This design comes from an exercise in tuning for small area, a short achievable clock period and few clock cycles per item on the open sky130 flow, not from production work.
RTL that was checked went through simulation tests only; none was proved equivalent to the original.
Not every run is shown, and edits may drop behaviour that the tests do not exercise.
For runs 6 to 10, only the layout was checked, not whether the RTL still works.

--- flow/design.v: outline only ---
// module multiplyer: 1177 lines
module multiplyer(
    clk,
    rst_n,
    A,
    B,
    result,
    start_sig,
    done_sig
);
  // ...
==> flow/flow/run.sh <==
#!/bin/bash
set -uo pipefail
export BUFFER_PORTS_ARGS="-buffer_cell sky130_fd_sc_hd__buf_2"
bash standard.sh synth > synth.log 2>&1 || exit 1
R=$(sed -n 's/.*WORK_HOME=\([^ ]*\).*/\1/p' standard.sh | head -1)/results/$FLOW_PLATFORM/multiplyer/base
LIB=$FLOW_HOME/platforms/$FLOW_PLATFORM/lib/sky130_fd_sc_hd__tt_025C_1v80.lib
cp $R/1_2_yosys.v yosys_orig.v
python3 flow/polopt2.py $LIB yosys_orig.v yosys_pol.v > polopt.log 2>&1
python3 flow/cutff.py yosys_orig.v orig_comb.v
python3 flow/cutff.py yosys_pol.v pol_comb.v
cat > equiv.ys <<EOS
read_liberty -ignore_miss_func $LIB
read_verilog orig_comb.v
rename $FLOW_TOP gold
read_verilog pol_comb.v
rename $FLOW_TOP gate
flatten
miter -equiv -flatten gold gate miter
hierarchy -top miter
techmap
opt -fast
aigmap
write_aiger -zinit miter.aig
EOS
ABC=$(dirname $(command -v yosys))/yosys-abc
if [ -s yosys_pol.v ] && yosys -s equiv.ys > equiv.log 2>&1 && \
   $ABC -c "read miter.aig; print_stats; iprove" > cec.log 2>&1 && \
   grep -q "^UNSATISFIABLE" cec.log; then
  cp yosys_pol.v $R/1_2_yosys.v
  rm -f $R/1_synth.odb
  echo "polarity rewrite used" >> polopt.log
else
  echo "equivalence not proven; keeping synthesized netlist" >> polopt.log
fi
bash standard.sh > standard.log 2>&1
==> flow/flow/cutff.py <==
#!/usr/bin/env python3
"""Make a combinational copy of a mapped netlist for equivalence checking:
every flip-flop instance is removed, its Q net becomes input port
q_<n> and each of its inputs (D, RESET_B, ...) output port d_<n>_<pin>,
where <n> is the instance's position among the flip-flops sorted by name.

usage: cutff.py in.v out.v"""
import re, sys
src = open(sys.argv[1]).read()
cell_re = re.compile(r"^(\s*)(sky130_fd_sc_hd__\w+)\s+(\S+)\s*\((.*?)\);\n", re.S | re.M)
pin_re = re.compile(r"\.(\w+)\(([^()]*)\)")
ffs = []
for m in cell_re.finditer(src):
    if re.search(r"__(df|sdf|edf|dl)", m.group(2)):
        ffs.append((m.group(3), m.span(), [(p, n.strip()) for p, n in pin_re.findall(m.group(4))]))
ffs.sort()
ports, assigns, decls = [], [], []
spans = set()
for i, (name, span, pins) in enumerate(ffs):
    spans.add(span)
    for p, n in pins:
        if p in ("Q",):
            ports.append(f"q_{i}_{p}")
            decls.append(f"  input q_{i}_{p};\n")
            assigns.append(f"  assign {n} = q_{i}_{p};\n")
        elif p in ("Q_N",):
            ports.append(f"q_{i}_{p}")
            decls.append(f"  input q_{i}_{p};\n")
            assigns.append(f"  assign {n} = q_{i}_{p};\n")
        elif p not in ("CLK", "CLK_N", "GATE"):
            ports.append(f"d_{i}_{p}")
            decls.append(f"  output d_{i}_{p};\n")
            assigns.append(f"  assign d_{i}_{p} = {n} ;\n")
out = []
pos = 0
for m in cell_re.finditer(src):
    if m.span() in spans:
        out.append(src[pos:m.start()])
        pos = m.end()
out.append(src[pos:])
text = "".join(out)
i = text.index(");", text.index("module"))
text = text[:i] + "".join(", " + p for p in ports) + text[i:]
j = text.index(";", i) + 1
text = text[:j] + "\n" + "".join(decls) + text[j:]
k = text.rfind("endmodule")
text = text[:k] + "".join(assigns) + text[k:]
open(sys.argv[2], "w").write(text)
==> flow/flow/polopt2.py <==
#!/usr/bin/env python3
"""Inverter minimisation on a mapped sky130 netlist by output polarity.

Every full adder is self-dual (FA(~a,~b,~c) = (~sum,~cout)), and many
single-output gates have a complementary cell with the same inputs
(and2/nand2, a21o/a21oi, xor2/xnor2, ...).  This pass chooses for each full
adder and each such gate whether it produces its signal true or
complemented, so that the inverters between cells plus the gates' area are
as small as possible, and rewires the netlist with at most one inverter per
signal.  Flip-flops, half adders, ports and other cells keep their
function; the result is logically equivalent (checked by the flow with Yosys).

usage: polopt2.py liberty in.v out.v
"""
import re
import sys
import random
import itertools
from collections import defaultdict

libf, inf, outf = sys.argv[1:4]
OUTPINS = {"X", "Y", "SUM", "COUT", "Q", "Q_N", "HI", "LO"}
INV_AREA = 3.7536

# ---- liberty: area, single-output function truth tables, complements ----
lib = open(libf).read()
libcells = {}
for m in re.finditer(r'cell \("(sky130_fd_sc_hd__\w+)"\) \{', lib):
    name = m.group(1)
    start = m.end()
    nxt = lib.find('\n    cell (', start)
    blk = lib[start:nxt if nxt > 0 else len(lib)]
    am = re.search(r'area : ([\d.]+)', blk)
    if not am or 'ff (' in blk or 'latch (' in blk or 'statetable' in blk:
        continue
    funcs = re.findall(r'pin \("(\w+)"\) \{(?:(?!pin \().)*?direction : "output";(?:(?!pin \().)*?function : "([^"]*)"', blk, re.S)
    ins = re.findall(r'pin \("(\w+)"\) \{\s*(?:[^{}]*?)direction : "input"', blk)
    libcells[name] = (float(am.group(1)), funcs, tuple(sorted(ins)))


def truth(func, ins):
    expr = func.replace('!', '~')
    tt = 0
    for i, vals in enumerate(itertools.product((0, 1), repeat=len(ins))):
        env = dict(zip(ins, vals))
        if eval(expr, {}, env) & 1:
            tt |= 1 << i
    return tt


bad = re.compile(r'lpflow|probe|clk|dly|buf_|bufinv|bufbuf|einv|ebuf|conb|diode|tap|fill|decap|mux2i|lsbuf')
sig = {}
for name, (area, funcs, ins) in libcells.items():
    if len(funcs) != 1 or bad.search(name) or not ins:
        continue
    sig[name] = (ins, truth(funcs[0][1], ins), funcs[0][0], area)
bykey = defaultdict(list)
for name, (ins, tt, op, area) in sig.items():
    bykey[(ins, tt)].append((area, name))
comp = {}
for name, (ins, tt, op, area) in sig.items():
    full = (1 << (1 << len(ins))) - 1
    c = bykey.get((ins, tt ^ full))
    if c:
        comp[name] = min(c)[1]

# ---- netlist ----
src = open(inf).read()
cell_re = re.compile(r"^(\s*)(sky130_fd_sc_hd__\w+)\s+(\S+)\s*\((.*?)\);\n", re.S | re.M)
pin_re = re.compile(r"\.(\w+)\(([^()]*)\)")
cells = []
for m in cell_re.finditer(src):
    pins = [(p, n.strip()) for p, n in pin_re.findall(m.group(4))]
    cells.append(dict(type=m.group(2), name=m.group(3), pins=pins, span=m.span(), ind=m.group(1)))

outports = set()
for m in re.finditer(r"^\s*output\s+(\[(\d+):(\d+)\]\s*)?(\S+?)\s*;", src, re.M):
    if m.group(1):
        hi, lo = int(m.group(2)), int(m.group(3))
        for i in range(min(hi, lo), max(hi, lo) + 1):
            outports.add(f"{m.group(4)}[{i}]")
    else:
        outports.add(m.group(4))

driver = {}
for ci, c in enumerate(cells):
    for p, n in c["pins"]:
        if p in OUTPINS:
            driver[n] = (ci, p)

is_inv = lambda t: re.match(r"sky130_fd_sc_hd__inv_\d+$", t) is not None
is_fa = lambda t: re.match(r"sky130_fd_sc_hd__fa_\d+$", t) is not None

removable = set()
for ci, c in enumerate(cells):
    if is_inv(c["type"]) and dict(c["pins"])["Y"] not in outports:
        removable.add(ci)

fas = set(ci for ci, c in enumerate(cells) if is_fa(c["type"]))
# gates that may swap to their complement: not driving a port directly
swappable = set()
for ci, c in enumerate(cells):
    if ci in removable or c["type"] not in comp:
        continue
    outs = [n for p, n in c["pins"] if p in OUTPINS]
    if len(outs) == 1 and outs[0] not in outports:
        swappable.add(ci)


def base(n):
    pol = 0
    for _ in range(1000):
        if n in driver and driver[n][0] in removable:
            n = dict(cells[driver[n][0]]["pins"])["A"]
            pol ^= 1
        else:
            return n, pol
    raise Exception("inverter loop")


cons = defaultdict(list)   # base -> [(ci, pi, pol)]
reads = defaultdict(set)   # ci -> bases it reads
for ci, c in enumerate(cells):
    if ci in removable:
        continue
    for pi, (p, n) in enumerate(c["pins"]):
        if p in OUTPINS or n.startswith("1'") or n == "":
            continue
        b, pol = base(n)
        cons[b].append((ci, pi, pol))
        reads[ci].add(b)
outs_of = {ci: [n for p, n in cells[ci]["pins"] if p in OUTPINS] for ci in range(len(cells))}
swappable = set(ci for ci in swappable
                if cons.get(outs_of[ci][0]) and all(x[0] in fas for x in cons[outs_of[ci][0]]))

flip = defaultdict(int)


def phys(b):
    d = driver.get(b)
    if d and (d[0] in fas or d[0] in swappable):
        return flip[d[0]]
    return 0


def inv_needed(b):
    ph = phys(b)
    for ci, pi, pol in cons.get(b, ()):
        if (pol ^ (flip[ci] if ci in fas else 0)) != ph:
            return 1
    return 0


def gate_area(ci):
    t = cells[ci]["type"]
    return sig[comp[t]][3] if flip[ci] else sig[t][3]


def local(ci):
    bs = set(outs_of[ci])
    if ci in fas:
        bs |= reads[ci]
    a = sum(inv_needed(b) for b in bs) * INV_AREA
    if ci in swappable:
        a += gate_area(ci)
    return a


allbases = list(cons.keys())
before_inv = sum(inv_needed(b) for b in allbases)
vars_ = sorted(fas | swappable)
import math
rng = random.Random(1)
cur = sum(inv_needed(b) for b in allbases) * INV_AREA + sum(gate_area(c) for c in swappable)
best = cur
bestflip = dict(flip)
T0, T1, steps = 4.0, 0.05, 200000
for st in range(steps):
    T = T0 * (T1 / T0) ** (st / steps)
    ci = vars_[rng.randrange(len(vars_))]
    a0 = local(ci)
    flip[ci] ^= 1
    a1 = local(ci)
    d = a1 - a0
    if d <= 0 or rng.random() < math.exp(-d / T):
        cur += d
        if cur < best - 1e-9:
            best = cur
            bestflip = dict(flip)
    else:
        flip[ci] ^= 1
flip = defaultdict(int, bestflip)
after_inv = sum(inv_needed(b) for b in allbases)
sys.stderr.write(f"removable inverters {len(removable)} -> signals needing an inverter "
                 f"{before_inv} -> {after_inv}; adders flipped {sum(flip[c] for c in fas)}, "
                 f"gates swapped {sum(flip[c] for c in swappable)} of {len(swappable)}\n")

# ---- rewrite ----
newpins = {ci: list(c["pins"]) for ci, c in enumerate(cells)}
newtype = {ci: c["type"] for ci, c in enumerate(cells)}
for ci in swappable:
    if flip[ci]:
        t = cells[ci]["type"]
        nt = comp[t]
        op_old = sig[t][2]
        op_new = sig[nt][2]
        newtype[ci] = nt
        newpins[ci] = [(op_new if p == op_old else p, n) for p, n in newpins[ci]]
newcells = []
newwires = []
k = 0
for b, lst in cons.items():
    ph = phys(b)
    invnet = None
    for ci, pi, pol in lst:
        req = pol ^ (flip[ci] if ci in fas else 0)
        p, _ = newpins[ci][pi]
        if req == ph:
            newpins[ci][pi] = (p, b)
        else:
            if invnet is None:
                k += 1
                invnet = f"_polinv{k}_"
                newwires.append(invnet)
                newcells.append(f"  sky130_fd_sc_hd__inv_1 _polinvc{k}_ (\n    .A({b} ),\n    .Y({invnet} )\n  );\n")
            newpins[ci][pi] = (p, invnet)

out = []
pos = 0
for ci, c in enumerate(cells):
    s, e = c["span"]
    out.append(src[pos:s])
    pos = e
    if ci in removable:
        continue
    body = ",\n".join(f"    .{p}({n} )" for p, n in newpins[ci])
    out.append(f"{c['ind']}{newtype[ci]} {c['name']} (\n{body}\n  );\n")
tail = src[pos:]
i = tail.rfind("endmodule")
out.append(tail[:i] + "".join(newcells) + tail[i:])
text = "".join(out)
decl = "".join(f"  wire {w};\n" for w in newwires)
j = text.index(");", text.index("module")) + 3
text = text[:j] + decl + text[j:]
open(outf, "w").write(text)
==> flow/standard.sh <==
#!/bin/bash
# synth_recipe.tcl (not shown) runs the flow's synth.tcl, then flattens the netlist and writes it again
# the make line also repeats each setting of config.mk as NAME=value (left out here)
make -C /OpenROAD-flow-scripts/flow DESIGN_CONFIG=/design/flow/config.mk WORK_HOME=/design/flow/orfs CLKGATE_MAP_FILE= SYNTH_SCRIPT=/design/flow/synth_recipe.tcl "${@:-finish}"
==> flow/config.mk <==
export PLATFORM = sky130hd
export DESIGN_NAME = multiplyer
export DESIGN_NICKNAME = multiplyer
export VERILOG_FILES = /design/flow/design.v
export SDC_FILE = /design/flow/constraint.sdc
export NUM_CORES = 4
export LEC_CHECK = 0
export CAP_MARGIN = 20
export CORE_MARGIN = 2
export CORE_UTILIZATION = 60
export CTS_BUF_LIST = sky130_fd_sc_hd__clkbuf_4 sky130_fd_sc_hd__clkbuf_8
export CTS_CLUSTER_SIZE = 30
export PLACE_DENSITY = 0.75
export SETUP_SLACK_MARGIN = 3.0
export SLEW_MARGIN = 20
==> flow/constraint.sdc <==
create_clock -name core_clock -period 8.0 [get_ports {clk}]
set_input_delay 1.6000 -clock core_clock [delete_from_list [all_inputs] [get_ports {clk}]]
set_output_delay 1.6000 -clock core_clock [all_outputs]
set_load 0.01 [all_outputs]
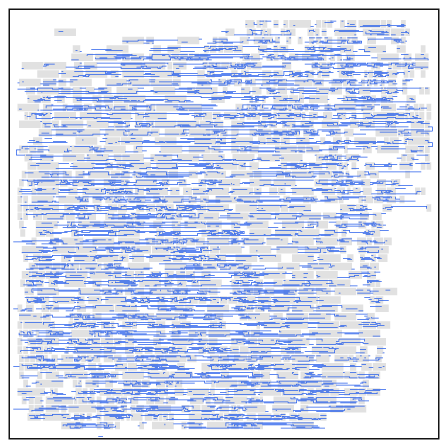
Fig. 1. M1 wires (run 1).
Cells faint in the background.
longest straight run = 49.2 um
share of all routed wire = 39%

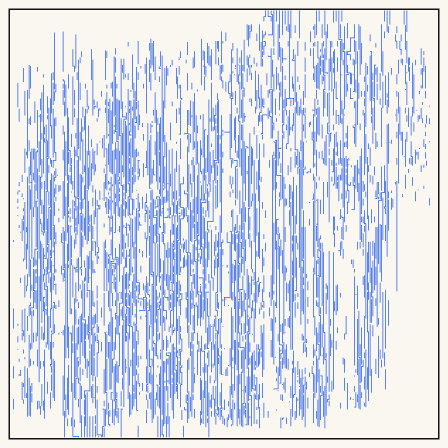
Fig. 2. Met2 routing (run 1).
share of all routed wire = 46%
wire length on this layer = 14500 um
nets with wire on the layer = 1231
Routed WL: 31700 um
met2 Resource Use GR: 0.531
vias post-DR: 8855

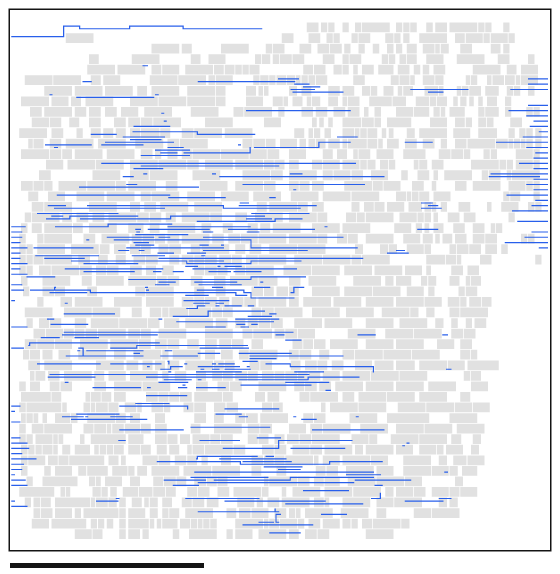
Fig. 3. M3 wires (run 1).
The bar under the picture is 50 um long. Cells faint in the background.
share of all routed wire = 11%
wire length on this layer = 3420 um
Global Route met3 Usage: 0.0760

==> impl_results.md, run 1 <==
- Worst-Skew Late Latency: ~380 ps
- Non-Filler Instances: about 1400
- Max-slew violations: 0
- Achievable Freq: 203 MHz
- Area Growth Syn to Fin: 10.5%
- Cells after synthesis: 1077
- Largest register FFs: 26
- GRT Util Overall: 0.331
- Final setup fails: 0
- Register clock-pin slew on the reported worst setup and hold paths: 100 ps
- Met3 wire length: about 3400 um
- Critical path type: primary input to flip-flop
- Final hold slack: 476 ps
- Syn Nets: 1388
- CTS tree: built
- Die X: 139 um
- Drt wl/cell: 23.1 um
- RSZ-0062 raised after global routing: true
- Post-place instance area: 11500 um2
- Place WS: 2090 ps
- Crit path capture type: flip-flop
- Clock Tree Root: clkbuf_8
- DIE AREA: 19400 um2
- Post-Route Skew: roughly 14 ps
- Largest net degree at the start of global routing: 41
- Tcrit/Tclk final: 0.615
- I/O Buffers: 101
- Placed Cells: between 1000 and 1500
- Critical path's largest stage delay: 500 ps
- Status: no timing/DRC/antenna violations
- Reg2reg path depth: 14
- Peak fanout along the critical path: 24
- Cell mode on critical path: fa_1
- Nets: 1448
- Syn_area_per_cell: 10.2 um2
- N_diodes: 0
- Detail Route Antenna Nets: 0
- H-tree depth: 3
- Initial drt markers: between 900 and 1000
- Die height: 139 um
- Max cap viols: 0
Testbench counts for the RTL of run 1, summed over its fixed seeds: cycles 4,800, items 1,600.
## run 1: cell type report
type | instances | area [um2]
flip-flops and latches | 70 | 1410
clock buffers | 9 | 124
multi-input cells | 903 | 9350
repair buffers | 126 | 746
clock inverters | 7 | 86.3
inverters | 27 | 113
fillers | 1422 | 5850
well taps | 229 | 287
## run 1: metal layers
metal,GRT usage,up-vias
met3,0.0760,120
met1,0.437,4278
met5,0,-
met4,0.139,0
li1,-,3930
met2,0.531,527
## run 1: what timing repair did
action                     in CTS  in global routing
resized for setup              24                 27
hold endpoints to repair        0                  0
buffers inserted                7                  7
hold buffers                    0                  0
pin swaps                       1                 11
setup endpoints to repair      68                 63
gates cloned                    1                  0
## run 1: worst max-delay path: cells and delay by family
kind | cells | cell delay (ps)
adder cells (fa/ha/maj) | 5 | 1970
XOR/XNOR | 1 | 280
AND/OR/NAND/NOR | 1 | 100
buffers and inverters | 4 | 880
AO/OA/AOI/OAI | 1 | 340
==> run 2, diff against run 1 <==
--- a/flow/flow/run.sh
+++ b/flow/flow/run.sh
@@ -1,5 +1,5 @@
 #!/bin/bash
 set -uo pipefail
-export BUFFER_PORTS_ARGS="-buffer_cell sky130_fd_sc_hd__buf_2"
+export BUFFER_PORTS_ARGS="-buffer_cell sky130_fd_sc_hd__buf_1"
 bash standard.sh synth > synth.log 2>&1 || exit 1
 R=$(sed -n 's/.*WORK_HOME=\([^ ]*\).*/\1/p' standard.sh | head -1)/results/$FLOW_PLATFORM/multiplyer/base
--- a/flow/config.mk
+++ b/flow/config.mk
@@ -14,2 +14,3 @@
 export SETUP_SLACK_MARGIN = 3.0
 export SLEW_MARGIN = 20
+export TNS_END_PERCENT = 20
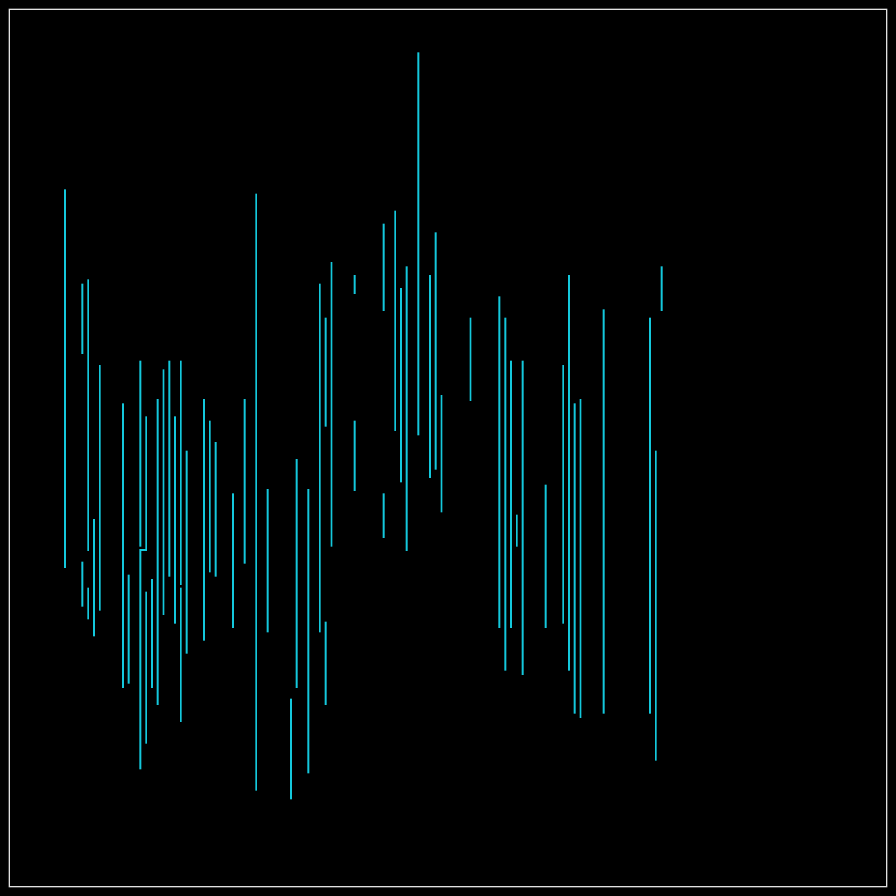
Fig. 4. Met4 routing (run 2).
nets with wire on the layer = 54
main direction = vertical
longest straight run = 94.5 um
wire length on this layer = 2000 um
Routed WL: 33000 um
vias post-DR: 9041

==> run 2 against run 1 <==
Compared with the run above: worst hold slack better by 9.8 ps; routed wire length up 4.1%; sequential cell count unchanged; critical path type unchanged.
==> impl_results.md, run 2 <==
- Post-place instance area: 11400 um2 (was 11500 um2)
- I/O Buffers: 101 (unchanged)
- Register clock-pin slew on the reported worst setup and hold paths: 90 ps (was 100 ps)
- Worst-Skew Late Latency: 400 ps (was 380 ps)
- Final Hold Viols: 0 (unchanged)
- Post-synthesis cell area: 11000 um2 (unchanged)
- Initial drt markers: 809 (was 995)
- GRT Util Overall: 0.337 (was 0.331)
- Status: no timing/DRC/antenna violations (unchanged)
- Clock Tree Root: clkbuf_8 (unchanged)
- Fill cell count: 1398 (was 1422)
- Area Growth Syn to Fin: 10.7% (was 10.5%)
- CP Depth: 11 (was 12)
- Tcrit/Tclk final: 0.620 (was 0.615)
- Data arrival, critical path: 5230 ps (was 5190 ps)
- Largest register FFs: 26 (unchanged)
- Nets: 1456 (was 1448)
- Crit path buf inv count: 1 (was 4)
- Critical path type: primary input to flip-flop (unchanged)
- Max cap viols: 0 (unchanged)
- Cell mode on critical path: fa_1 (unchanged)
- Final instance area: 12100 um2 (about the same)
- Drt wl/cell: 23.9 um (was 23.1 um)
- Largest net degree at the start of global routing: 45 (was 41)
- CP top delay family: adder cells (unchanged)
- Post-Route Skew: 18.3 ps (was 14.5 ps)
- Peak fanout along the critical path: 12 (was 24)
- H-tree depth: 3 (unchanged)
- Syn_area_per_cell: 10.2 um2 (unchanged)
- Clock tree buffer depth: 2 (unchanged)
- RSZ-0062 raised after global routing: true (unchanged)
- Crit path capture type: flip-flop (unchanged)
- N_diodes: 0 (unchanged)
- Place WS: 1810 ps (was 2090 ps)
- Critical path's largest stage delay: 530 ps (was 500 ps)
- Flop2flop setup slack: 3190 ps (was 3200 ps)
- Detail Route Antenna Nets: 0 (unchanged)
- Achievable Freq: 202 MHz (was 203 MHz)
- Commonest non-fill, non-tap cell in the layout: fa_1 (unchanged)
- Reg2reg path depth: 14 (unchanged)
- Final setup fails: 0 (unchanged)
- Hold Buf Count CTS: 0 (unchanged)
- First-pass GRT wire length: 50400 um (was 50200 um)
- Initial Util: 0.610 (unchanged)
- CTS tree: built (unchanged)
- Cells after synthesis: 1077 (unchanged)
- Total core area: 18000 um2 (unchanged)
- Syn Nets: 1388 (unchanged)
- Max-slew violations: 0 (unchanged)
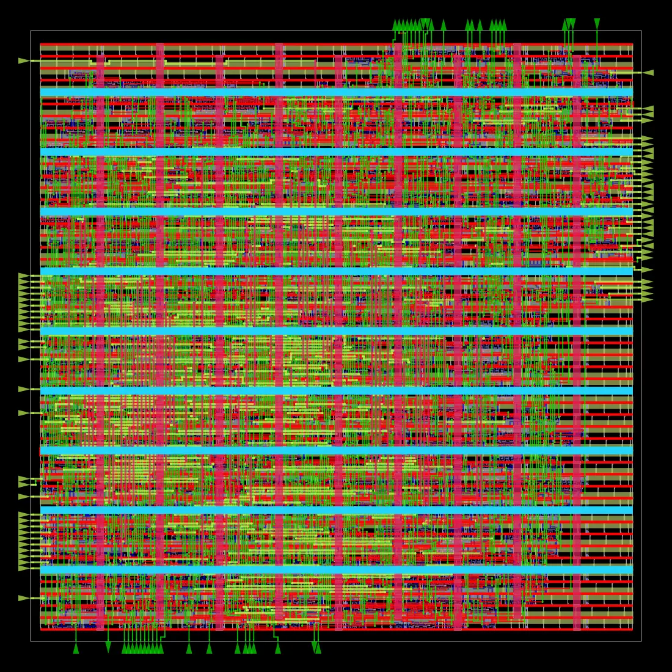
Fig. 5. Top view of the die (run 2).
die height: 139 um
DIE AREA: 19400 um2
Die X: 139 um
Site Rows: 49

## run 2: cell type report
type | instances | area (um2) | area share
Clock buffer | 9 | 124 | 0.0102
Sequential cell | 70 | 1410 | 0.116
Clock inverter | 7 | 121 | 0.0100
Inverter | 27 | 113 | 0.00928
Timing Repair Buffer | 133 | 667 | 0.0550
Multi-Input combinational cell | 904 | 9410 | 0.776
Tap cell | 229 | 287 | 0.0236
## run 2: through the flow
step           hold WS [ps]  cells  utilization
2_1_floorplan           437   1077            -
5_1_grt                 536   1379        0.675
6_report                486   1379        0.675
4_1_cts                 492   1366        0.660
3_3_place_gp            465   1339        0.634
3_5_place_dp            480   1339        0.634
## run 2: routing by layer
metal	global-route usage	vias up	share of wire
met1	0.433	4380	0.37
met4	0.153	0	0.061
li1	-	3941	-
met2	0.535	581	0.45
met3	0.0925	139	0.11
met5	0	-	0
## run 2: repair_timing
action | in CTS | in global routing
pin swaps | 5 | 16
cloned | 1 | 1
gates resized for setup | 27 | 35
setup buffers | 10 | 12
setup endpoints to repair | 76 | 59
==> run 3, diff against run 2 <==
--- a/flow/config.mk
+++ b/flow/config.mk
@@ -14,3 +14,2 @@
 export SETUP_SLACK_MARGIN = 3.0
 export SLEW_MARGIN = 20
-export TNS_END_PERCENT = 20
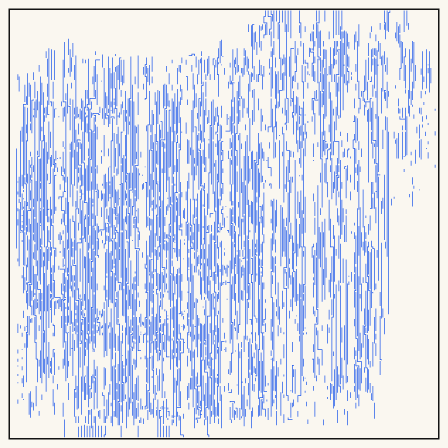
Fig. 6. Met2 routing (run 3).
main direction = vertical
share of all routed wire = 46%
nets with wire on the layer = 1244
longest straight run = 59.2 um
wire length on this layer = 14900 um
Routed WL: 32500 um
vias post-DR: 9013

==> run 3 against run 2 <==
Compared with the run above: still clean on timing, DRC and antenna; via count fell by 0.31%; design area is 0.28% lower; sequential cell count unchanged; worst hold slack worse by 19 ps; register-to-register slack gained 50 ps; critical path depth is 2 higher; clock skew is essentially flat; clock-buffer cell count stayed put; critical path type unchanged; critical endpoint is now rY[14]$_DFF_P_; highest routed layer unchanged.
==> impl_results.md, run 3 <==
- Clock Tree Root: clkbuf_8 (unchanged)
- Top layer used by detailed routing: met4 (unchanged)
- CTS tree: built (unchanged)
- Postcts setup bufs: 12 (was 10)
- Initial drt markers: 806 (was 809)
- Clock tree buffer depth: 2 (unchanged)
- Worst-Skew Late Latency: 390 ps (was 400 ps)
- Syn_area_per_cell: 10.2 um2 (unchanged)
- Detail Route Antenna Nets: 0 (unchanged)
- Drt wl/cell: 23.4 um (was 23.9 um)
- Initial Util: 0.610 (unchanged)
- Crit path capture type: flip-flop (unchanged)
- Worst min-delay path class: flip-flop to flip-flop (unchanged)
- Place WS: 1770 ps (was 1810 ps)
- Largest net degree at the start of global routing: 41 (was 45)
- DIE AREA: 19400 um2 (unchanged)
- Data arrival, critical path: 5150 ps (was 5230 ps)
- Reg area: 1410 um2 (about the same)
- Peak fanout along the critical path: 16 (was 12)
- RSZ-0062 raised after global routing: true (unchanged)
- Fin util: 0.674 (was 0.675)
- Status: no timing/DRC/antenna violations (unchanged)
- Multi-input combinational cell area: 9350 um2 (was 9410 um2)
- Final Hold Viols: 0 (unchanged)
- Met3 wire length: 3680 um (was 3750 um)
- Max-slew violations: 0 (unchanged)
- Final setup fails: 0 (unchanged)
- M1 WL: 12300 um (was 12200 um)
- Syn Nets: 1388 (unchanged)
- N_diodes: 0 (unchanged)
- Nets: 1462 (was 1456)
- GRT Util Overall: 0.336 (was 0.337)
- Tcrit/Tclk final: 0.609 (was 0.620)
- Metal2 WL: 14900 um (was 15000 um)
- Fill cell count: 1400 (was 1398)
- H-tree depth: 3 (unchanged)
- GRT busiest layer: met2 (unchanged)
- Total core area: 18000 um2 (unchanged)
- Global Route met3 Usage: 0.107 (was 0.0925)
- Commonest non-fill, non-tap cell in the layout: fa_1 (unchanged)
- Register clock-pin slew on the reported worst setup and hold paths: 100 ps (was 90 ps)
- Die height: 139 um (unchanged)
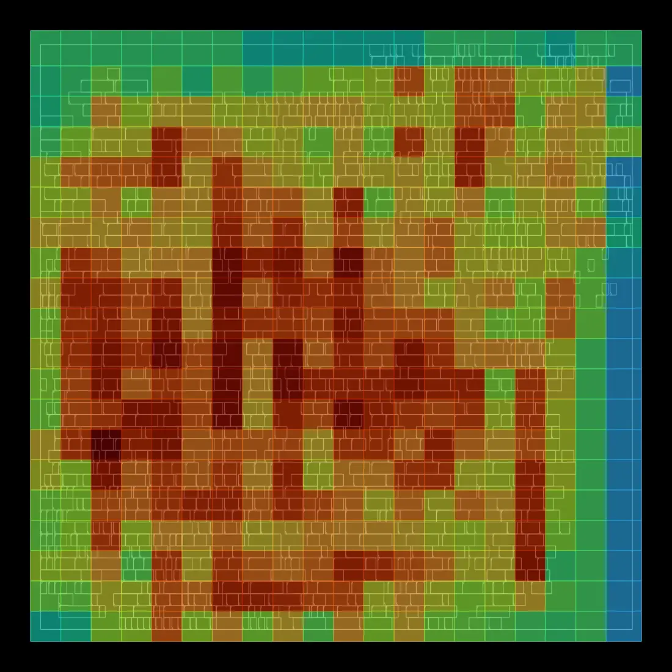
Fig. 7. Track usage over the die (run 3).
met1 Use GR: 0.419
met2 Resource Use GR: 0.532

run 3: layout make-up:
type	instances	area share
clock buffers	9	0.0102
flip-flops and latches	70	0.117
clock inverters	7	0.00807
well taps	229	0.0237
repair buffers	140	0.0594
inverters	27	0.00931
multi-input cells	903	0.773
run 3: metrics by stage:
stage	area (um2)	instances	hold slack [ps]
after global placement	11400	1339	462
after CTS	11800	1368	471
final	12100	1385	468
after detailed placement	11400	1339	458
after floorplan	11000	1077	437
after global routing	12100	1385	508
run 3: critical path: stages:
cell,delay [ps]
buf_1,80
a22oi_2,190
buf_4,150
inv_1,50
or2_1,280
o22ai_4,260
buf_6,230
a22oi_1,100
xor2_1,280
fa_1,510
fa_1,460
fa_1,540
fa_1,400
==> run 4, diff against run 3 <==
--- a/flow/config.mk
+++ b/flow/config.mk
@@ -12,4 +12,4 @@
 export CTS_CLUSTER_SIZE = 30
 export PLACE_DENSITY = 0.75
-export SETUP_SLACK_MARGIN = 3.0
+export SETUP_SLACK_MARGIN = 3.2
 export SLEW_MARGIN = 20
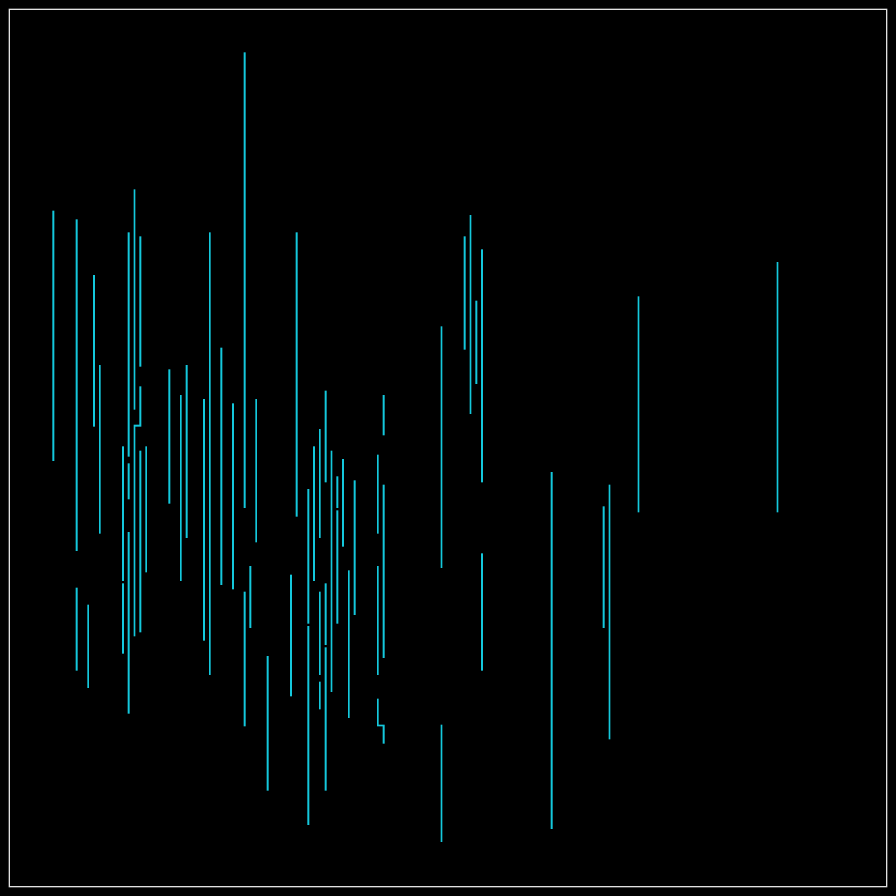
Fig. 8. Met4 routing (run 4).
nets with wire on the layer = 52
wire length on this layer = 1580 um
share of all routed wire = 4.8%
longest straight run = 72.1 um

==> run 4 against run 3 <==
Compared with the run above: highest routed layer unchanged; global-route usage rose by 0.25 points; synthesized area did not move; still clean; sequential cell count did not move; utilization rose by 2.0 points; setup slack improved by 120 ps; register-to-register slack improved by 200 ps; first-iteration DRC count rose by 28%; cell count rose by 0.79%; critical path depth fell by 1.
==> impl_results.md, run 4 <==
- Cell mode on critical path: fa_1 (unchanged)
- I/O Buffers: 101 (unchanged)
- Routed WL: 33200 um (was 32500 um)
- Post-Route Skew: 16.9 ps (was 18.3 ps)
- Total CTS buffers: 9 (unchanged)
- CP top delay family: adder cells (unchanged)
- Commonest non-fill, non-tap cell in the layout: fa_1 (unchanged)
- Post-synthesis cell area: 11000 um2 (unchanged)
- Area Growth Syn to Fin: 13.8% (was 10.4%)
- Vias post-DR: 9145 (was 9013)
- Boundary Pins: 103 (unchanged)
- Critical path's largest stage delay: 550 ps (was 540 ps)
- Placed Cells: 1337 (was 1339)
- Max cap viols: 0 (unchanged)
- N_diodes: 0 (unchanged)
- Crit path buf inv count: 3 (was 4)
- Status: no timing/DRC/antenna violations (unchanged)
- First-pass DRT Iterations: 7 (was 6)
- Total core area: 18000 um2 (unchanged)
- CP Depth: 12 (was 13)
- Data arrival, critical path: 4990 ps (was 5150 ps)
- Top layer used by detailed routing: met4 (unchanged)
- PnR worst setup slack: 3250 ps (was 3130 ps)
- Place WS: 2290 ps (was 1770 ps)
- GRT busiest layer: met2 (unchanged)
- Reg2reg path depth: 12 (was 14)
- Final setup fails: 0 (unchanged)
- CP Launch Type: primary input (unchanged)
- Final GP Congestion: 0.939 (was 1.00)
- GR Overflow Total: 0 (unchanged)
- Tcrit/Tclk final: 0.593 (was 0.609)
- Fill cell count: 1380 (was 1400)
- Clock Tree Root: clkbuf_8 (unchanged)
- Min Clock Period, post-route: 4750 ps (was 4870 ps)
- H-tree depth: 3 (unchanged)
- Clock tree buffer depth: 2 (unchanged)
- Critical-path cell list: buf_1 -> a22oi_2 -> inv_2 -> or2_1 -> o22ai_4 -> buf_12 -> a22oi_1 -> xnor2_1 -> fa_1 -> fa_1 -> fa_1 -> fa_1 (was buf_1 -> a22oi_2 -> buf_4 -> inv_1 -> or2_1 -> o22ai_4 -> buf_6 -> a22oi_1 -> xor2_1 -> fa_1 -> fa_1 -> fa_1 -> fa_1)
- TNS Setup: 0 ps (unchanged)
- Largest net degree at the start of global routing: 65 (was 41)
- Die height: 139 um (unchanged)
- Most frequent cells in the layout: 162 x fa_1, 134 x a22oi_1, 127 x xnor2_1, 90 x buf_1, 70 x ha_1 (was 163 x fa_1, 134 x a22oi_1, 128 x xnor2_1, 99 x buf_1, 74 x ha_1)
- Yosys warns: 1 (unchanged)
- Initial drt markers: 1031 (was 806)
- Vias in the first global route: 9222 (was 9148)
- Largest register FFs: 26 (unchanged)
- Met3 wire length: 3730 um (was 3680 um)
- Slowest cell on the critical path: fa_1 (unchanged)
- Final Hold Viols: 0 (unchanged)
- Multi-input combinational cell area: 9570 um2 (was 9350 um2)
- Reg area: 1410 um2 (about the same)
- DIE AREA: 19400 um2 (unchanged)
- Global Route met3 Usage: 0.0711 (was 0.107)
- Worst min-delay path class: flip-flop to flip-flop (unchanged)
- CP required: 8240 ps (was 8280 ps)
- Post-place instance area: 11400 um2 (about the same)
- Drt wl/cell: 23.8 um (was 23.4 um)
- Worst slew pin tran: 1110 ps (was 1120 ps)
- Initial antenna violation count: 0 (unchanged)
- Flop2flop setup slack: 3440 ps (was 3240 ps)
- Site Rows: 49 (unchanged)
- Metal2 WL: 15400 um (was 14900 um)
- Crit path capture type: flip-flop (unchanged)
- Critical path type: primary input to flip-flop (unchanged)
- Syn_area_per_cell: 10.2 um2 (unchanged)
- Detail Route Antenna Nets: 0 (unchanged)
- Cells after synthesis: 1077 (unchanged)
- Register clock-pin slew on the reported worst setup and hold paths: 90 ps (was 100 ps)
- Nets: 1473 (was 1462)
- Peak fanout along the critical path: 11 (was 16)
- DP HPWL: 22600 um (was 23200 um)
- Max-slew violations: 0 (unchanged)
- M1 WL: 12500 um (was 12300 um)
- Final instance area: 12500 um2 (was 12100 um2)
- Final hold slack: 471 ps (was 468 ps)
- RSZ-0062 raised after global routing: true (unchanged)
- Initial Util: 0.610 (unchanged)
- CTS tree: built (unchanged)
- Syn Nets: 1388 (unchanged)
- Non-Filler Instances: 1396 (was 1385)
- Worst-Skew Late Latency: 380 ps (was 390 ps)
- First-pass GRT wire length: 51100 um (was 50200 um)
- Die X: 139 um (unchanged)
- Worst hold stages: 1 (unchanged)
- Achievable Freq: 211 MHz (was 205 MHz)
- DR vias/cell: 6.55 (was 6.51)
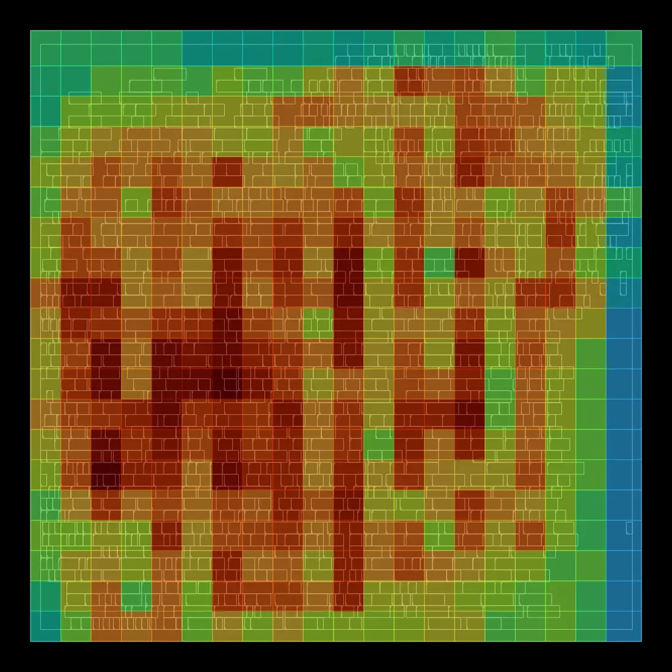
Fig. 9. Track usage over the die (run 4).
met1 Use GR: 0.452
fin util: 0.694
met2 Resource Use GR: 0.543
GRT Util Overall: 0.339

## run 4: final cells by class
| cell class | instances | share of cell area |
|---|---|---|
| Clock inverter | 5 | 0.00652 |
| Sequential cell | 70 | 0.113 |
| Tap cell | 229 | 0.0230 |
| Multi-Input combinational cell | 907 | 0.768 |
| Timing Repair Buffer | 147 | 0.0681 |
| Inverter | 27 | 0.00923 |
| Clock buffer | 11 | 0.0121 |
## run 4: worst register-to-register path, cell delays in order (launching register included)
cell and delay [ps]:
dfrtp_1 400, inv_1 110, ha_1 280, buf_6 370, inv_1 230, a211oi_2 410, a32o_4 360, a22oi_1 120
xnor2_1 250, fa_1 490, fa_1 450, fa_1 550, fa_1 400
## run 4: what timing repair did
item | in CTS | in global routing
hold buffers | 0 | 0
pin swaps | 18 | 40
gates cloned | 4 | 1
resized for setup | 43 | 52
hold endpoints to repair | 0 | 0
endpoints found under the setup margin | 78 | 59
buffers inserted | 17 | 21
==> run 5, diff against run 4 <==
--- a/flow/config.mk
+++ b/flow/config.mk
@@ -8,8 +8,8 @@
 export CAP_MARGIN = 20
 export CORE_MARGIN = 2
-export CORE_UTILIZATION = 60
+export CORE_UTILIZATION = 70
 export CTS_BUF_LIST = sky130_fd_sc_hd__clkbuf_4 sky130_fd_sc_hd__clkbuf_8
 export CTS_CLUSTER_SIZE = 30
-export PLACE_DENSITY = 0.75
-export SETUP_SLACK_MARGIN = 3.2
+export PLACE_DENSITY = 0.85
+export SETUP_SLACK_MARGIN = 3.0
 export SLEW_MARGIN = 20
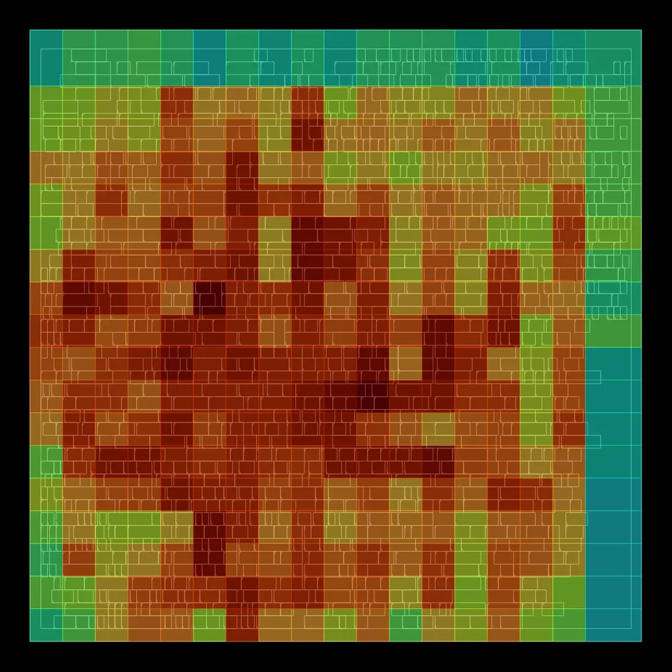
Fig. 10. Track usage over the die (run 5).
drt wl/cell: 24.7 um
GRT Util Overall: 0.412
fin util: 0.791
met2 Resource Use GR: 0.650
GRT busiest layer: met2

==> run 5 against run 4 <==
Compared with the run above: still clean on timing, DRC and antenna; critical endpoint is now rC$_DFF_P_; worst hold slack improved by 20 ps; first-iteration DRC count increased by 17%; synthesized area is the same; sequential share of layout area grew 0.35 points.
==> impl_results.md, run 5 <==
- Status: no timing/DRC/antenna violations (unchanged)
- Placed Cells: 1321 (was 1337)
- Worst-Skew Late Latency: 390 ps (was 380 ps)
- RSZ-0062 raised after global routing: true (unchanged)
- Post-place instance area: 11400 um2 (about the same)
- Final hold slack: 491 ps (was 471 ps)
- Achievable Freq: 201 MHz (was 211 MHz)
- Total CTS buffers: 9 (unchanged)
- Multi-input combinational cell area: 9380 um2 (was 9570 um2)
- Final Hold Viols: 0 (unchanged)
- CP required: 8280 ps (was 8240 ps)
- Die X: 129 um (was 139 um)
- Nets: 1456 (was 1473)
- CP Launch Type: primary input (unchanged)
- Commonest non-fill, non-tap cell in the layout: fa_1 (unchanged)
- First-pass GRT wire length: 51500 um (was 51100 um)
- Post-synthesis cell area: 11000 um2 (unchanged)
- Routed WL: 33700 um (was 33200 um)
- H-tree depth: 3 (unchanged)
- Max-slew violations: 0 (unchanged)
- Final setup fails: 0 (unchanged)
- I/O Buffers: 101 (unchanged)
- Cells after synthesis: 1077 (unchanged)
- Reg area: 1410 um2 (about the same)
- DR vias/cell: 6.86 (was 6.55)
- Syn_area_per_cell: 10.2 um2 (unchanged)
- Critical-path cell list: buf_1 -> a22o_1 -> ha_4 -> nor2_4 -> clkinvlp_4 -> buf_4 -> xor2_1 -> fa_1 -> fa_1 -> ha_1 -> o21a_1 -> o21a_1 -> o21ai_0 -> nand2b_1 -> a21oi_1 -> o21ai_0 (was buf_1 -> a22oi_2 -> inv_2 -> or2_1 -> o22ai_4 -> buf_12 -> a22oi_1 -> xnor2_1 -> fa_1 -> fa_1 -> fa_1 -> fa_1)
- Vias in the first global route: 9434 (was 9222)
- Syn Nets: 1388 (unchanged)
- Non-Filler Instances: 1361 (was 1396)
- Flop2flop setup slack: 3200 ps (was 3440 ps)
- Crit path capture type: flip-flop (unchanged)
- Critical path type: primary input to flip-flop (unchanged)
- Worst slew pin tran: 1030 ps (was 1110 ps)
- Clock tree buffer depth: 2 (unchanged)
- Vias post-DR: 9341 (was 9145)
- Reg2reg path depth: 14 (was 12)
- Peak fanout along the critical path: 10 (was 11)
- Post-Route Skew: 15.3 ps (was 16.9 ps)
- Min Clock Period, post-route: 4980 ps (was 4750 ps)
- Die height: 129 um (was 139 um)
- Most frequent cells in the layout: 163 x fa_1, 136 x a22oi_1, 127 x xnor2_1, 97 x buf_1, 72 x ha_1 (was 162 x fa_1, 134 x a22oi_1, 127 x xnor2_1, 90 x buf_1, 70 x ha_1)
- N_diodes: 0 (unchanged)
- DIE AREA: 16700 um2 (was 19400 um2)
- Crit path buf inv count: 3 (unchanged)
- Clock Tree Root: clkbuf_8 (unchanged)
- CP Depth: 16 (was 12)
- Largest net degree at the start of global routing: 43 (was 65)
- DP HPWL: 23300 um (was 22600 um)
- CP top delay family: adder cells (unchanged)
- Initial drt markers: 1202 (was 1031)
- GR Overflow Total: 0 (unchanged)
- Site Rows: 45 (was 49)
- Max cap viols: 0 (unchanged)
- PnR worst setup slack: 3020 ps (was 3250 ps)
- TNS Setup: 0 ps (unchanged)
- Detail Route Antenna Nets: 0 (unchanged)
- Area Growth Syn to Fin: 10.1% (was 13.8%)
- Data arrival, critical path: 5260 ps (was 4990 ps)
- Place WS: 1840 ps (was 2290 ps)
- Tcrit/Tclk final: 0.622 (was 0.593)
- Critical path's largest stage delay: 520 ps (was 550 ps)
- CTS tree: built (unchanged)
- First-pass DRT Iterations: 7 (unchanged)
- Slowest cell on the critical path: fa_1 (unchanged)
- Register clock-pin slew on the reported worst setup and hold paths: 100 ps (was 90 ps)
- Initial antenna violation count: 0 (unchanged)
- Final GP Congestion: 0.985 (was 0.939)
- Fill cell count: 970 (was 1380)
- Total core area: 15300 um2 (was 18000 um2)
- Largest register FFs: 26 (unchanged)
- Yosys warns: 1 (unchanged)
- Worst hold stages: 1 (unchanged)
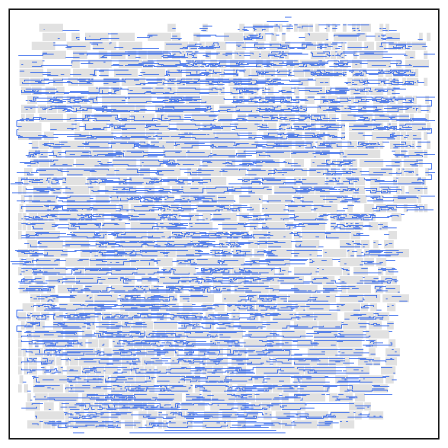
Fig. 11. M1 wires (run 5).
Cells faint in the background.
share of all routed wire = 35%
wire length on this layer = 11800 um
nets with wire on the layer = 1271
longest straight run = 46.9 um
main direction = horizontal

-- run 5: metal layers --
layer  GRT usage  vias to the layer above  share of wire
met5           0                        -              0
met1       0.511                     4494           0.35
met3       0.121                      216           0.13
met4       0.228                        0          0.072
met2       0.650                      685           0.45
li1            -                     3946              -
-- run 5: cell type report --
class	count	area share
Clock inverter	7	0.00798
Timing Repair Buffer	134	0.0563
Inverter	27	0.00933
Tap cell	211	0.0219
Multi-Input combinational cell	903	0.777
Sequential cell	70	0.117
Clock buffer	9	0.0103
-- run 5: timing repair --
action	in CTS	in global routing
setup endpoints to repair	74	59
pin swaps	5	10
resized for setup	27	31
buffers inserted	18	5
gates cloned	1	0
endpoints found under the hold margin	0	0
==> run 6, diff against run 5 <==
--- a/flow/design.v
+++ b/flow/design.v
@@ -21,6 +21,6 @@
     reg     [26:0]rY;
     reg     rC;
-    reg     [2:0]rDX;        
-    reg     [2:0]rDY;
+    reg     [3:0]rDX;        
+    reg     [3:0]rDY;
     reg     [8:0]rS;           
     reg     rSign;
@@ -45,6 +45,6 @@
     wire    [26:0]ax = first ? 27'd0 : rX;
     wire    [26:0]ay = first ? 27'd0 : rY;
-    wire    [3:0]dl = {1'b0, rDX} + {1'b0, rDY} + rC;
-    wire    cin = dl[3];
+    wire    [4:0]dl = {1'b0, rDX} + {1'b0, rDY} + rC;
+    wire    cin = dl[4];
     wire    ac = first ? 1'b0 : cin;
     wire one0, two0, neg0, nneg0;
@@ -1148,11 +1148,11 @@
     wire    [38:0]zx = {1'b0, c384, s383, s381, s379, c376, s375, c372, c370, c368, c366, c364, c362, c360, c358, c356, c354, c352, c350, c348, c346, c344, c342, c340, c338, c336, c334, c332, c330, c328, c326, c324, c322, c320, c318, c316, c314, c312, ay[0]};
     wire    [38:0]zy = {1'b0, 1'b0, c382, c380, c378, s377, c374, s373, s371, s369, s367, s365, s363, s361, s359, s357, s355, s353, s351, s349, s347, s345, s343, s341, s339, s337, s335, s333, s331, s329, s327, s325, s323, s321, s319, s317, s315, s313, s311};
-    wire    [9:0]zl = {1'b0, zx[8:0]} + {1'b0, zy[8:0]};
+    wire    [8:0]zl = {1'b0, zx[7:0]} + {1'b0, zy[7:0]};
     always @(posedge clk) begin
         rX <= zx[38:12];
         rY <= zy[38:12];
-        rC <= zl[9];
-        rDX <= zx[11:9];
-        rDY <= zy[11:9];
+        rC <= zl[8];
+        rDX <= zx[11:8];
+        rDY <= zy[11:8];
         rS <= {1'b0, A[30:23]} + {1'b0, B[30:23]};
         rSign <= A[31] ^ B[31];
--- a/flow/flow/run.sh
+++ b/flow/flow/run.sh
@@ -1,5 +1,5 @@
 #!/bin/bash
 set -uo pipefail
-export BUFFER_PORTS_ARGS="-buffer_cell sky130_fd_sc_hd__buf_1"
+export BUFFER_PORTS_ARGS="-buffer_cell sky130_fd_sc_hd__buf_2"
 bash standard.sh synth > synth.log 2>&1 || exit 1
 R=$(sed -n 's/.*WORK_HOME=\([^ ]*\).*/\1/p' standard.sh | head -1)/results/$FLOW_PLATFORM/multiplyer/base
--- a/flow/config.mk
+++ b/flow/config.mk
@@ -8,8 +8,8 @@
 export CAP_MARGIN = 20
 export CORE_MARGIN = 2
-export CORE_UTILIZATION = 70
+export CORE_UTILIZATION = 60
 export CTS_BUF_LIST = sky130_fd_sc_hd__clkbuf_4 sky130_fd_sc_hd__clkbuf_8
 export CTS_CLUSTER_SIZE = 30
-export PLACE_DENSITY = 0.85
-export SETUP_SLACK_MARGIN = 3.0
+export PLACE_DENSITY = 0.75
+export SETUP_SLACK_MARGIN = 2.8
 export SLEW_MARGIN = 20
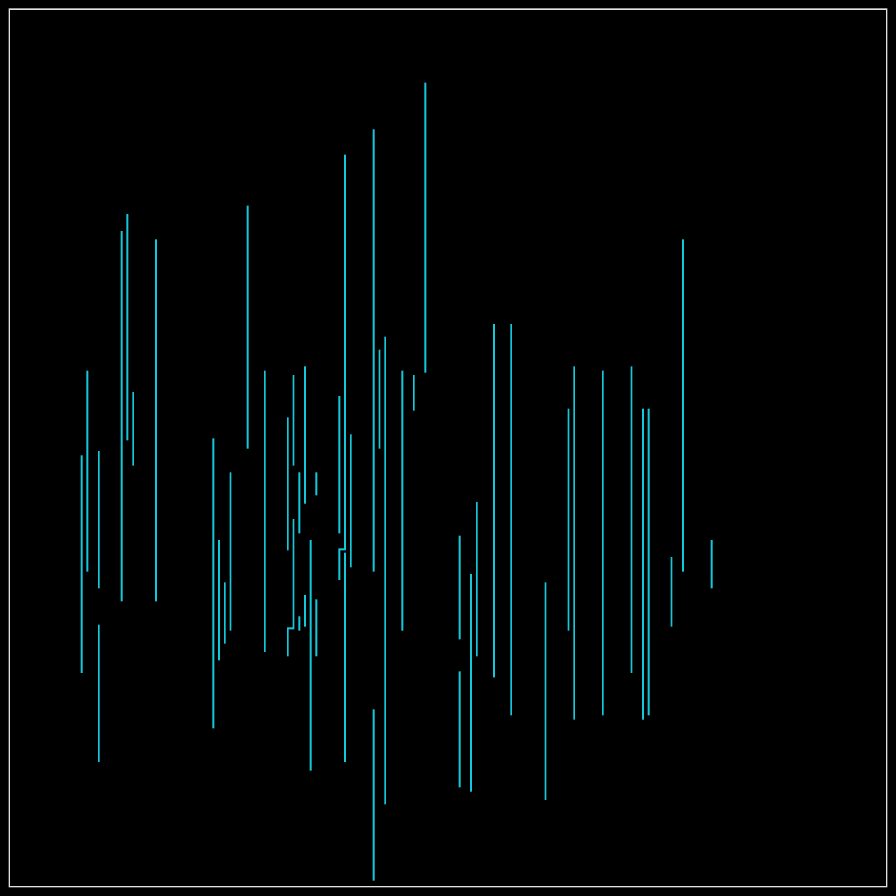
Fig. 12. Met4 routing (run 6).
nets with wire on the layer = 48
wire length on this layer = 1640 um
Routed WL: 32500 um
vias post-DR: 9304

==> run 6 against run 5 <==
Compared with the run above: critical path type is now flip-flop to output pin; still clean on timing, DRC and antenna; cell count rose by 4.2%; sequential share of layout area hardly changed; synthesized cell count grew 3.7%; fmax down 4.0%.
==> impl_results.md, run 6 <==
- Final instance area: 12500 um2 (was 12100 um2)
- RSZ-0062 raised after global routing: true (unchanged)
- Clock tree buffer depth: 2 (unchanged)
- Yosys warns: 1 (unchanged)
- I/O Buffers: 101 (unchanged)
- GR Overflow Total: 0 (unchanged)
- Max cap viols: 0 (unchanged)
- Detail Route Antenna Nets: 0 (unchanged)
- Boundary Pins: 103 (unchanged)
- First-pass DRT Iterations: 6 (was 7)
- Fin util: 0.688 (was 0.791)
- Normalized max-slew margin: 0.312 (was 0.315)
- Post-place instance area: 11800 um2 (was 11400 um2)
- Cells after synthesis: 1117 (was 1077)
- Achievable Freq: 193 MHz (was 201 MHz)
- Syn_area_per_cell: 10.0 um2 (was 10.2 um2)
- Total core area: 18100 um2 (was 15300 um2)
- Slowest cell on the critical path: fa_2 (was fa_1)
- Non-Filler Instances: 1418 (was 1361)
- Initial antenna violation count: 0 (unchanged)
- Drc violations: 0 (unchanged)
- Reg2reg path depth: 11 (was 14)
- Drt wl/cell: 22.9 um (was 24.7 um)
- Critical path type: flip-flop to output pin (was primary input to flip-flop)
- Hold Buf Count CTS: 0 (unchanged)
- Area Growth Syn to Fin: 11.4% (was 10.1%)
- Largest register FFs: 26 (unchanged)
- Data arrival, critical path: 3590 ps (was 5260 ps)
- Crit path capture type: output pin (was flip-flop)
- DP HPWL: 24400 um (was 23300 um)
- Post-Route Skew: 12.0 ps (was 15.3 ps)
- Worst hold stages: 1 (unchanged)
- CTS tree: built (unchanged)
- Nets: 1497 (was 1456)
- Post-synthesis cell area: 11200 um2 (was 11000 um2)
- Worst min-delay path class: flip-flop to flip-flop (unchanged)
- Initial Util: 0.618 (was 0.718)
- Postcts setup bufs: 9 (was 18)
- Syn Nets: 1430 (was 1388)
- CP Launch Type: flip-flop (was primary input)
- Max-slew violations: 0 (unchanged)
- Vias in the first global route: 9484 (was 9434)
- Site Rows: 49 (was 45)
- CP required: 6400 ps (was 8280 ps)
- Critical path's largest stage delay: 390 ps (was 520 ps)
- First-pass GRT wire length: 51000 um (was 51500 um)
- Register clock-pin slew on the reported worst setup and hold paths: 80 ps (was 100 ps)
- Die height: 141 um (was 129 um)
- Commonest non-fill, non-tap cell in the layout: fa_1 (unchanged)
- TNS Setup: 0 ps (unchanged)
- Cell mode on critical path: a211oi_2
- Post-CTS sizing: 32 (was 27)
- Final GP Congestion: 0.942 (was 0.985)
- Die X: 141 um (was 129 um)
- Critical-path cell list: ha_4 -> nand3_4 -> a2bb2oi_4 -> nand2_2 -> inv_2 -> fa_2 -> nor2b_4 -> o21bai_2 -> a211oi_2 -> buf_4 -> o311ai_4 -> a211oi_2 -> o211ai_1 -> and3b_2 -> o32ai_2 -> buf_2 (was buf_1 -> a22o_1 -> ha_4 -> nor2_4 -> clkinvlp_4 -> buf_4 -> xor2_1 -> fa_1 -> fa_1 -> ha_1 -> o21a_1 -> o21a_1 -> o21ai_0 -> nand2b_1 -> a21oi_1 -> o21ai_0)
- Clock Tree Root: clkbuf_8 (unchanged)
- Tcrit/Tclk final: 0.649 (was 0.622)
- Status: no timing/DRC/antenna violations (unchanged)
- Largest net degree at the start of global routing: 52 (was 43)
- H-tree depth: 3 (unchanged)
- Initial drt markers: 904 (was 1202)
- Most frequent cells in the layout: 154 x fa_1, 151 x xnor2_1, 137 x a22oi_1, 101 x buf_2, 77 x ha_1 (was 163 x fa_1, 136 x a22oi_1, 127 x xnor2_1, 97 x buf_1, 72 x ha_1)
- N_diodes: 0 (unchanged)
- Flop2flop setup slack: 3110 ps (was 3200 ps)
- Clock Sink Count: 72 (was 70)
- DR vias/cell: 6.56 (was 6.86)
- Worst slew pin tran: 1010 ps (was 1030 ps)
- GRT Util Overall: 0.330 (was 0.412)
- Final setup fails: 0 (unchanged)
- Min Clock Period, post-route: 5190 ps (was 4980 ps)
- Worst-Skew Late Latency: 370 ps (was 390 ps)
- DIE AREA: 19800 um2 (was 16700 um2)
- Fill cell count: 1437 (was 970)
- Share of cells above drive strength 1: 0.191 (was 0.0939)
- Final Hold Viols: 0 (unchanged)
- Peak fanout along the critical path: 4 (was 10)
- Placed Cells: 1379 (was 1321)
- Total CTS buffers: 9 (unchanged)
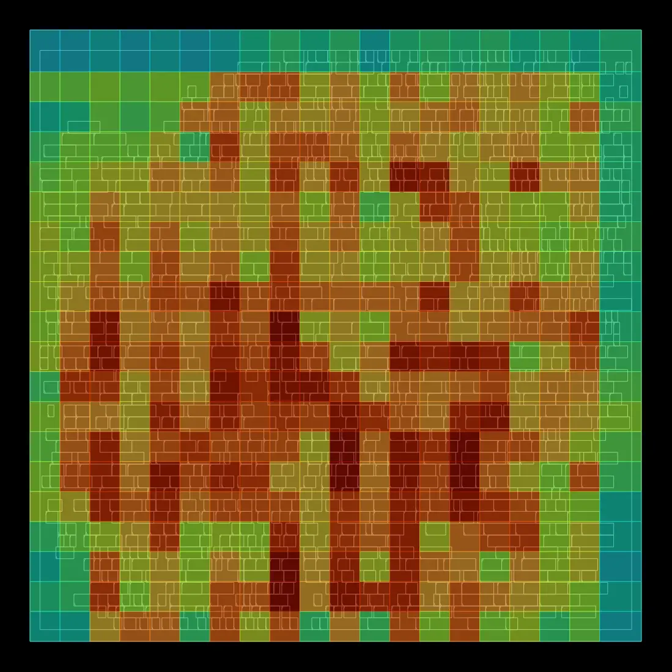
Fig. 13. Track usage over the die (run 6).
met2 Resource Use GR: 0.541
met1 Use GR: 0.428
Global Route met3 Usage: 0.0639

-- run 6: area by class of cell --
type,instances,area [um2],share of cell area
clock buffer,9,124,0.00992
clock inverter,7,120,0.00962
inverter,35,135,0.0108
multi-input combinational,933,9620,0.770
sequential,72,1460,0.117
tap,229,287,0.0229
timing repair buffer,133,746,0.0597
-- run 6: routing by layer --
layer	global-route usage	wire length, um	up-vias
li1	-	-	4096
met1	0.428	12600	4578
met2	0.541	15500	518
met3	0.0639	2750	112
met4	0.151	1640	0
met5	0	0	-
-- run 6: metrics by stage --
| stage | hold slack (ps) | setup WS (ps) |
|---|---|---|
| 2_1_floorplan | 464 | 2810 |
| 3_3_place_gp | 485 | 1820 |
| 3_5_place_dp | 492 | 1640 |
| 4_1_cts | 510 | 2770 |
| 5_1_grt | 533 | 2630 |
| 6_report | 512 | 2810 |
-- run 6: critical path, delay by kind of cell (launching register included) --
family	cells	cell delay [ps]
simple gates	4	550
fa+ha+maj	2	660
compound gates	7	1280
flops	1	340
buf+inv	3	380
==> run 7, diff against run 6 <==
--- a/flow/design.v
+++ b/flow/design.v
@@ -21,8 +21,9 @@
     reg     [26:0]rY;
     reg     rC;
-    reg     [3:0]rDX;        
-    reg     [3:0]rDY;
-    reg     [8:0]rS;           
+    reg     [2:0]rDX;        
+    reg     [2:0]rDY;
+    reg     [8:0]rS1;          
     reg     rSign;
+    wire    [9:0]S1w = {1'b0, A[30:23], 1'b1} + {1'b0, B[30:23], 1'b1};
     wire    first = (cnt == 2'd0);
     wire    done = (cnt == 2'd2);
@@ -45,6 +46,6 @@
     wire    [26:0]ax = first ? 27'd0 : rX;
     wire    [26:0]ay = first ? 27'd0 : rY;
-    wire    [4:0]dl = {1'b0, rDX} + {1'b0, rDY} + rC;
-    wire    cin = dl[4];
+    wire    [3:0]dl = {1'b0, rDX} + {1'b0, rDY} + rC;
+    wire    cin = dl[3];
     wire    ac = first ? 1'b0 : cin;
     wire one0, two0, neg0, nneg0;
@@ -1148,12 +1149,12 @@
     wire    [38:0]zx = {1'b0, c384, s383, s381, s379, c376, s375, c372, c370, c368, c366, c364, c362, c360, c358, c356, c354, c352, c350, c348, c346, c344, c342, c340, c338, c336, c334, c332, c330, c328, c326, c324, c322, c320, c318, c316, c314, c312, ay[0]};
     wire    [38:0]zy = {1'b0, 1'b0, c382, c380, c378, s377, c374, s373, s371, s369, s367, s365, s363, s361, s359, s357, s355, s353, s351, s349, s347, s345, s343, s341, s339, s337, s335, s333, s331, s329, s327, s325, s323, s321, s319, s317, s315, s313, s311};
-    wire    [8:0]zl = {1'b0, zx[7:0]} + {1'b0, zy[7:0]};
+    wire    [9:0]zl = {1'b0, zx[8:0]} + {1'b0, zy[8:0]};
     always @(posedge clk) begin
         rX <= zx[38:12];
         rY <= zy[38:12];
-        rC <= zl[8];
-        rDX <= zx[11:8];
-        rDY <= zy[11:8];
-        rS <= {1'b0, A[30:23]} + {1'b0, B[30:23]};
+        rC <= zl[9];
+        rDX <= zx[11:9];
+        rDY <= zy[11:9];
+        rS1 <= S1w[9:1];
         rSign <= A[31] ^ B[31];
     end
@@ -1161,14 +1162,15 @@
     wire    [24:0]P = Pc[25:1];
     wire    p47 = P[24];
-    wire    [9:0]E0 = {1'b0, rS} - 10'd127;
-    wire    [9:0]E1 = {1'b0, rS} - 10'd126;
-    wire    ov0 = (E0[9:8] == 2'b01);
-    wire    un0 = (E0[9:8] == 2'b11);
-    wire    ov1 = (E1[9:8] == 2'b01);
-    wire    un1 = (E1[9:8] == 2'b11);
+    wire    [7:0]Ex0 = rS1[7:0] ^ 8'h80;
+    wire    [7:0]Ex1 = (rS1[7:0] + 8'd1) ^ 8'h80;
+    wire    all7 = &rS1[6:0];
+    wire    ov0 = rS1[8] & rS1[7];                   
+    wire    un0 = ~rS1[8] & ~rS1[7];                 
+    wire    ov1 = rS1[8] & (rS1[7] | all7);          
+    wire    un1 = ~rS1[8] & ~rS1[7] & ~all7;         
     wire    ok0 = ~(ov0 | un0);
     wire    ok1 = ~(ov1 | un1);
-    wire    [8:0]R0 = ok0 ? {rSign, E0[7:0]} : 9'h07F;
-    wire    [8:0]R1 = ok1 ? {rSign, E1[7:0]} : 9'h07F;
+    wire    [8:0]R0 = ok0 ? {rSign, Ex0} : 9'h07F;
+    wire    [8:0]R1 = ok1 ? {rSign, Ex1} : 9'h07F;
     wire    [22:0]M0 = P[22:0] & {23{ok0}};
     wire    [22:0]M1 = P[23:1] & {23{ok1}};
--- a/flow/flow/run.sh
+++ b/flow/flow/run.sh
@@ -1,5 +1,5 @@
 #!/bin/bash
 set -uo pipefail
-export BUFFER_PORTS_ARGS="-buffer_cell sky130_fd_sc_hd__buf_2"
+export BUFFER_PORTS_ARGS="-buffer_cell sky130_fd_sc_hd__buf_1"
 bash standard.sh synth > synth.log 2>&1 || exit 1
 R=$(sed -n 's/.*WORK_HOME=\([^ ]*\).*/\1/p' standard.sh | head -1)/results/$FLOW_PLATFORM/multiplyer/base
--- a/flow/config.mk
+++ b/flow/config.mk
@@ -12,4 +12,4 @@
 export CTS_CLUSTER_SIZE = 30
 export PLACE_DENSITY = 0.75
-export SETUP_SLACK_MARGIN = 2.8
+export SETUP_SLACK_MARGIN = 3.0
 export SLEW_MARGIN = 20
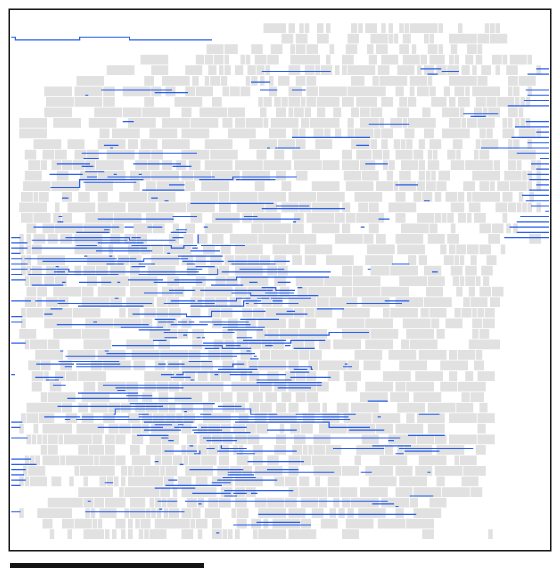
Fig. 14. M3 wires (run 7).
The bar under the picture is 50 um long. Cells faint in the background.
main direction = horizontal
nets with wire on the layer = 199
longest straight run = 70.4 um
share of all routed wire = 10%

==> run 7 against run 6 <==
Compared with the run above: cell count shrank 0.99%; sequential share of layout area shrank 0.14 points; worst hold slack lost 27 ps; clock-buffer cell count grew 2; setup slack gained 270 ps; non-clock buffer count grew 14; register-to-register slack gained 160 ps; die area shrank 2.0%.
==> impl_results.md, run 7 <==
- Status: no timing/DRC/antenna violations (unchanged)
- Top layer used by detailed routing: met4 (unchanged)
- CP top delay family: adder cells (was compound AO/OA/AOI/OAI gates)
- RSZ-0062 raised after global routing: true (unchanged)
- Drt wl/cell: 23.0 um (was 22.9 um)
- Fill cell count: 1404 (was 1437)
- Non-Filler Instances: 1404 (was 1418)
- Routed WL: 32300 um (was 32500 um)
- Normalized max-slew margin: 0.371 (was 0.312)
- Postcts setup bufs: 19 (was 9)
- Total CTS buffers: 9 (unchanged)
- Largest register FFs: 26 (unchanged)
- Initial antenna violation count: 0 (unchanged)
- Cell mode on critical path: fa_1 (was a211oi_2)
- N_diodes: 0 (unchanged)
- Drc violations: 0 (unchanged)
- Clock tree buffer depth: 2 (unchanged)
- Metal2 WL: 14700 um (was 15500 um)
- Initial drt markers: 1075 (was 904)
- CP Depth: 11 (was 16)
- Crit path capture type: flip-flop (was output pin)
- Worst-Skew Late Latency: 380 ps (was 370 ps)
- Reg2reg path depth: 17 (was 11)
- GR Overflow Total: 0 (unchanged)
- Critical path type: primary input to flip-flop (was flip-flop to output pin)
- Achievable Freq: 203 MHz (was 193 MHz)
- Critical-path cell list: buf_1 -> a22oi_2 -> inv_1 -> ha_4 -> buf_4 -> a22oi_1 -> xnor2_1 -> fa_1 -> fa_1 -> fa_1 -> fa_1 (was ha_4 -> nand3_4 -> a2bb2oi_4 -> nand2_2 -> inv_2 -> fa_2 -> nor2b_4 -> o21bai_2 -> a211oi_2 -> buf_4 -> o311ai_4 -> a211oi_2 -> o211ai_1 -> and3b_2 -> o32ai_2 -> buf_2)
- CP Launch Type: primary input (was flip-flop)
- DR vias/cell: 6.55 (was 6.56)
- Register clock-pin slew on the reported worst setup and hold paths: 90 ps (was 80 ps)
- DIE AREA: 19400 um2 (was 19800 um2)
- Post-CTS sizing: 38 (was 32)
- Final Hold Viols: 0 (unchanged)
- Post-Route Skew: 20.3 ps (was 12.0 ps)
- Vias in the first global route: 9182 (was 9484)
- M1 WL: 12500 um (was 12600 um)
- Max-slew violations: 0 (unchanged)
- First-pass GRT wire length: 50100 um (was 51000 um)
- Total core area: 18000 um2 (was 18100 um2)
- Critical path's largest stage delay: 530 ps (was 390 ps)
- CTS tree: built (unchanged)
- Detail Route Antenna Nets: 0 (unchanged)
- Area Growth Syn to Fin: 11.4% (about the same)
- Worst slew pin tran: 943 ps (was 1010 ps)
- Crit path buf inv count: 3 (unchanged)
- Data arrival, critical path: 5180 ps (was 3590 ps)
- TNS Setup: 0 ps (unchanged)
- Boundary Pins: 103 (unchanged)
- Clock Tree Root: clkbuf_8 (unchanged)
- H-tree depth: 3 (unchanged)
- Worst min-delay path class: flip-flop to flip-flop (unchanged)
- Largest net degree at the start of global routing: 42 (was 52)
- Slowest cell on the critical path: fa_1 (was fa_2)
- Flop2flop setup slack: 3270 ps (was 3110 ps)
- Clock Sink Count: 70 (was 72)
- Die X: 139 um (was 141 um)
- Min Clock Period, post-route: 4920 ps (was 5190 ps)
- Vias post-DR: 9200 (was 9304)
- CP required: 8260 ps (was 6400 ps)
- Worst hold stages: 1 (unchanged)
- Syn_area_per_cell: 10.0 um2 (about the same)
- Site Rows: 49 (unchanged)
- Peak fanout along the critical path: 13 (was 4)
- Tcrit/Tclk final: 0.615 (was 0.649)
- Die height: 139 um (was 141 um)
- Placed Cells: 1351 (was 1379)
- Commonest non-fill, non-tap cell in the layout: fa_1 (unchanged)
- Final GP Congestion: 0.907 (was 0.942)
- First-pass DRT Iterations: 7 (was 6)
- Post-synthesis cell area: 11000 um2 (was 11200 um2)
- Most frequent cells in the layout: 163 x fa_1, 136 x a22oi_1, 120 x xnor2_1, 98 x buf_1, 74 x ha_1 (was 154 x fa_1, 151 x xnor2_1, 137 x a22oi_1, 101 x buf_2, 77 x ha_1)
- Syn Nets: 1407 (was 1430)
- I/O Buffers: 101 (unchanged)
- Final setup fails: 0 (unchanged)
- Initial Util: 0.611 (was 0.618)
- Cells after synthesis: 1094 (was 1117)
- Met3 wire length: 3220 um (was 2750 um)
- DP HPWL: 23300 um (was 24400 um)
- Nets: 1484 (was 1497)
- Yosys warns: 1 (unchanged)
- Hold Buf Count CTS: 0 (unchanged)
- GRT Util Overall: 0.330 (about the same)
- Share of cells above drive strength 1: 0.105 (was 0.191)
- Max cap viols: 0 (unchanged)
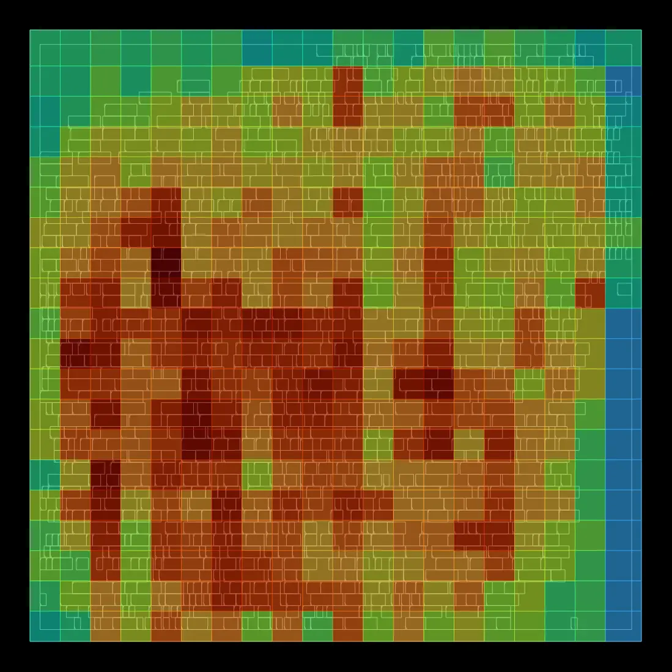
Fig. 15. Track usage over the die (run 7).
Global Route met3 Usage: 0.0747
fin util: 0.681

## run 7: through the flow
stage	utilization	hold slack (ps)	cell area [um2]	worst slack, ps
after global placement	0.636	458	11400	2170
after floorplan	-	437	11000	2920
after CTS	0.665	486	12000	2950
after detailed placement	0.636	470	11400	2070
final	0.681	485	12200	3080
after global routing	0.681	524	12200	2950
## run 7: layer usage
metal,GRT usage,vias to the layer above
met5,0,-
met4,0.157,0
met3,0.0747,149
met2,0.522,548
met1,0.432,4495
li1,-,4008
## run 7: layout make-up
cell class | instances | area, um2 | share of cell area
inverters | 35 | 143 | 0.0117
multi-input cells | 908 | 9430 | 0.770
clock buffers | 11 | 145 | 0.0119
well taps | 229 | 287 | 0.0234
repair buffers | 147 | 776 | 0.0634
clock inverters | 4 | 47.5 | 0.00389
flip-flops and latches | 70 | 1410 | 0.115
==> run 8, diff against run 7 <==
--- a/flow/design.v
+++ b/flow/design.v
@@ -23,7 +23,6 @@
     reg     [2:0]rDX;        
     reg     [2:0]rDY;
-    reg     [8:0]rS1;          
+    reg     [8:0]rS;           
     reg     rSign;
-    wire    [9:0]S1w = {1'b0, A[30:23], 1'b1} + {1'b0, B[30:23], 1'b1};
     wire    first = (cnt == 2'd0);
     wire    done = (cnt == 2'd2);
@@ -44,4 +43,7 @@
         endcase
     wire    last = (cnt == 2'd1);
+    wire    [1:0]it;            
+    assign  it[0] = (cnt == 2'd0);
+    assign  it[1] = (cnt == 2'd1);
     wire    [26:0]ax = first ? 27'd0 : rX;
     wire    [26:0]ay = first ? 27'd0 : rY;
@@ -50,4 +52,6 @@
     wire    ac = first ? 1'b0 : cin;
     wire one0, two0, neg0, nneg0;
+    wire one0_0, two0_0, neg0_0;
+    wire one0_1, two0_1, neg0_1;
     wire pp0_0;
     wire pp0_1;
@@ -76,4 +80,6 @@
     wire pp0_24;
     wire one1, two1, neg1, nneg1;
+    wire one1_0, two1_0, neg1_0;
+    wire one1_1, two1_1, neg1_1;
     wire pp1_0;
     wire pp1_1;
@@ -102,4 +108,6 @@
     wire pp1_24;
     wire one2, two2, neg2, nneg2;
+    wire one2_0, two2_0, neg2_0;
+    wire one2_1, two2_1, neg2_1;
     wire pp2_0;
     wire pp2_1;
@@ -128,4 +136,6 @@
     wire pp2_24;
     wire one3, two3, neg3, nneg3;
+    wire one3_0, two3_0, neg3_0;
+    wire one3_1, two3_1, neg3_1;
     wire pp3_0;
     wire pp3_1;
@@ -154,4 +164,6 @@
     wire pp3_24;
     wire one4, two4, neg4, nneg4;
+    wire one4_0, two4_0, neg4_0;
+    wire one4_1, two4_1, neg4_1;
     wire pp4_0;
     wire pp4_1;
@@ -180,4 +192,6 @@
     wire pp4_24;
     wire one5, two5, neg5, nneg5;
+    wire one5_0, two5_0, neg5_0;
+    wire one5_1, two5_1, neg5_1;
     wire pp5_0;
     wire pp5_1;
@@ -589,7 +603,13 @@
     wire s383;
     wire c384;
-    assign one0 = dig[1] ^ dig[0];
-    assign two0 = (dig[2] & ~dig[1] & ~dig[0]) | (~dig[2] & dig[1] & dig[0]);
-    assign neg0 = dig[2] & ~(dig[1] & dig[0]);
+    assign one0_0 = mb[0] ^ 1'b0;
+    assign two0_0 = (mb[1] & ~mb[0] & ~1'b0) | (~mb[1] & mb[0] & 1'b0);
+    assign neg0_0 = mb[1] & ~(mb[0] & 1'b0);
+    assign one0_1 = mb[12] ^ mb[11];
+    assign two0_1 = (mb[13] & ~mb[12] & ~mb[11]) | (~mb[13] & mb[12] & mb[11]);
+    assign neg0_1 = mb[13] & ~(mb[12] & mb[11]);
+    assign one0 = (it[0] & one0_0) | (it[1] & one0_1);
+    assign two0 = (it[0] & two0_0) | (it[1] & two0_1);
+    assign neg0 = (it[0] & neg0_0) | (it[1] & neg0_1);
     assign nneg0 = ~neg0;
     assign pp0_0 = ((one0 & ma[0]) | (two0 & 1'b0)) ^ neg0;
@@ -618,7 +638,13 @@
     assign pp0_23 = ((one0 & ma[23]) | (two0 & ma[22])) ^ neg0;
     assign pp0_24 = ((one0 & 1'b0) | (two0 & ma[23])) ^ neg0;
-    assign one1 = dig[3] ^ dig[2];
-    assign two1 = (dig[4] & ~dig[3] & ~dig[2]) | (~dig[4] & dig[3] & dig[2]);
-    assign neg1 = dig[4] & ~(dig[3] & dig[2]);
+    assign one1_0 = mb[2] ^ mb[1];
+    assign two1_0 = (mb[3] & ~mb[2] & ~mb[1]) | (~mb[3] & mb[2] & mb[1]);
+    assign neg1_0 = mb[3] & ~(mb[2] & mb[1]);
+    assign one1_1 = mb[14] ^ mb[13];
+    assign two1_1 = (mb[15] & ~mb[14] & ~mb[13]) | (~mb[15] & mb[14] & mb[13]);
+    assign neg1_1 = mb[15] & ~(mb[14] & mb[13]);
+    assign one1 = (it[0] & one1_0) | (it[1] & one1_1);
+    assign two1 = (it[0] & two1_0) | (it[1] & two1_1);
+    assign neg1 = (it[0] & neg1_0) | (it[1] & neg1_1);
     assign nneg1 = ~neg1;
     assign pp1_0 = ((one1 & ma[0]) | (two1 & 1'b0)) ^ neg1;
@@ -647,7 +673,13 @@
     assign pp1_23 = ((one1 & ma[23]) | (two1 & ma[22])) ^ neg1;
     assign pp1_24 = ((one1 & 1'b0) | (two1 & ma[23])) ^ neg1;
-    assign one2 = dig[5] ^ dig[4];
-    assign two2 = (dig[6] & ~dig[5] & ~dig[4]) | (~dig[6] & dig[5] & dig[4]);
-    assign neg2 = dig[6] & ~(dig[5] & dig[4]);
+    assign one2_0 = mb[4] ^ mb[3];
+    assign two2_0 = (mb[5] & ~mb[4] & ~mb[3]) | (~mb[5] & mb[4] & mb[3]);
+    assign neg2_0 = mb[5] & ~(mb[4] & mb[3]);
+    assign one2_1 = mb[16] ^ mb[15];
+    assign two2_1 = (mb[17] & ~mb[16] & ~mb[15]) | (~mb[17] & mb[16] & mb[15]);
+    assign neg2_1 = mb[17] & ~(mb[16] & mb[15]);
+    assign one2 = (it[0] & one2_0) | (it[1] & one2_1);
+    assign two2 = (it[0] & two2_0) | (it[1] & two2_1);
+    assign neg2 = (it[0] & neg2_0) | (it[1] & neg2_1);
     assign nneg2 = ~neg2;
     assign pp2_0 = ((one2 & ma[0]) | (two2 & 1'b0)) ^ neg2;
@@ -676,7 +708,13 @@
     assign pp2_23 = ((one2 & ma[23]) | (two2 & ma[22])) ^ neg2;
     assign pp2_24 = ((one2 & 1'b0) | (two2 & ma[23])) ^ neg2;
-    assign one3 = dig[7] ^ dig[6];
-    assign two3 = (dig[8] & ~dig[7] & ~dig[6]) | (~dig[8] & dig[7] & dig[6]);
-    assign neg3 = dig[8] & ~(dig[7] & dig[6]);
+    assign one3_0 = mb[6] ^ mb[5];
+    assign two3_0 = (mb[7] & ~mb[6] & ~mb[5]) | (~mb[7] & mb[6] & mb[5]);
+    assign neg3_0 = mb[7] & ~(mb[6] & mb[5]);
+    assign one3_1 = mb[18] ^ mb[17];
+    assign two3_1 = (mb[19] & ~mb[18] & ~mb[17]) | (~mb[19] & mb[18] & mb[17]);
+    assign neg3_1 = mb[19] & ~(mb[18] & mb[17]);
+    assign one3 = (it[0] & one3_0) | (it[1] & one3_1);
+    assign two3 = (it[0] & two3_0) | (it[1] & two3_1);
+    assign neg3 = (it[0] & neg3_0) | (it[1] & neg3_1);
     assign nneg3 = ~neg3;
     assign pp3_0 = ((one3 & ma[0]) | (two3 & 1'b0)) ^ neg3;
@@ -705,7 +743,13 @@
     assign pp3_23 = ((one3 & ma[23]) | (two3 & ma[22])) ^ neg3;
     assign pp3_24 = ((one3 & 1'b0) | (two3 & ma[23])) ^ neg3;
-    assign one4 = dig[9] ^ dig[8];
-    assign two4 = (dig[10] & ~dig[9] & ~dig[8]) | (~dig[10] & dig[9] & dig[8]);
-    assign neg4 = dig[10] & ~(dig[9] & dig[8]);
+    assign one4_0 = mb[8] ^ mb[7];
+    assign two4_0 = (mb[9] & ~mb[8] & ~mb[7]) | (~mb[9] & mb[8] & mb[7]);
+    assign neg4_0 = mb[9] & ~(mb[8] & mb[7]);
+    assign one4_1 = mb[20] ^ mb[19];
+    assign two4_1 = (mb[21] & ~mb[20] & ~mb[19]) | (~mb[21] & mb[20] & mb[19]);
+    assign neg4_1 = mb[21] & ~(mb[20] & mb[19]);
+    assign one4 = (it[0] & one4_0) | (it[1] & one4_1);
+    assign two4 = (it[0] & two4_0) | (it[1] & two4_1);
+    assign neg4 = (it[0] & neg4_0) | (it[1] & neg4_1);
     assign nneg4 = ~neg4;
     assign pp4_0 = ((one4 & ma[0]) | (two4 & 1'b0)) ^ neg4;
@@ -734,7 +778,13 @@
     assign pp4_23 = ((one4 & ma[23]) | (two4 & ma[22])) ^ neg4;
     assign pp4_24 = ((one4 & 1'b0) | (two4 & ma[23])) ^ neg4;
-    assign one5 = dig[11] ^ dig[10];
-    assign two5 = (dig[12] & ~dig[11] & ~dig[10]) | (~dig[12] & dig[11] & dig[10]);
-    assign neg5 = dig[12] & ~(dig[11] & dig[10]);
+    assign one5_0 = mb[10] ^ mb[9];
+    assign two5_0 = (mb[11] & ~mb[10] & ~mb[9]) | (~mb[11] & mb[10] & mb[9]);
+    assign neg5_0 = mb[11] & ~(mb[10] & mb[9]);
+    assign one5_1 = mb[22] ^ mb[21];
+    assign two5_1 = (mb[23] & ~mb[22] & ~mb[21]) | (~mb[23] & mb[22] & mb[21]);
+    assign neg5_1 = mb[23] & ~(mb[22] & mb[21]);
+    assign one5 = (it[0] & one5_0) | (it[1] & one5_1);
+    assign two5 = (it[0] & two5_0) | (it[1] & two5_1);
+    assign neg5 = (it[0] & neg5_0) | (it[1] & neg5_1);
     assign nneg5 = ~neg5;
     assign pp5_0 = ((one5 & ma[0]) | (two5 & 1'b0)) ^ neg5;
@@ -1156,5 +1206,5 @@
         rDX <= zx[11:9];
         rDY <= zy[11:9];
-        rS1 <= S1w[9:1];
+        rS <= {1'b0, A[30:23]} + {1'b0, B[30:23]};
         rSign <= A[31] ^ B[31];
     end
@@ -1162,15 +1212,14 @@
     wire    [24:0]P = Pc[25:1];
     wire    p47 = P[24];
-    wire    [7:0]Ex0 = rS1[7:0] ^ 8'h80;
-    wire    [7:0]Ex1 = (rS1[7:0] + 8'd1) ^ 8'h80;
-    wire    all7 = &rS1[6:0];
-    wire    ov0 = rS1[8] & rS1[7];                   
-    wire    un0 = ~rS1[8] & ~rS1[7];                 
-    wire    ov1 = rS1[8] & (rS1[7] | all7);          
-    wire    un1 = ~rS1[8] & ~rS1[7] & ~all7;         
+    wire    [9:0]E0 = {1'b0, rS} - 10'd127;
+    wire    [9:0]E1 = {1'b0, rS} - 10'd126;
+    wire    ov0 = (E0[9:8] == 2'b01);
+    wire    un0 = (E0[9:8] == 2'b11);
+    wire    ov1 = (E1[9:8] == 2'b01);
+    wire    un1 = (E1[9:8] == 2'b11);
     wire    ok0 = ~(ov0 | un0);
     wire    ok1 = ~(ov1 | un1);
-    wire    [8:0]R0 = ok0 ? {rSign, Ex0} : 9'h07F;
-    wire    [8:0]R1 = ok1 ? {rSign, Ex1} : 9'h07F;
+    wire    [8:0]R0 = ok0 ? {rSign, E0[7:0]} : 9'h07F;
+    wire    [8:0]R1 = ok1 ? {rSign, E1[7:0]} : 9'h07F;
     wire    [22:0]M0 = P[22:0] & {23{ok0}};
     wire    [22:0]M1 = P[23:1] & {23{ok1}};
--- a/flow/flow/run.sh
+++ b/flow/flow/run.sh
@@ -1,5 +1,5 @@
 #!/bin/bash
 set -uo pipefail
-export BUFFER_PORTS_ARGS="-buffer_cell sky130_fd_sc_hd__buf_1"
+export BUFFER_PORTS_ARGS="-buffer_cell sky130_fd_sc_hd__buf_2"
 bash standard.sh synth > synth.log 2>&1 || exit 1
 R=$(sed -n 's/.*WORK_HOME=\([^ ]*\).*/\1/p' standard.sh | head -1)/results/$FLOW_PLATFORM/multiplyer/base
--- a/flow/flow/polopt2.py
+++ b/flow/flow/polopt2.py
@@ -97,5 +97,4 @@
         removable.add(ci)
 
-fas = set(ci for ci, c in enumerate(cells) if is_fa(c["type"]))
 # gates that may swap to their complement: not driving a port directly
 swappable = set()
@@ -106,4 +105,5 @@
     if len(outs) == 1 and outs[0] not in outports:
         swappable.add(ci)
+fas = set(ci for ci, c in enumerate(cells) if is_fa(c["type"]))
 
 
@@ -131,6 +131,4 @@
         reads[ci].add(b)
 outs_of = {ci: [n for p, n in cells[ci]["pins"] if p in OUTPINS] for ci in range(len(cells))}
-swappable = set(ci for ci in swappable
-                if cons.get(outs_of[ci][0]) and all(x[0] in fas for x in cons[outs_of[ci][0]]))
 
 flip = defaultdict(int)
--- a/flow/config.mk
+++ b/flow/config.mk
@@ -8,8 +8,7 @@
 export CAP_MARGIN = 20
 export CORE_MARGIN = 2
-export CORE_UTILIZATION = 60
+export CORE_UTILIZATION = 40
 export CTS_BUF_LIST = sky130_fd_sc_hd__clkbuf_4 sky130_fd_sc_hd__clkbuf_8
 export CTS_CLUSTER_SIZE = 30
-export PLACE_DENSITY = 0.75
-export SETUP_SLACK_MARGIN = 3.0
+export SETUP_SLACK_MARGIN = 2.8
 export SLEW_MARGIN = 20
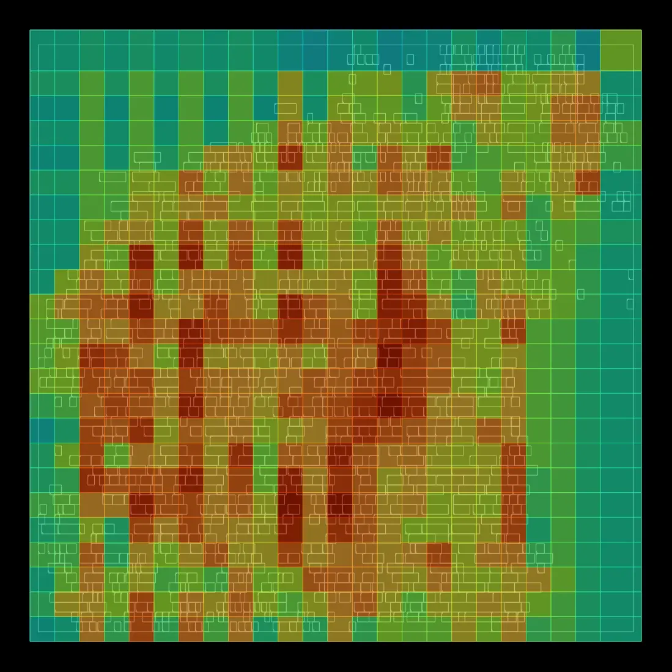
Fig. 16. Track usage over the die (run 8).
Global Route met3 Usage: 0.0256
met1 Use GR: 0.309
GRT Util Overall: 0.228

==> run 8 against run 7 <==
Compared with the run above: first-iteration DRC count is 31% lower; register-to-register slack worse by 120 ps; critical path depth is 8 higher; worst hold slack worse by 17 ps; highest routed layer unchanged; routed wire length is 0.65% higher; clock-buffer cell count stayed put; synthesized cell count is 1.2% higher; die area is 49% higher.
==> impl_results.md, run 8 <==
- Status: no timing/DRC/antenna violations (unchanged)
- Met2 Resource Use GR: 0.378 (was 0.522)
- Register clock-pin slew on the reported worst setup and hold paths: 100 ps (was 90 ps)
- Final setup fails: 0 (unchanged)
- Syn Nets: 1424 (was 1407)
- Worst hold stages: 1 (unchanged)
- Post-place instance area: 11800 um2 (was 11400 um2)
- CP required: 6400 ps (was 8260 ps)
- Hold Buf Count CTS: 0 (unchanged)
- Max cap viols: 0 (unchanged)
- Flop2flop setup slack: 3150 ps (was 3270 ps)
- Post-synthesis cell area: 11000 um2 (about the same)
- DP HPWL: 24700 um (was 23300 um)
- Area Growth Syn to Fin: 11.8% (was 11.4%)
- Peak fanout along the critical path: 3 (was 13)
- First-pass GRT wire length: 50800 um (was 50100 um)
- Final instance area: 12300 um2 (was 12200 um2)
- Final hold slack: 468 ps (was 485 ps)
- Nets: 1481 (was 1484)
- M1 WL: 14400 um (was 12500 um)
- Data arrival, critical path: 3790 ps (was 5180 ps)
- Largest register FFs: 26 (unchanged)
- Reg2reg path depth: 12 (was 17)
- TNS Setup: 0 ps (unchanged)
- Tcrit/Tclk final: 0.674 (was 0.615)
- Total core area: 27000 um2 (was 18000 um2)
- First-pass DRT Iterations: 5 (was 7)
- H-tree depth: 3 (unchanged)
- Most frequent cells in the layout: 163 x fa_1, 144 x xnor2_1, 135 x a22oi_1, 101 x buf_2, 82 x ha_1 (was 163 x fa_1, 136 x a22oi_1, 120 x xnor2_1, 98 x buf_1, 74 x ha_1)
- Top layer used by detailed routing: met4 (unchanged)
- Met3 wire length: 1610 um (was 3220 um)
- I/O Buffers: 101 (unchanged)
- Crit path capture type: output pin (was flip-flop)
- Critical path type: flip-flop to output pin (was primary input to flip-flop)
- Normalized max-slew margin: 0.273 (was 0.371)
- Vias post-DR: 8826 (was 9200)
- Clock Tree Root: clkbuf_8 (unchanged)
- Initial antenna violation count: 0 (unchanged)
- Clock tree buffer depth: 2 (unchanged)
- Clock Sink Count: 70 (unchanged)
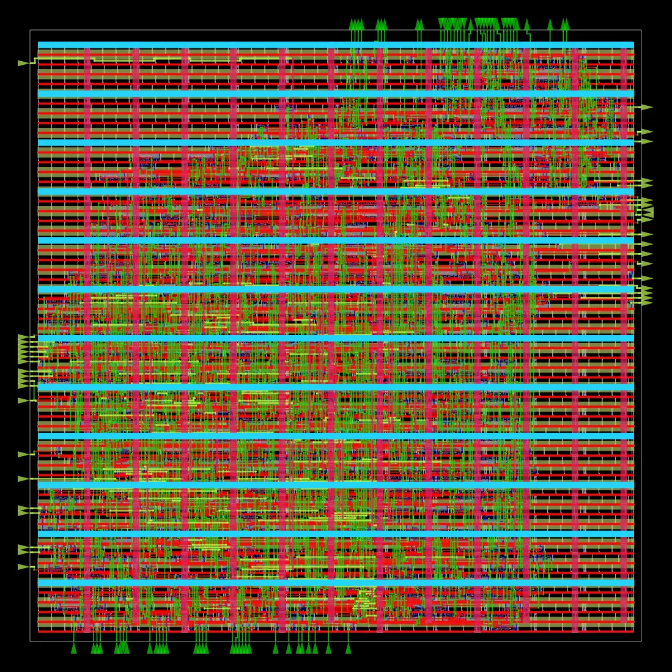
Fig. 17. Top view of the die (run 8).
Site Rows: 60
Non-Filler Instances: 1510
Boundary Pins: 103
fin util: 0.456

## run 8: changes by cell type in the layout (fill, tap and decap cells not counted), moves of 9 or more
cell	previous run	this run
buf_4	38	24
xnor2_1	120	144
buf_2	3	101
buf_1	98	0
a22o_1	26	40
and2b_1	30	17
xor2_1	58	39
o21ai_0	16	25
## run 8: critical path, stage by stage (launching register included)
cell and delay, ps:
dfxtp_2 330, ha_4 240, a211oi_4 250, o21bai_2 110
fa_2 340, a21o_1 200, a2111o_1 360, inv_1 70
o21ba_4 140, or4b_4 130, inv_4 40, o221ai_2 130
inv_2 80, nor4_2 160, inv_1 70, a311o_1 270
inv_2 70, xnor2_2 60, a22o_1 210, buf_2 140
## run 8: what timing repair did
action / CTS / global route
endpoints found under the hold margin: 0 / 0
pin swaps: 12 / 16
setup endpoints to repair: 32 / 68
gates cloned: 1 / 1
buffers inserted: 5 / 10
gates resized for setup: 21 / 30
## run 8: cell type report
cell class	count	area, um2
Inverter	32	134
Fill cell	2589	14700
Sequential cell	70	1410
Timing Repair Buffer	128	719
Clock buffer	11	139
Tap cell	341	427
Clock inverter	5	60.1
Multi-Input combinational cell	923	9440
==> run 9: too many edits to list; what changed since run 8 <==
flow/design.v: 1228 -> 1203 lines; modules unchanged: 0
  multiplyer: edited, 1228 -> 1203 lines
--- a/flow/flow/run.sh
+++ b/flow/flow/run.sh
@@ -1,5 +1,5 @@
 #!/bin/bash
 set -uo pipefail
-export BUFFER_PORTS_ARGS="-buffer_cell sky130_fd_sc_hd__buf_2"
+export BUFFER_PORTS_ARGS="-buffer_cell sky130_fd_sc_hd__buf_1"
 bash standard.sh synth > synth.log 2>&1 || exit 1
 R=$(sed -n 's/.*WORK_HOME=\([^ ]*\).*/\1/p' standard.sh | head -1)/results/$FLOW_PLATFORM/multiplyer/base
--- a/flow/flow/polopt2.py
+++ b/flow/flow/polopt2.py
@@ -97,4 +97,5 @@
         removable.add(ci)
 
+fas = set(ci for ci, c in enumerate(cells) if is_fa(c["type"]))
 # gates that may swap to their complement: not driving a port directly
 swappable = set()
@@ -105,5 +106,4 @@
     if len(outs) == 1 and outs[0] not in outports:
         swappable.add(ci)
-fas = set(ci for ci, c in enumerate(cells) if is_fa(c["type"]))
 
 
@@ -131,4 +131,6 @@
         reads[ci].add(b)
 outs_of = {ci: [n for p, n in cells[ci]["pins"] if p in OUTPINS] for ci in range(len(cells))}
+swappable = set(ci for ci in swappable
+                if cons.get(outs_of[ci][0]) and all(x[0] in fas for x in cons[outs_of[ci][0]]))
 
 flip = defaultdict(int)
--- a/flow/config.mk
+++ b/flow/config.mk
@@ -8,7 +8,8 @@
 export CAP_MARGIN = 20
 export CORE_MARGIN = 2
-export CORE_UTILIZATION = 40
+export CORE_UTILIZATION = 60
 export CTS_BUF_LIST = sky130_fd_sc_hd__clkbuf_4 sky130_fd_sc_hd__clkbuf_8
 export CTS_CLUSTER_SIZE = 30
-export SETUP_SLACK_MARGIN = 2.8
+export PLACE_DENSITY = 0.75
+export SETUP_SLACK_MARGIN = 3.0
 export SLEW_MARGIN = 20
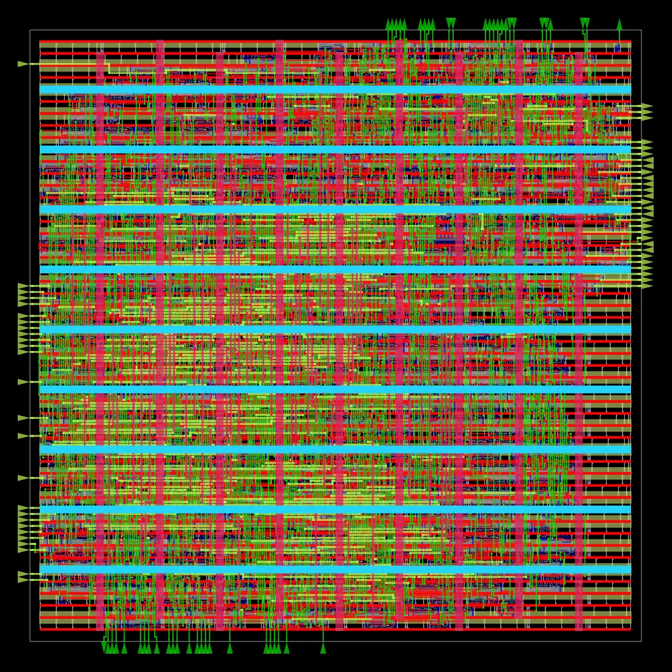
Fig. 18. Top view of the die (run 9).
fin util: 0.692
DIE AREA: 19200 um2
Non-Filler Instances: 1389
Routed WL: 32300 um
final instance area: 12300 um2

==> run 9 against run 8 <==
Compared with the run above: global-route usage up 11 points; non-clock buffer count is 23 higher; first-iteration DRC count grew 13%; utilization grew 24 points; critical path depth shrank 5; largest cell class unchanged.
==> impl_results.md, run 9 <==
- PnR worst setup slack: 2840 ps (was 2610 ps)
- N_diodes: 0 (unchanged)
- Drt wl/cell: 23.2 um (was 21.5 um)
- Crit path buf inv count: 1 (was 6)
- CP required: 6400 ps (about the same)
- Post-Route Skew: 14.8 ps (was 24.9 ps)
- Site Rows: 49 (was 60)
- Achievable Freq: 194 MHz (was 186 MHz)
- Die height: 139 um (was 170 um)
- Met3 wire length: 3850 um (was 1610 um)
- Crit path capture type: output pin (unchanged)
- Top layer used by detailed routing: met4 (unchanged)
- Boundary Pins: 103 (unchanged)
- GRT busiest layer: met2 (unchanged)
- Met2 Resource Use GR: 0.533 (was 0.378)
- Reg2reg path depth: 14 (was 12)
- Status: no timing/DRC/antenna violations (unchanged)
- Post-CTS sizing: 65 (was 21)
- GRT Util Overall: 0.335 (was 0.228)
- Total core area: 17800 um2 (was 27000 um2)
- Post-synthesis cell area: 10900 um2 (was 11000 um2)
- Total CTS buffers: 9 (unchanged)
- Clock tree buffer depth: 2 (unchanged)
- First-pass GRT wire length: 50100 um (was 50800 um)
- Final GP Congestion: 0.938 (was 0.857)
- Normalized max-slew margin: 0.313 (was 0.273)
- Data arrival, critical path: 3560 ps (was 3790 ps)
- Final setup fails: 0 (unchanged)
- M1 WL: 11500 um (was 14400 um)
- Largest net degree at the start of global routing: 68 (was 65)
- Cells after synthesis: 1072 (was 1107)
- CP Launch Type: flip-flop (unchanged)
- Vias in the first global route: 9205 (was 8961)
- Met1 Use GR: 0.417 (was 0.309)
- Tcrit/Tclk final: 0.645 (was 0.674)
- Yosys warns: 1 (unchanged)
- Final Hold Viols: 0 (unchanged)
- Critical path type: flip-flop to output pin (unchanged)
- Largest register FFs: 26 (unchanged)
- Commonest non-fill, non-tap cell in the layout: fa_1 (unchanged)
- GR Overflow Total: 0 (unchanged)
- DR vias/cell: 6.52 (was 5.85)
- Clock Tree Root: clkbuf_8 (unchanged)
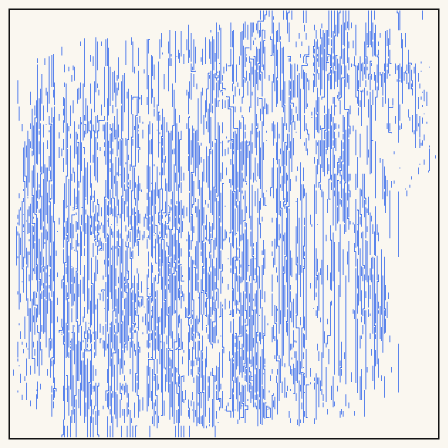
Fig. 19. Met2 routing (run 9).
nets with wire on the layer = 1270
main direction = vertical
longest straight run = 53.7 um
wire length on this layer = 14800 um
share of all routed wire = 46%

run 9: cell types whose count changed in the layout (fill, tap and decap cells not counted), sizes merged, moves of 8 or more:
cell | previous run | this run
buf | 128 | 150
xor2 | 40 | 59
xnor2 | 145 | 128
and2b | 17 | 30
nor2b | 37 | 25
nand2 | 44 | 34
a22oi | 135 | 143
run 9: metrics by stage:
step	cells	hold WS, ps
2_1_floorplan	1072	437
3_3_place_gp	1334	460
3_5_place_dp	1334	472
4_1_cts	1373	482
5_1_grt	1389	501
6_report	1389	483
run 9: layout make-up:
type	count	area [um2]
Multi-Input combinational cell	892	9500
Clock inverter	4	47.5
Timing Repair Buffer	151	812
Inverter	32	135
Fill cell	1401	5500
Tap cell	229	287
Sequential cell	70	1410
Clock buffer	11	145
==> run 10: too many edits to list; what changed since run 9 <==
flow/design.v: 1203 -> 3140 lines; modules unchanged: 0
  multiplyer: edited, 1203 -> 3140 lines
==> flow/flow/run.sh (replaced) <==
#!/bin/bash
export BUFFER_PORTS_ARGS="-buffer_cell sky130_fd_sc_hd__buf_2"
bash standard.sh > standard.log 2>&1
==> flow/config.mk (replaced) <==
export PLATFORM = sky130hd
export DESIGN_NAME = multiplyer
export DESIGN_NICKNAME = multiplyer
export VERILOG_FILES = /design/flow/design.v
export SDC_FILE = /design/flow/constraint.sdc
export NUM_CORES = 4
export LEC_CHECK = 0
export CAP_MARGIN = 20
export CORE_MARGIN = 2
export CORE_UTILIZATION = 40
export SETUP_SLACK_MARGIN = 2.6
export SLEW_MARGIN = 20
removed: flow/flow/cutff.py
removed: flow/flow/polopt2.py
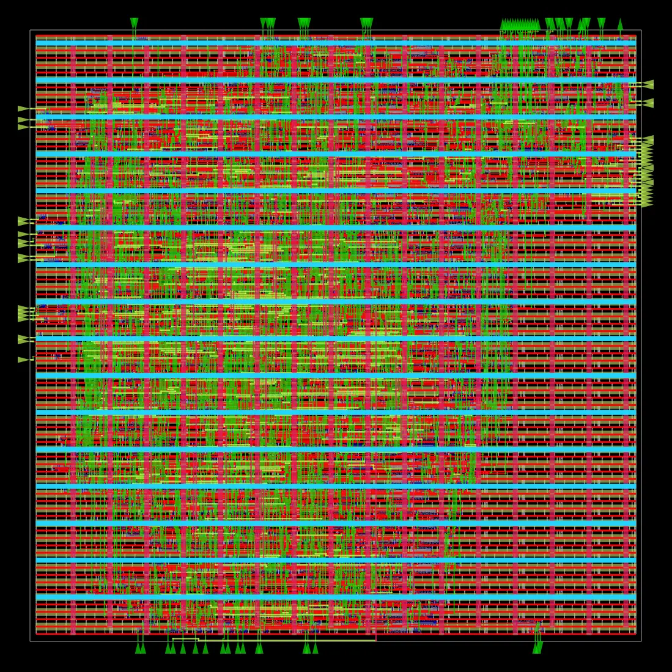
Fig. 20. Top view of the die (run 10).
Die X: 225 um
Routed WL: 57100 um
die height: 225 um

==> run 10 against run 9 <==
Compared with the run above: fmax is 2.4% lower; setup slack worse by 130 ps; critical endpoint is now rY[12]$_DFF_P_; die area grew to 2.6 times the previous value; sequential share of layout area is 3.0 points lower; still clean.
==> impl_results.md, run 10 <==
- Post-synthesis cell area: 19600 um2 (was 10900 um2)
- Crit path capture type: flip-flop (was output pin)
- CP Launch Type: primary input (was flip-flop)
- Achievable Freq: 189 MHz (was 194 MHz)
- Final hold slack: 416 ps (was 483 ps)
- Drc violations: 0 (unchanged)
- Yosys warns: 1 (unchanged)
- Cells after synthesis: 2129 (was 1072)
- Vias post-DR: 14200 (was 9056)
- CP required: 8240 ps (was 6400 ps)
- Min Clock Period, post-route: 5290 ps (was 5160 ps)
- Final Hold Viols: 0 (unchanged)
- Total core area: 48600 um2 (was 17800 um2)
- N_diodes: 0 (unchanged)
- Boundary Pins: 103 (unchanged)
- Worst-Skew Late Latency: 360 ps (was 380 ps)
- DR vias/cell: 5.11 (was 6.52)
- DP HPWL: 43100 um (was 22600 um)
- RSZ-0062 raised after global routing: true (unchanged)
- Vias in the first global route: 15500 (was 9205)
- Normalized max-slew margin: 0.499 (was 0.313)
- Non-Filler Instances: 2788 (was 1389)
- GRT busiest layer: met2 (unchanged)
- Syn_area_per_cell: 9.19 um2 (was 10.1 um2)
- PnR worst setup slack: 2710 ps (was 2840 ps)
- Top layer used by detailed routing: met4 (unchanged)
- Met3 wire length: 4880 um (was 3850 um)
- Commonest non-fill, non-tap cell in the layout: inv_1 (was fa_1)
- Syn Nets: 2779 (was 1383)
- Largest register FFs: 39 (was 26)
- TNS Setup: 0 ps (unchanged)
- Worst min-delay path class: flip-flop to flip-flop (unchanged)
- GRT Util Overall: 0.237 (was 0.335)
- Final GP Congestion: 0.891 (was 0.938)
- DIE AREA: 50700 um2 (was 19200 um2)
- Status: no timing/DRC/antenna violations (unchanged)
- Final setup fails: 0 (unchanged)
- Flop2flop setup slack: 7450 ps (was 3190 ps)
- Nets: 2811 (was 1467)
- First-pass GRT wire length: 89200 um (was 50100 um)
- I/O Buffers: 101 (unchanged)
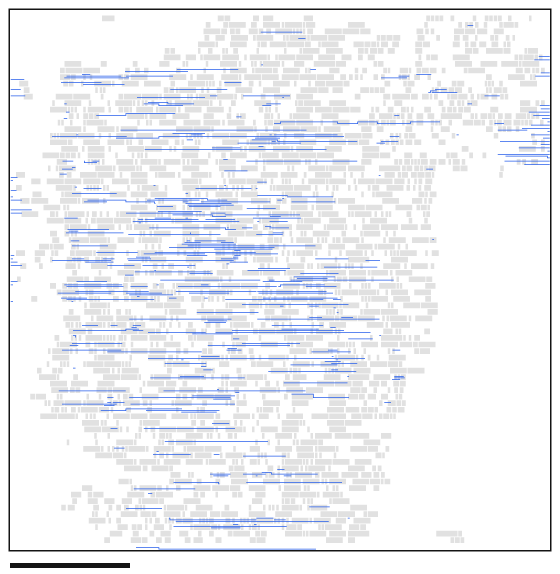
Fig. 21. M3 wires (run 10).
The bar under the picture is 50 um long. Cells faint in the background.
main direction = horizontal
longest straight run = 90.2 um
share of all routed wire = 8.5%
nets with wire on the layer = 183

==> run 10: changes by cell type in the layout (fill, tap and decap cells not counted), sizes merged, moves of 30 or more <==
cell	delta
fa	+319
a22oi	-141
inv	+530
buf	-50
xnor2	-102
and2b	-30
xor2	-49
nor2	+59
nand2	+223
and2	+218
==> run 10: cell type report <==
type	instances	area, um2
Fill cell	4749	27500
Multi-Input combinational cell	1384	15300
Inverter	565	2160
Sequential cell	89	1790
Timing Repair Buffer	112	788
Tap cell	622	778
Clock buffer	9	225
Clock inverter	7	81.3
==> run 10: logic make-up after synthesis <==
group	after synthesis
xor gates and xnor gates	36
and+or+nand+nor	599
other	1
DFF	89
buffers and inverters	658
AOI/OAI and AO/OA	163
adders and majority gates	583
==> run 10: timing repair <==
item | 4_1_cts | 5_1_grt
buffers inserted | 3 | 8
hold buffers | 0 | 0
pin swaps | 0 | 4
resized for setup | 40 | 50
setup endpoints to repair | 45 | 25
cloned | 0 | 2
==> run 10: worst max-delay path, stage by stage <==
cell and delay, ps:
buf_2 310, and2_1 280, fa_1 530, inv_1 50, fa_1 480, inv_1 60, fa_1 530, inv_1 60
fa_1 440, fa_1 610, inv_1 90, fa_1 490

==> layout pictures side by side <==
Met4 routing.
image #1
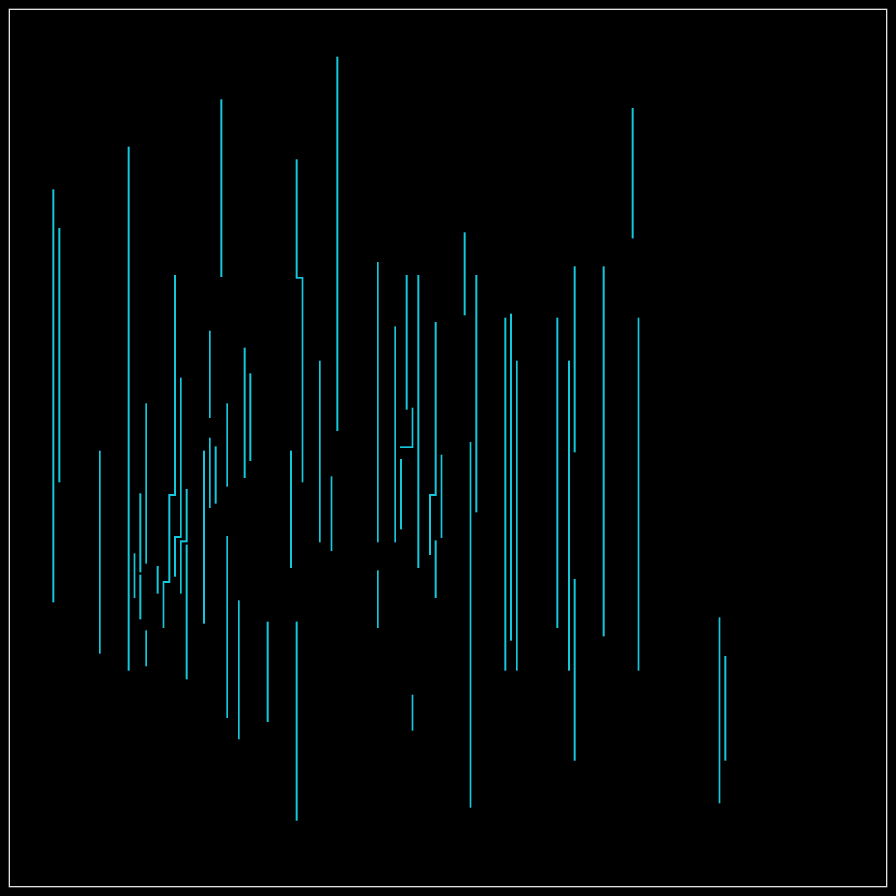
image #2
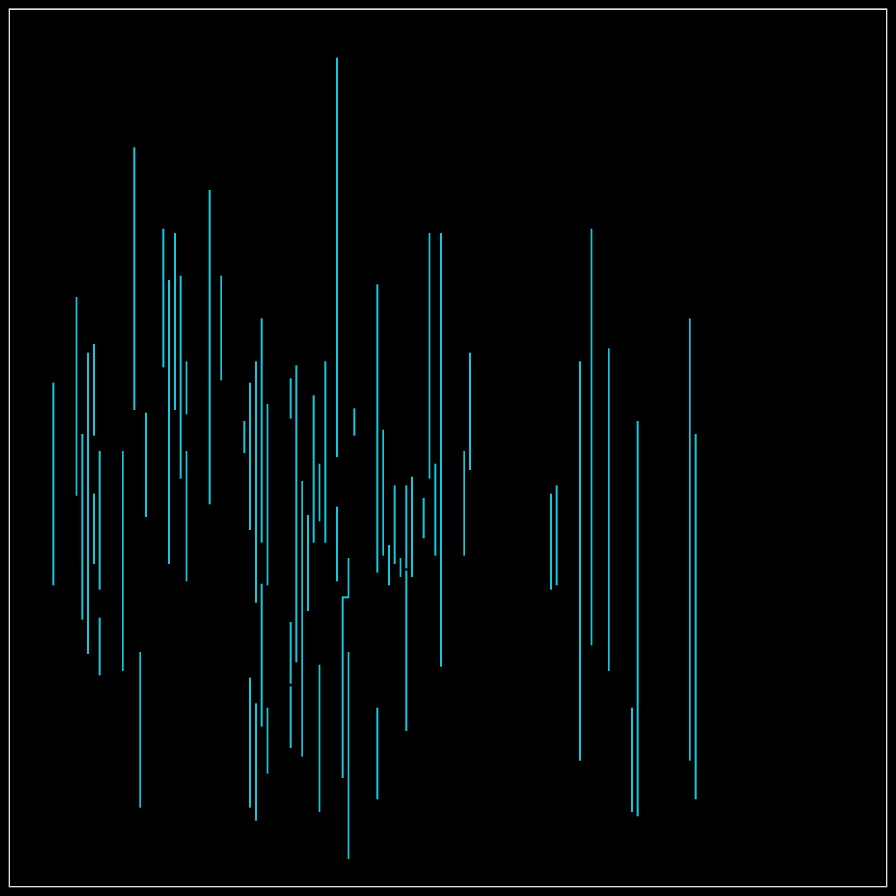
image #3
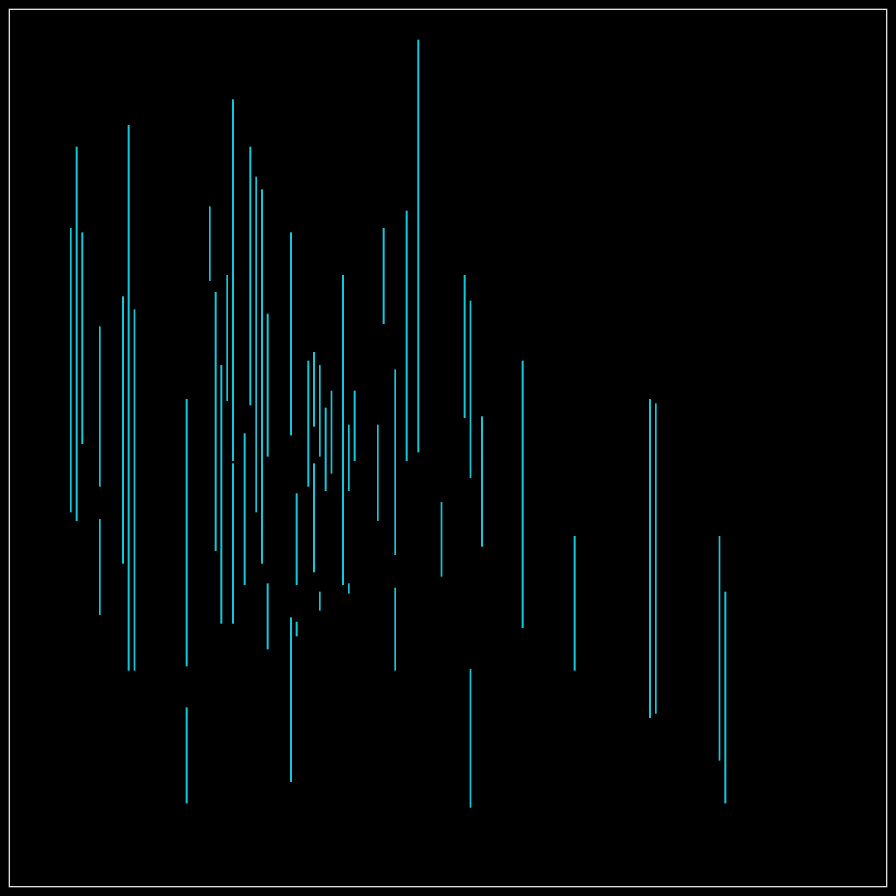
image #4
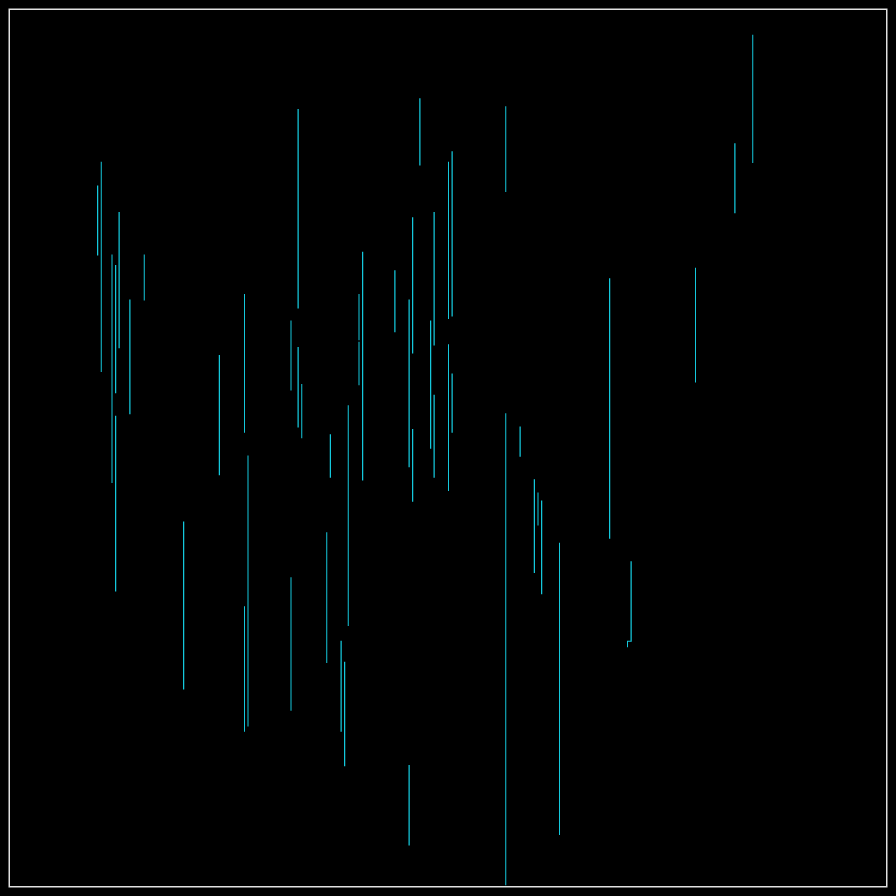
image #5
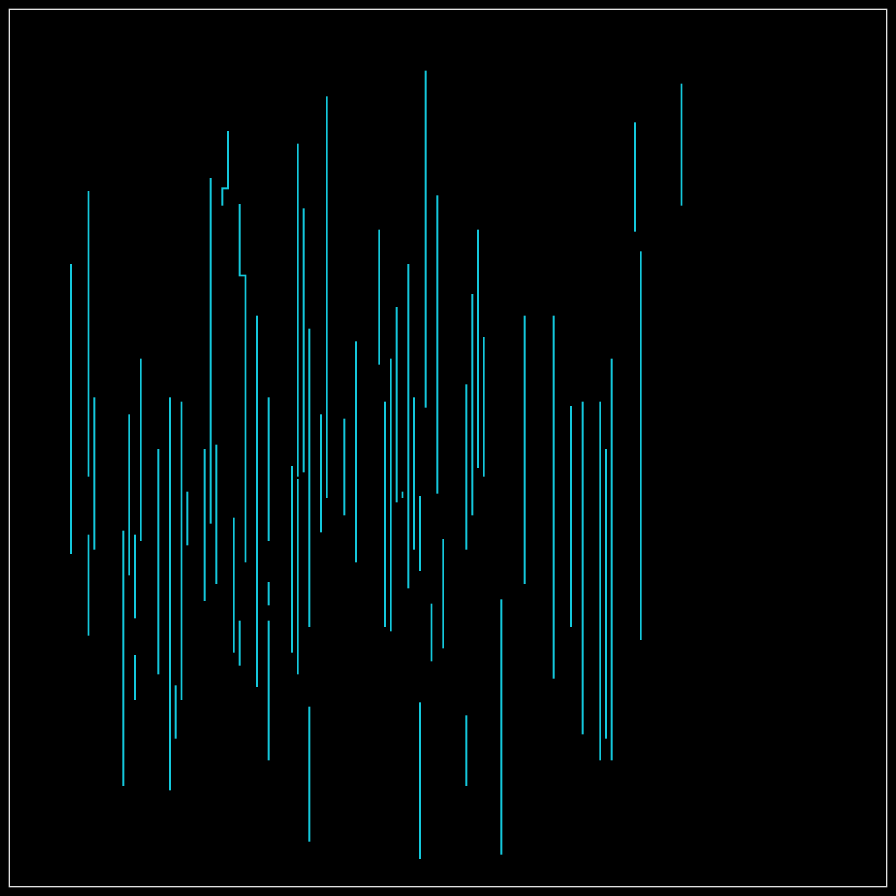
Image #3 comes from run 1.
Image #4 comes from run 10.
Image #1 comes from run 3.
Image #2 comes from run 7.
Image #5 comes from run 9.

==> afterwards: timing with drivers on the ports <==
Ports are ideal in the flow. The routed layouts listed here were re-timed in OpenROAD. Step 1, drivers: a clkbuf_16 drives clk and a buf_2 each remaining input, both assumed. Step 2 also shifts input and output timing later by t, the mid clock arrival at the registers, as if the neighbouring blocks saw the same clock. Three values: no drivers, after step 1, after step 2; two values: the first two.
| run | shift t [ns] | setup slack, ns | clock arrival spread, ns | worst slew at a driven data input, ns | pins driven straight from the clock port |
|---|---|---|---|---|---|
| run 1 | 0.415 | 3.077 / 3.095 / 2.680 | 0.015 / 0.016 | 0.04 | 1 |
| run 2 | 0.431 | 3.039 / 3.058 / 2.627 | 0.018 / 0.018 | 0.03 | 1 |
| run 3 | 0.423 | 3.131 / 3.095 / 2.727 | 0.018 / 0.018 | 0.03 | 1 |
| run 4 | 0.412 | 3.254 / 3.212 / 2.865 | 0.017 / 0.017 | 0.03 | 1 |
| run 5 | 0.423 | 3.021 / 3.028 / 2.604 | 0.015 / 0.015 | 0.04 | 1 |
| run 6 | 0.404 | 2.811 / 2.773 / 2.584 | 0.012 / 0.012 | 0.05 | 1 |
| run 7 | 0.409 | 3.084 / 3.070 / 2.683 | 0.020 / 0.020 | 0.04 | 1 |
| run 8 | 0.422 | 2.611 / 2.569 / 2.552 | 0.024 / 0.025 | 0.04 | 1 |
| run 9 | 0.416 | 2.837 / 2.797 / 2.766 | 0.015 / 0.014 | 0.04 | 1 |
| run 10 | 0.416 | 2.710 / 2.730 / 2.313 | 0.010 / 0.009 | 0.06 | 1 |
After both steps setup and hold are still met in every run listed. The setup slack of run 5, which loses most, moves by +0.007 ns with the drivers and by -0.417 ns with both steps.
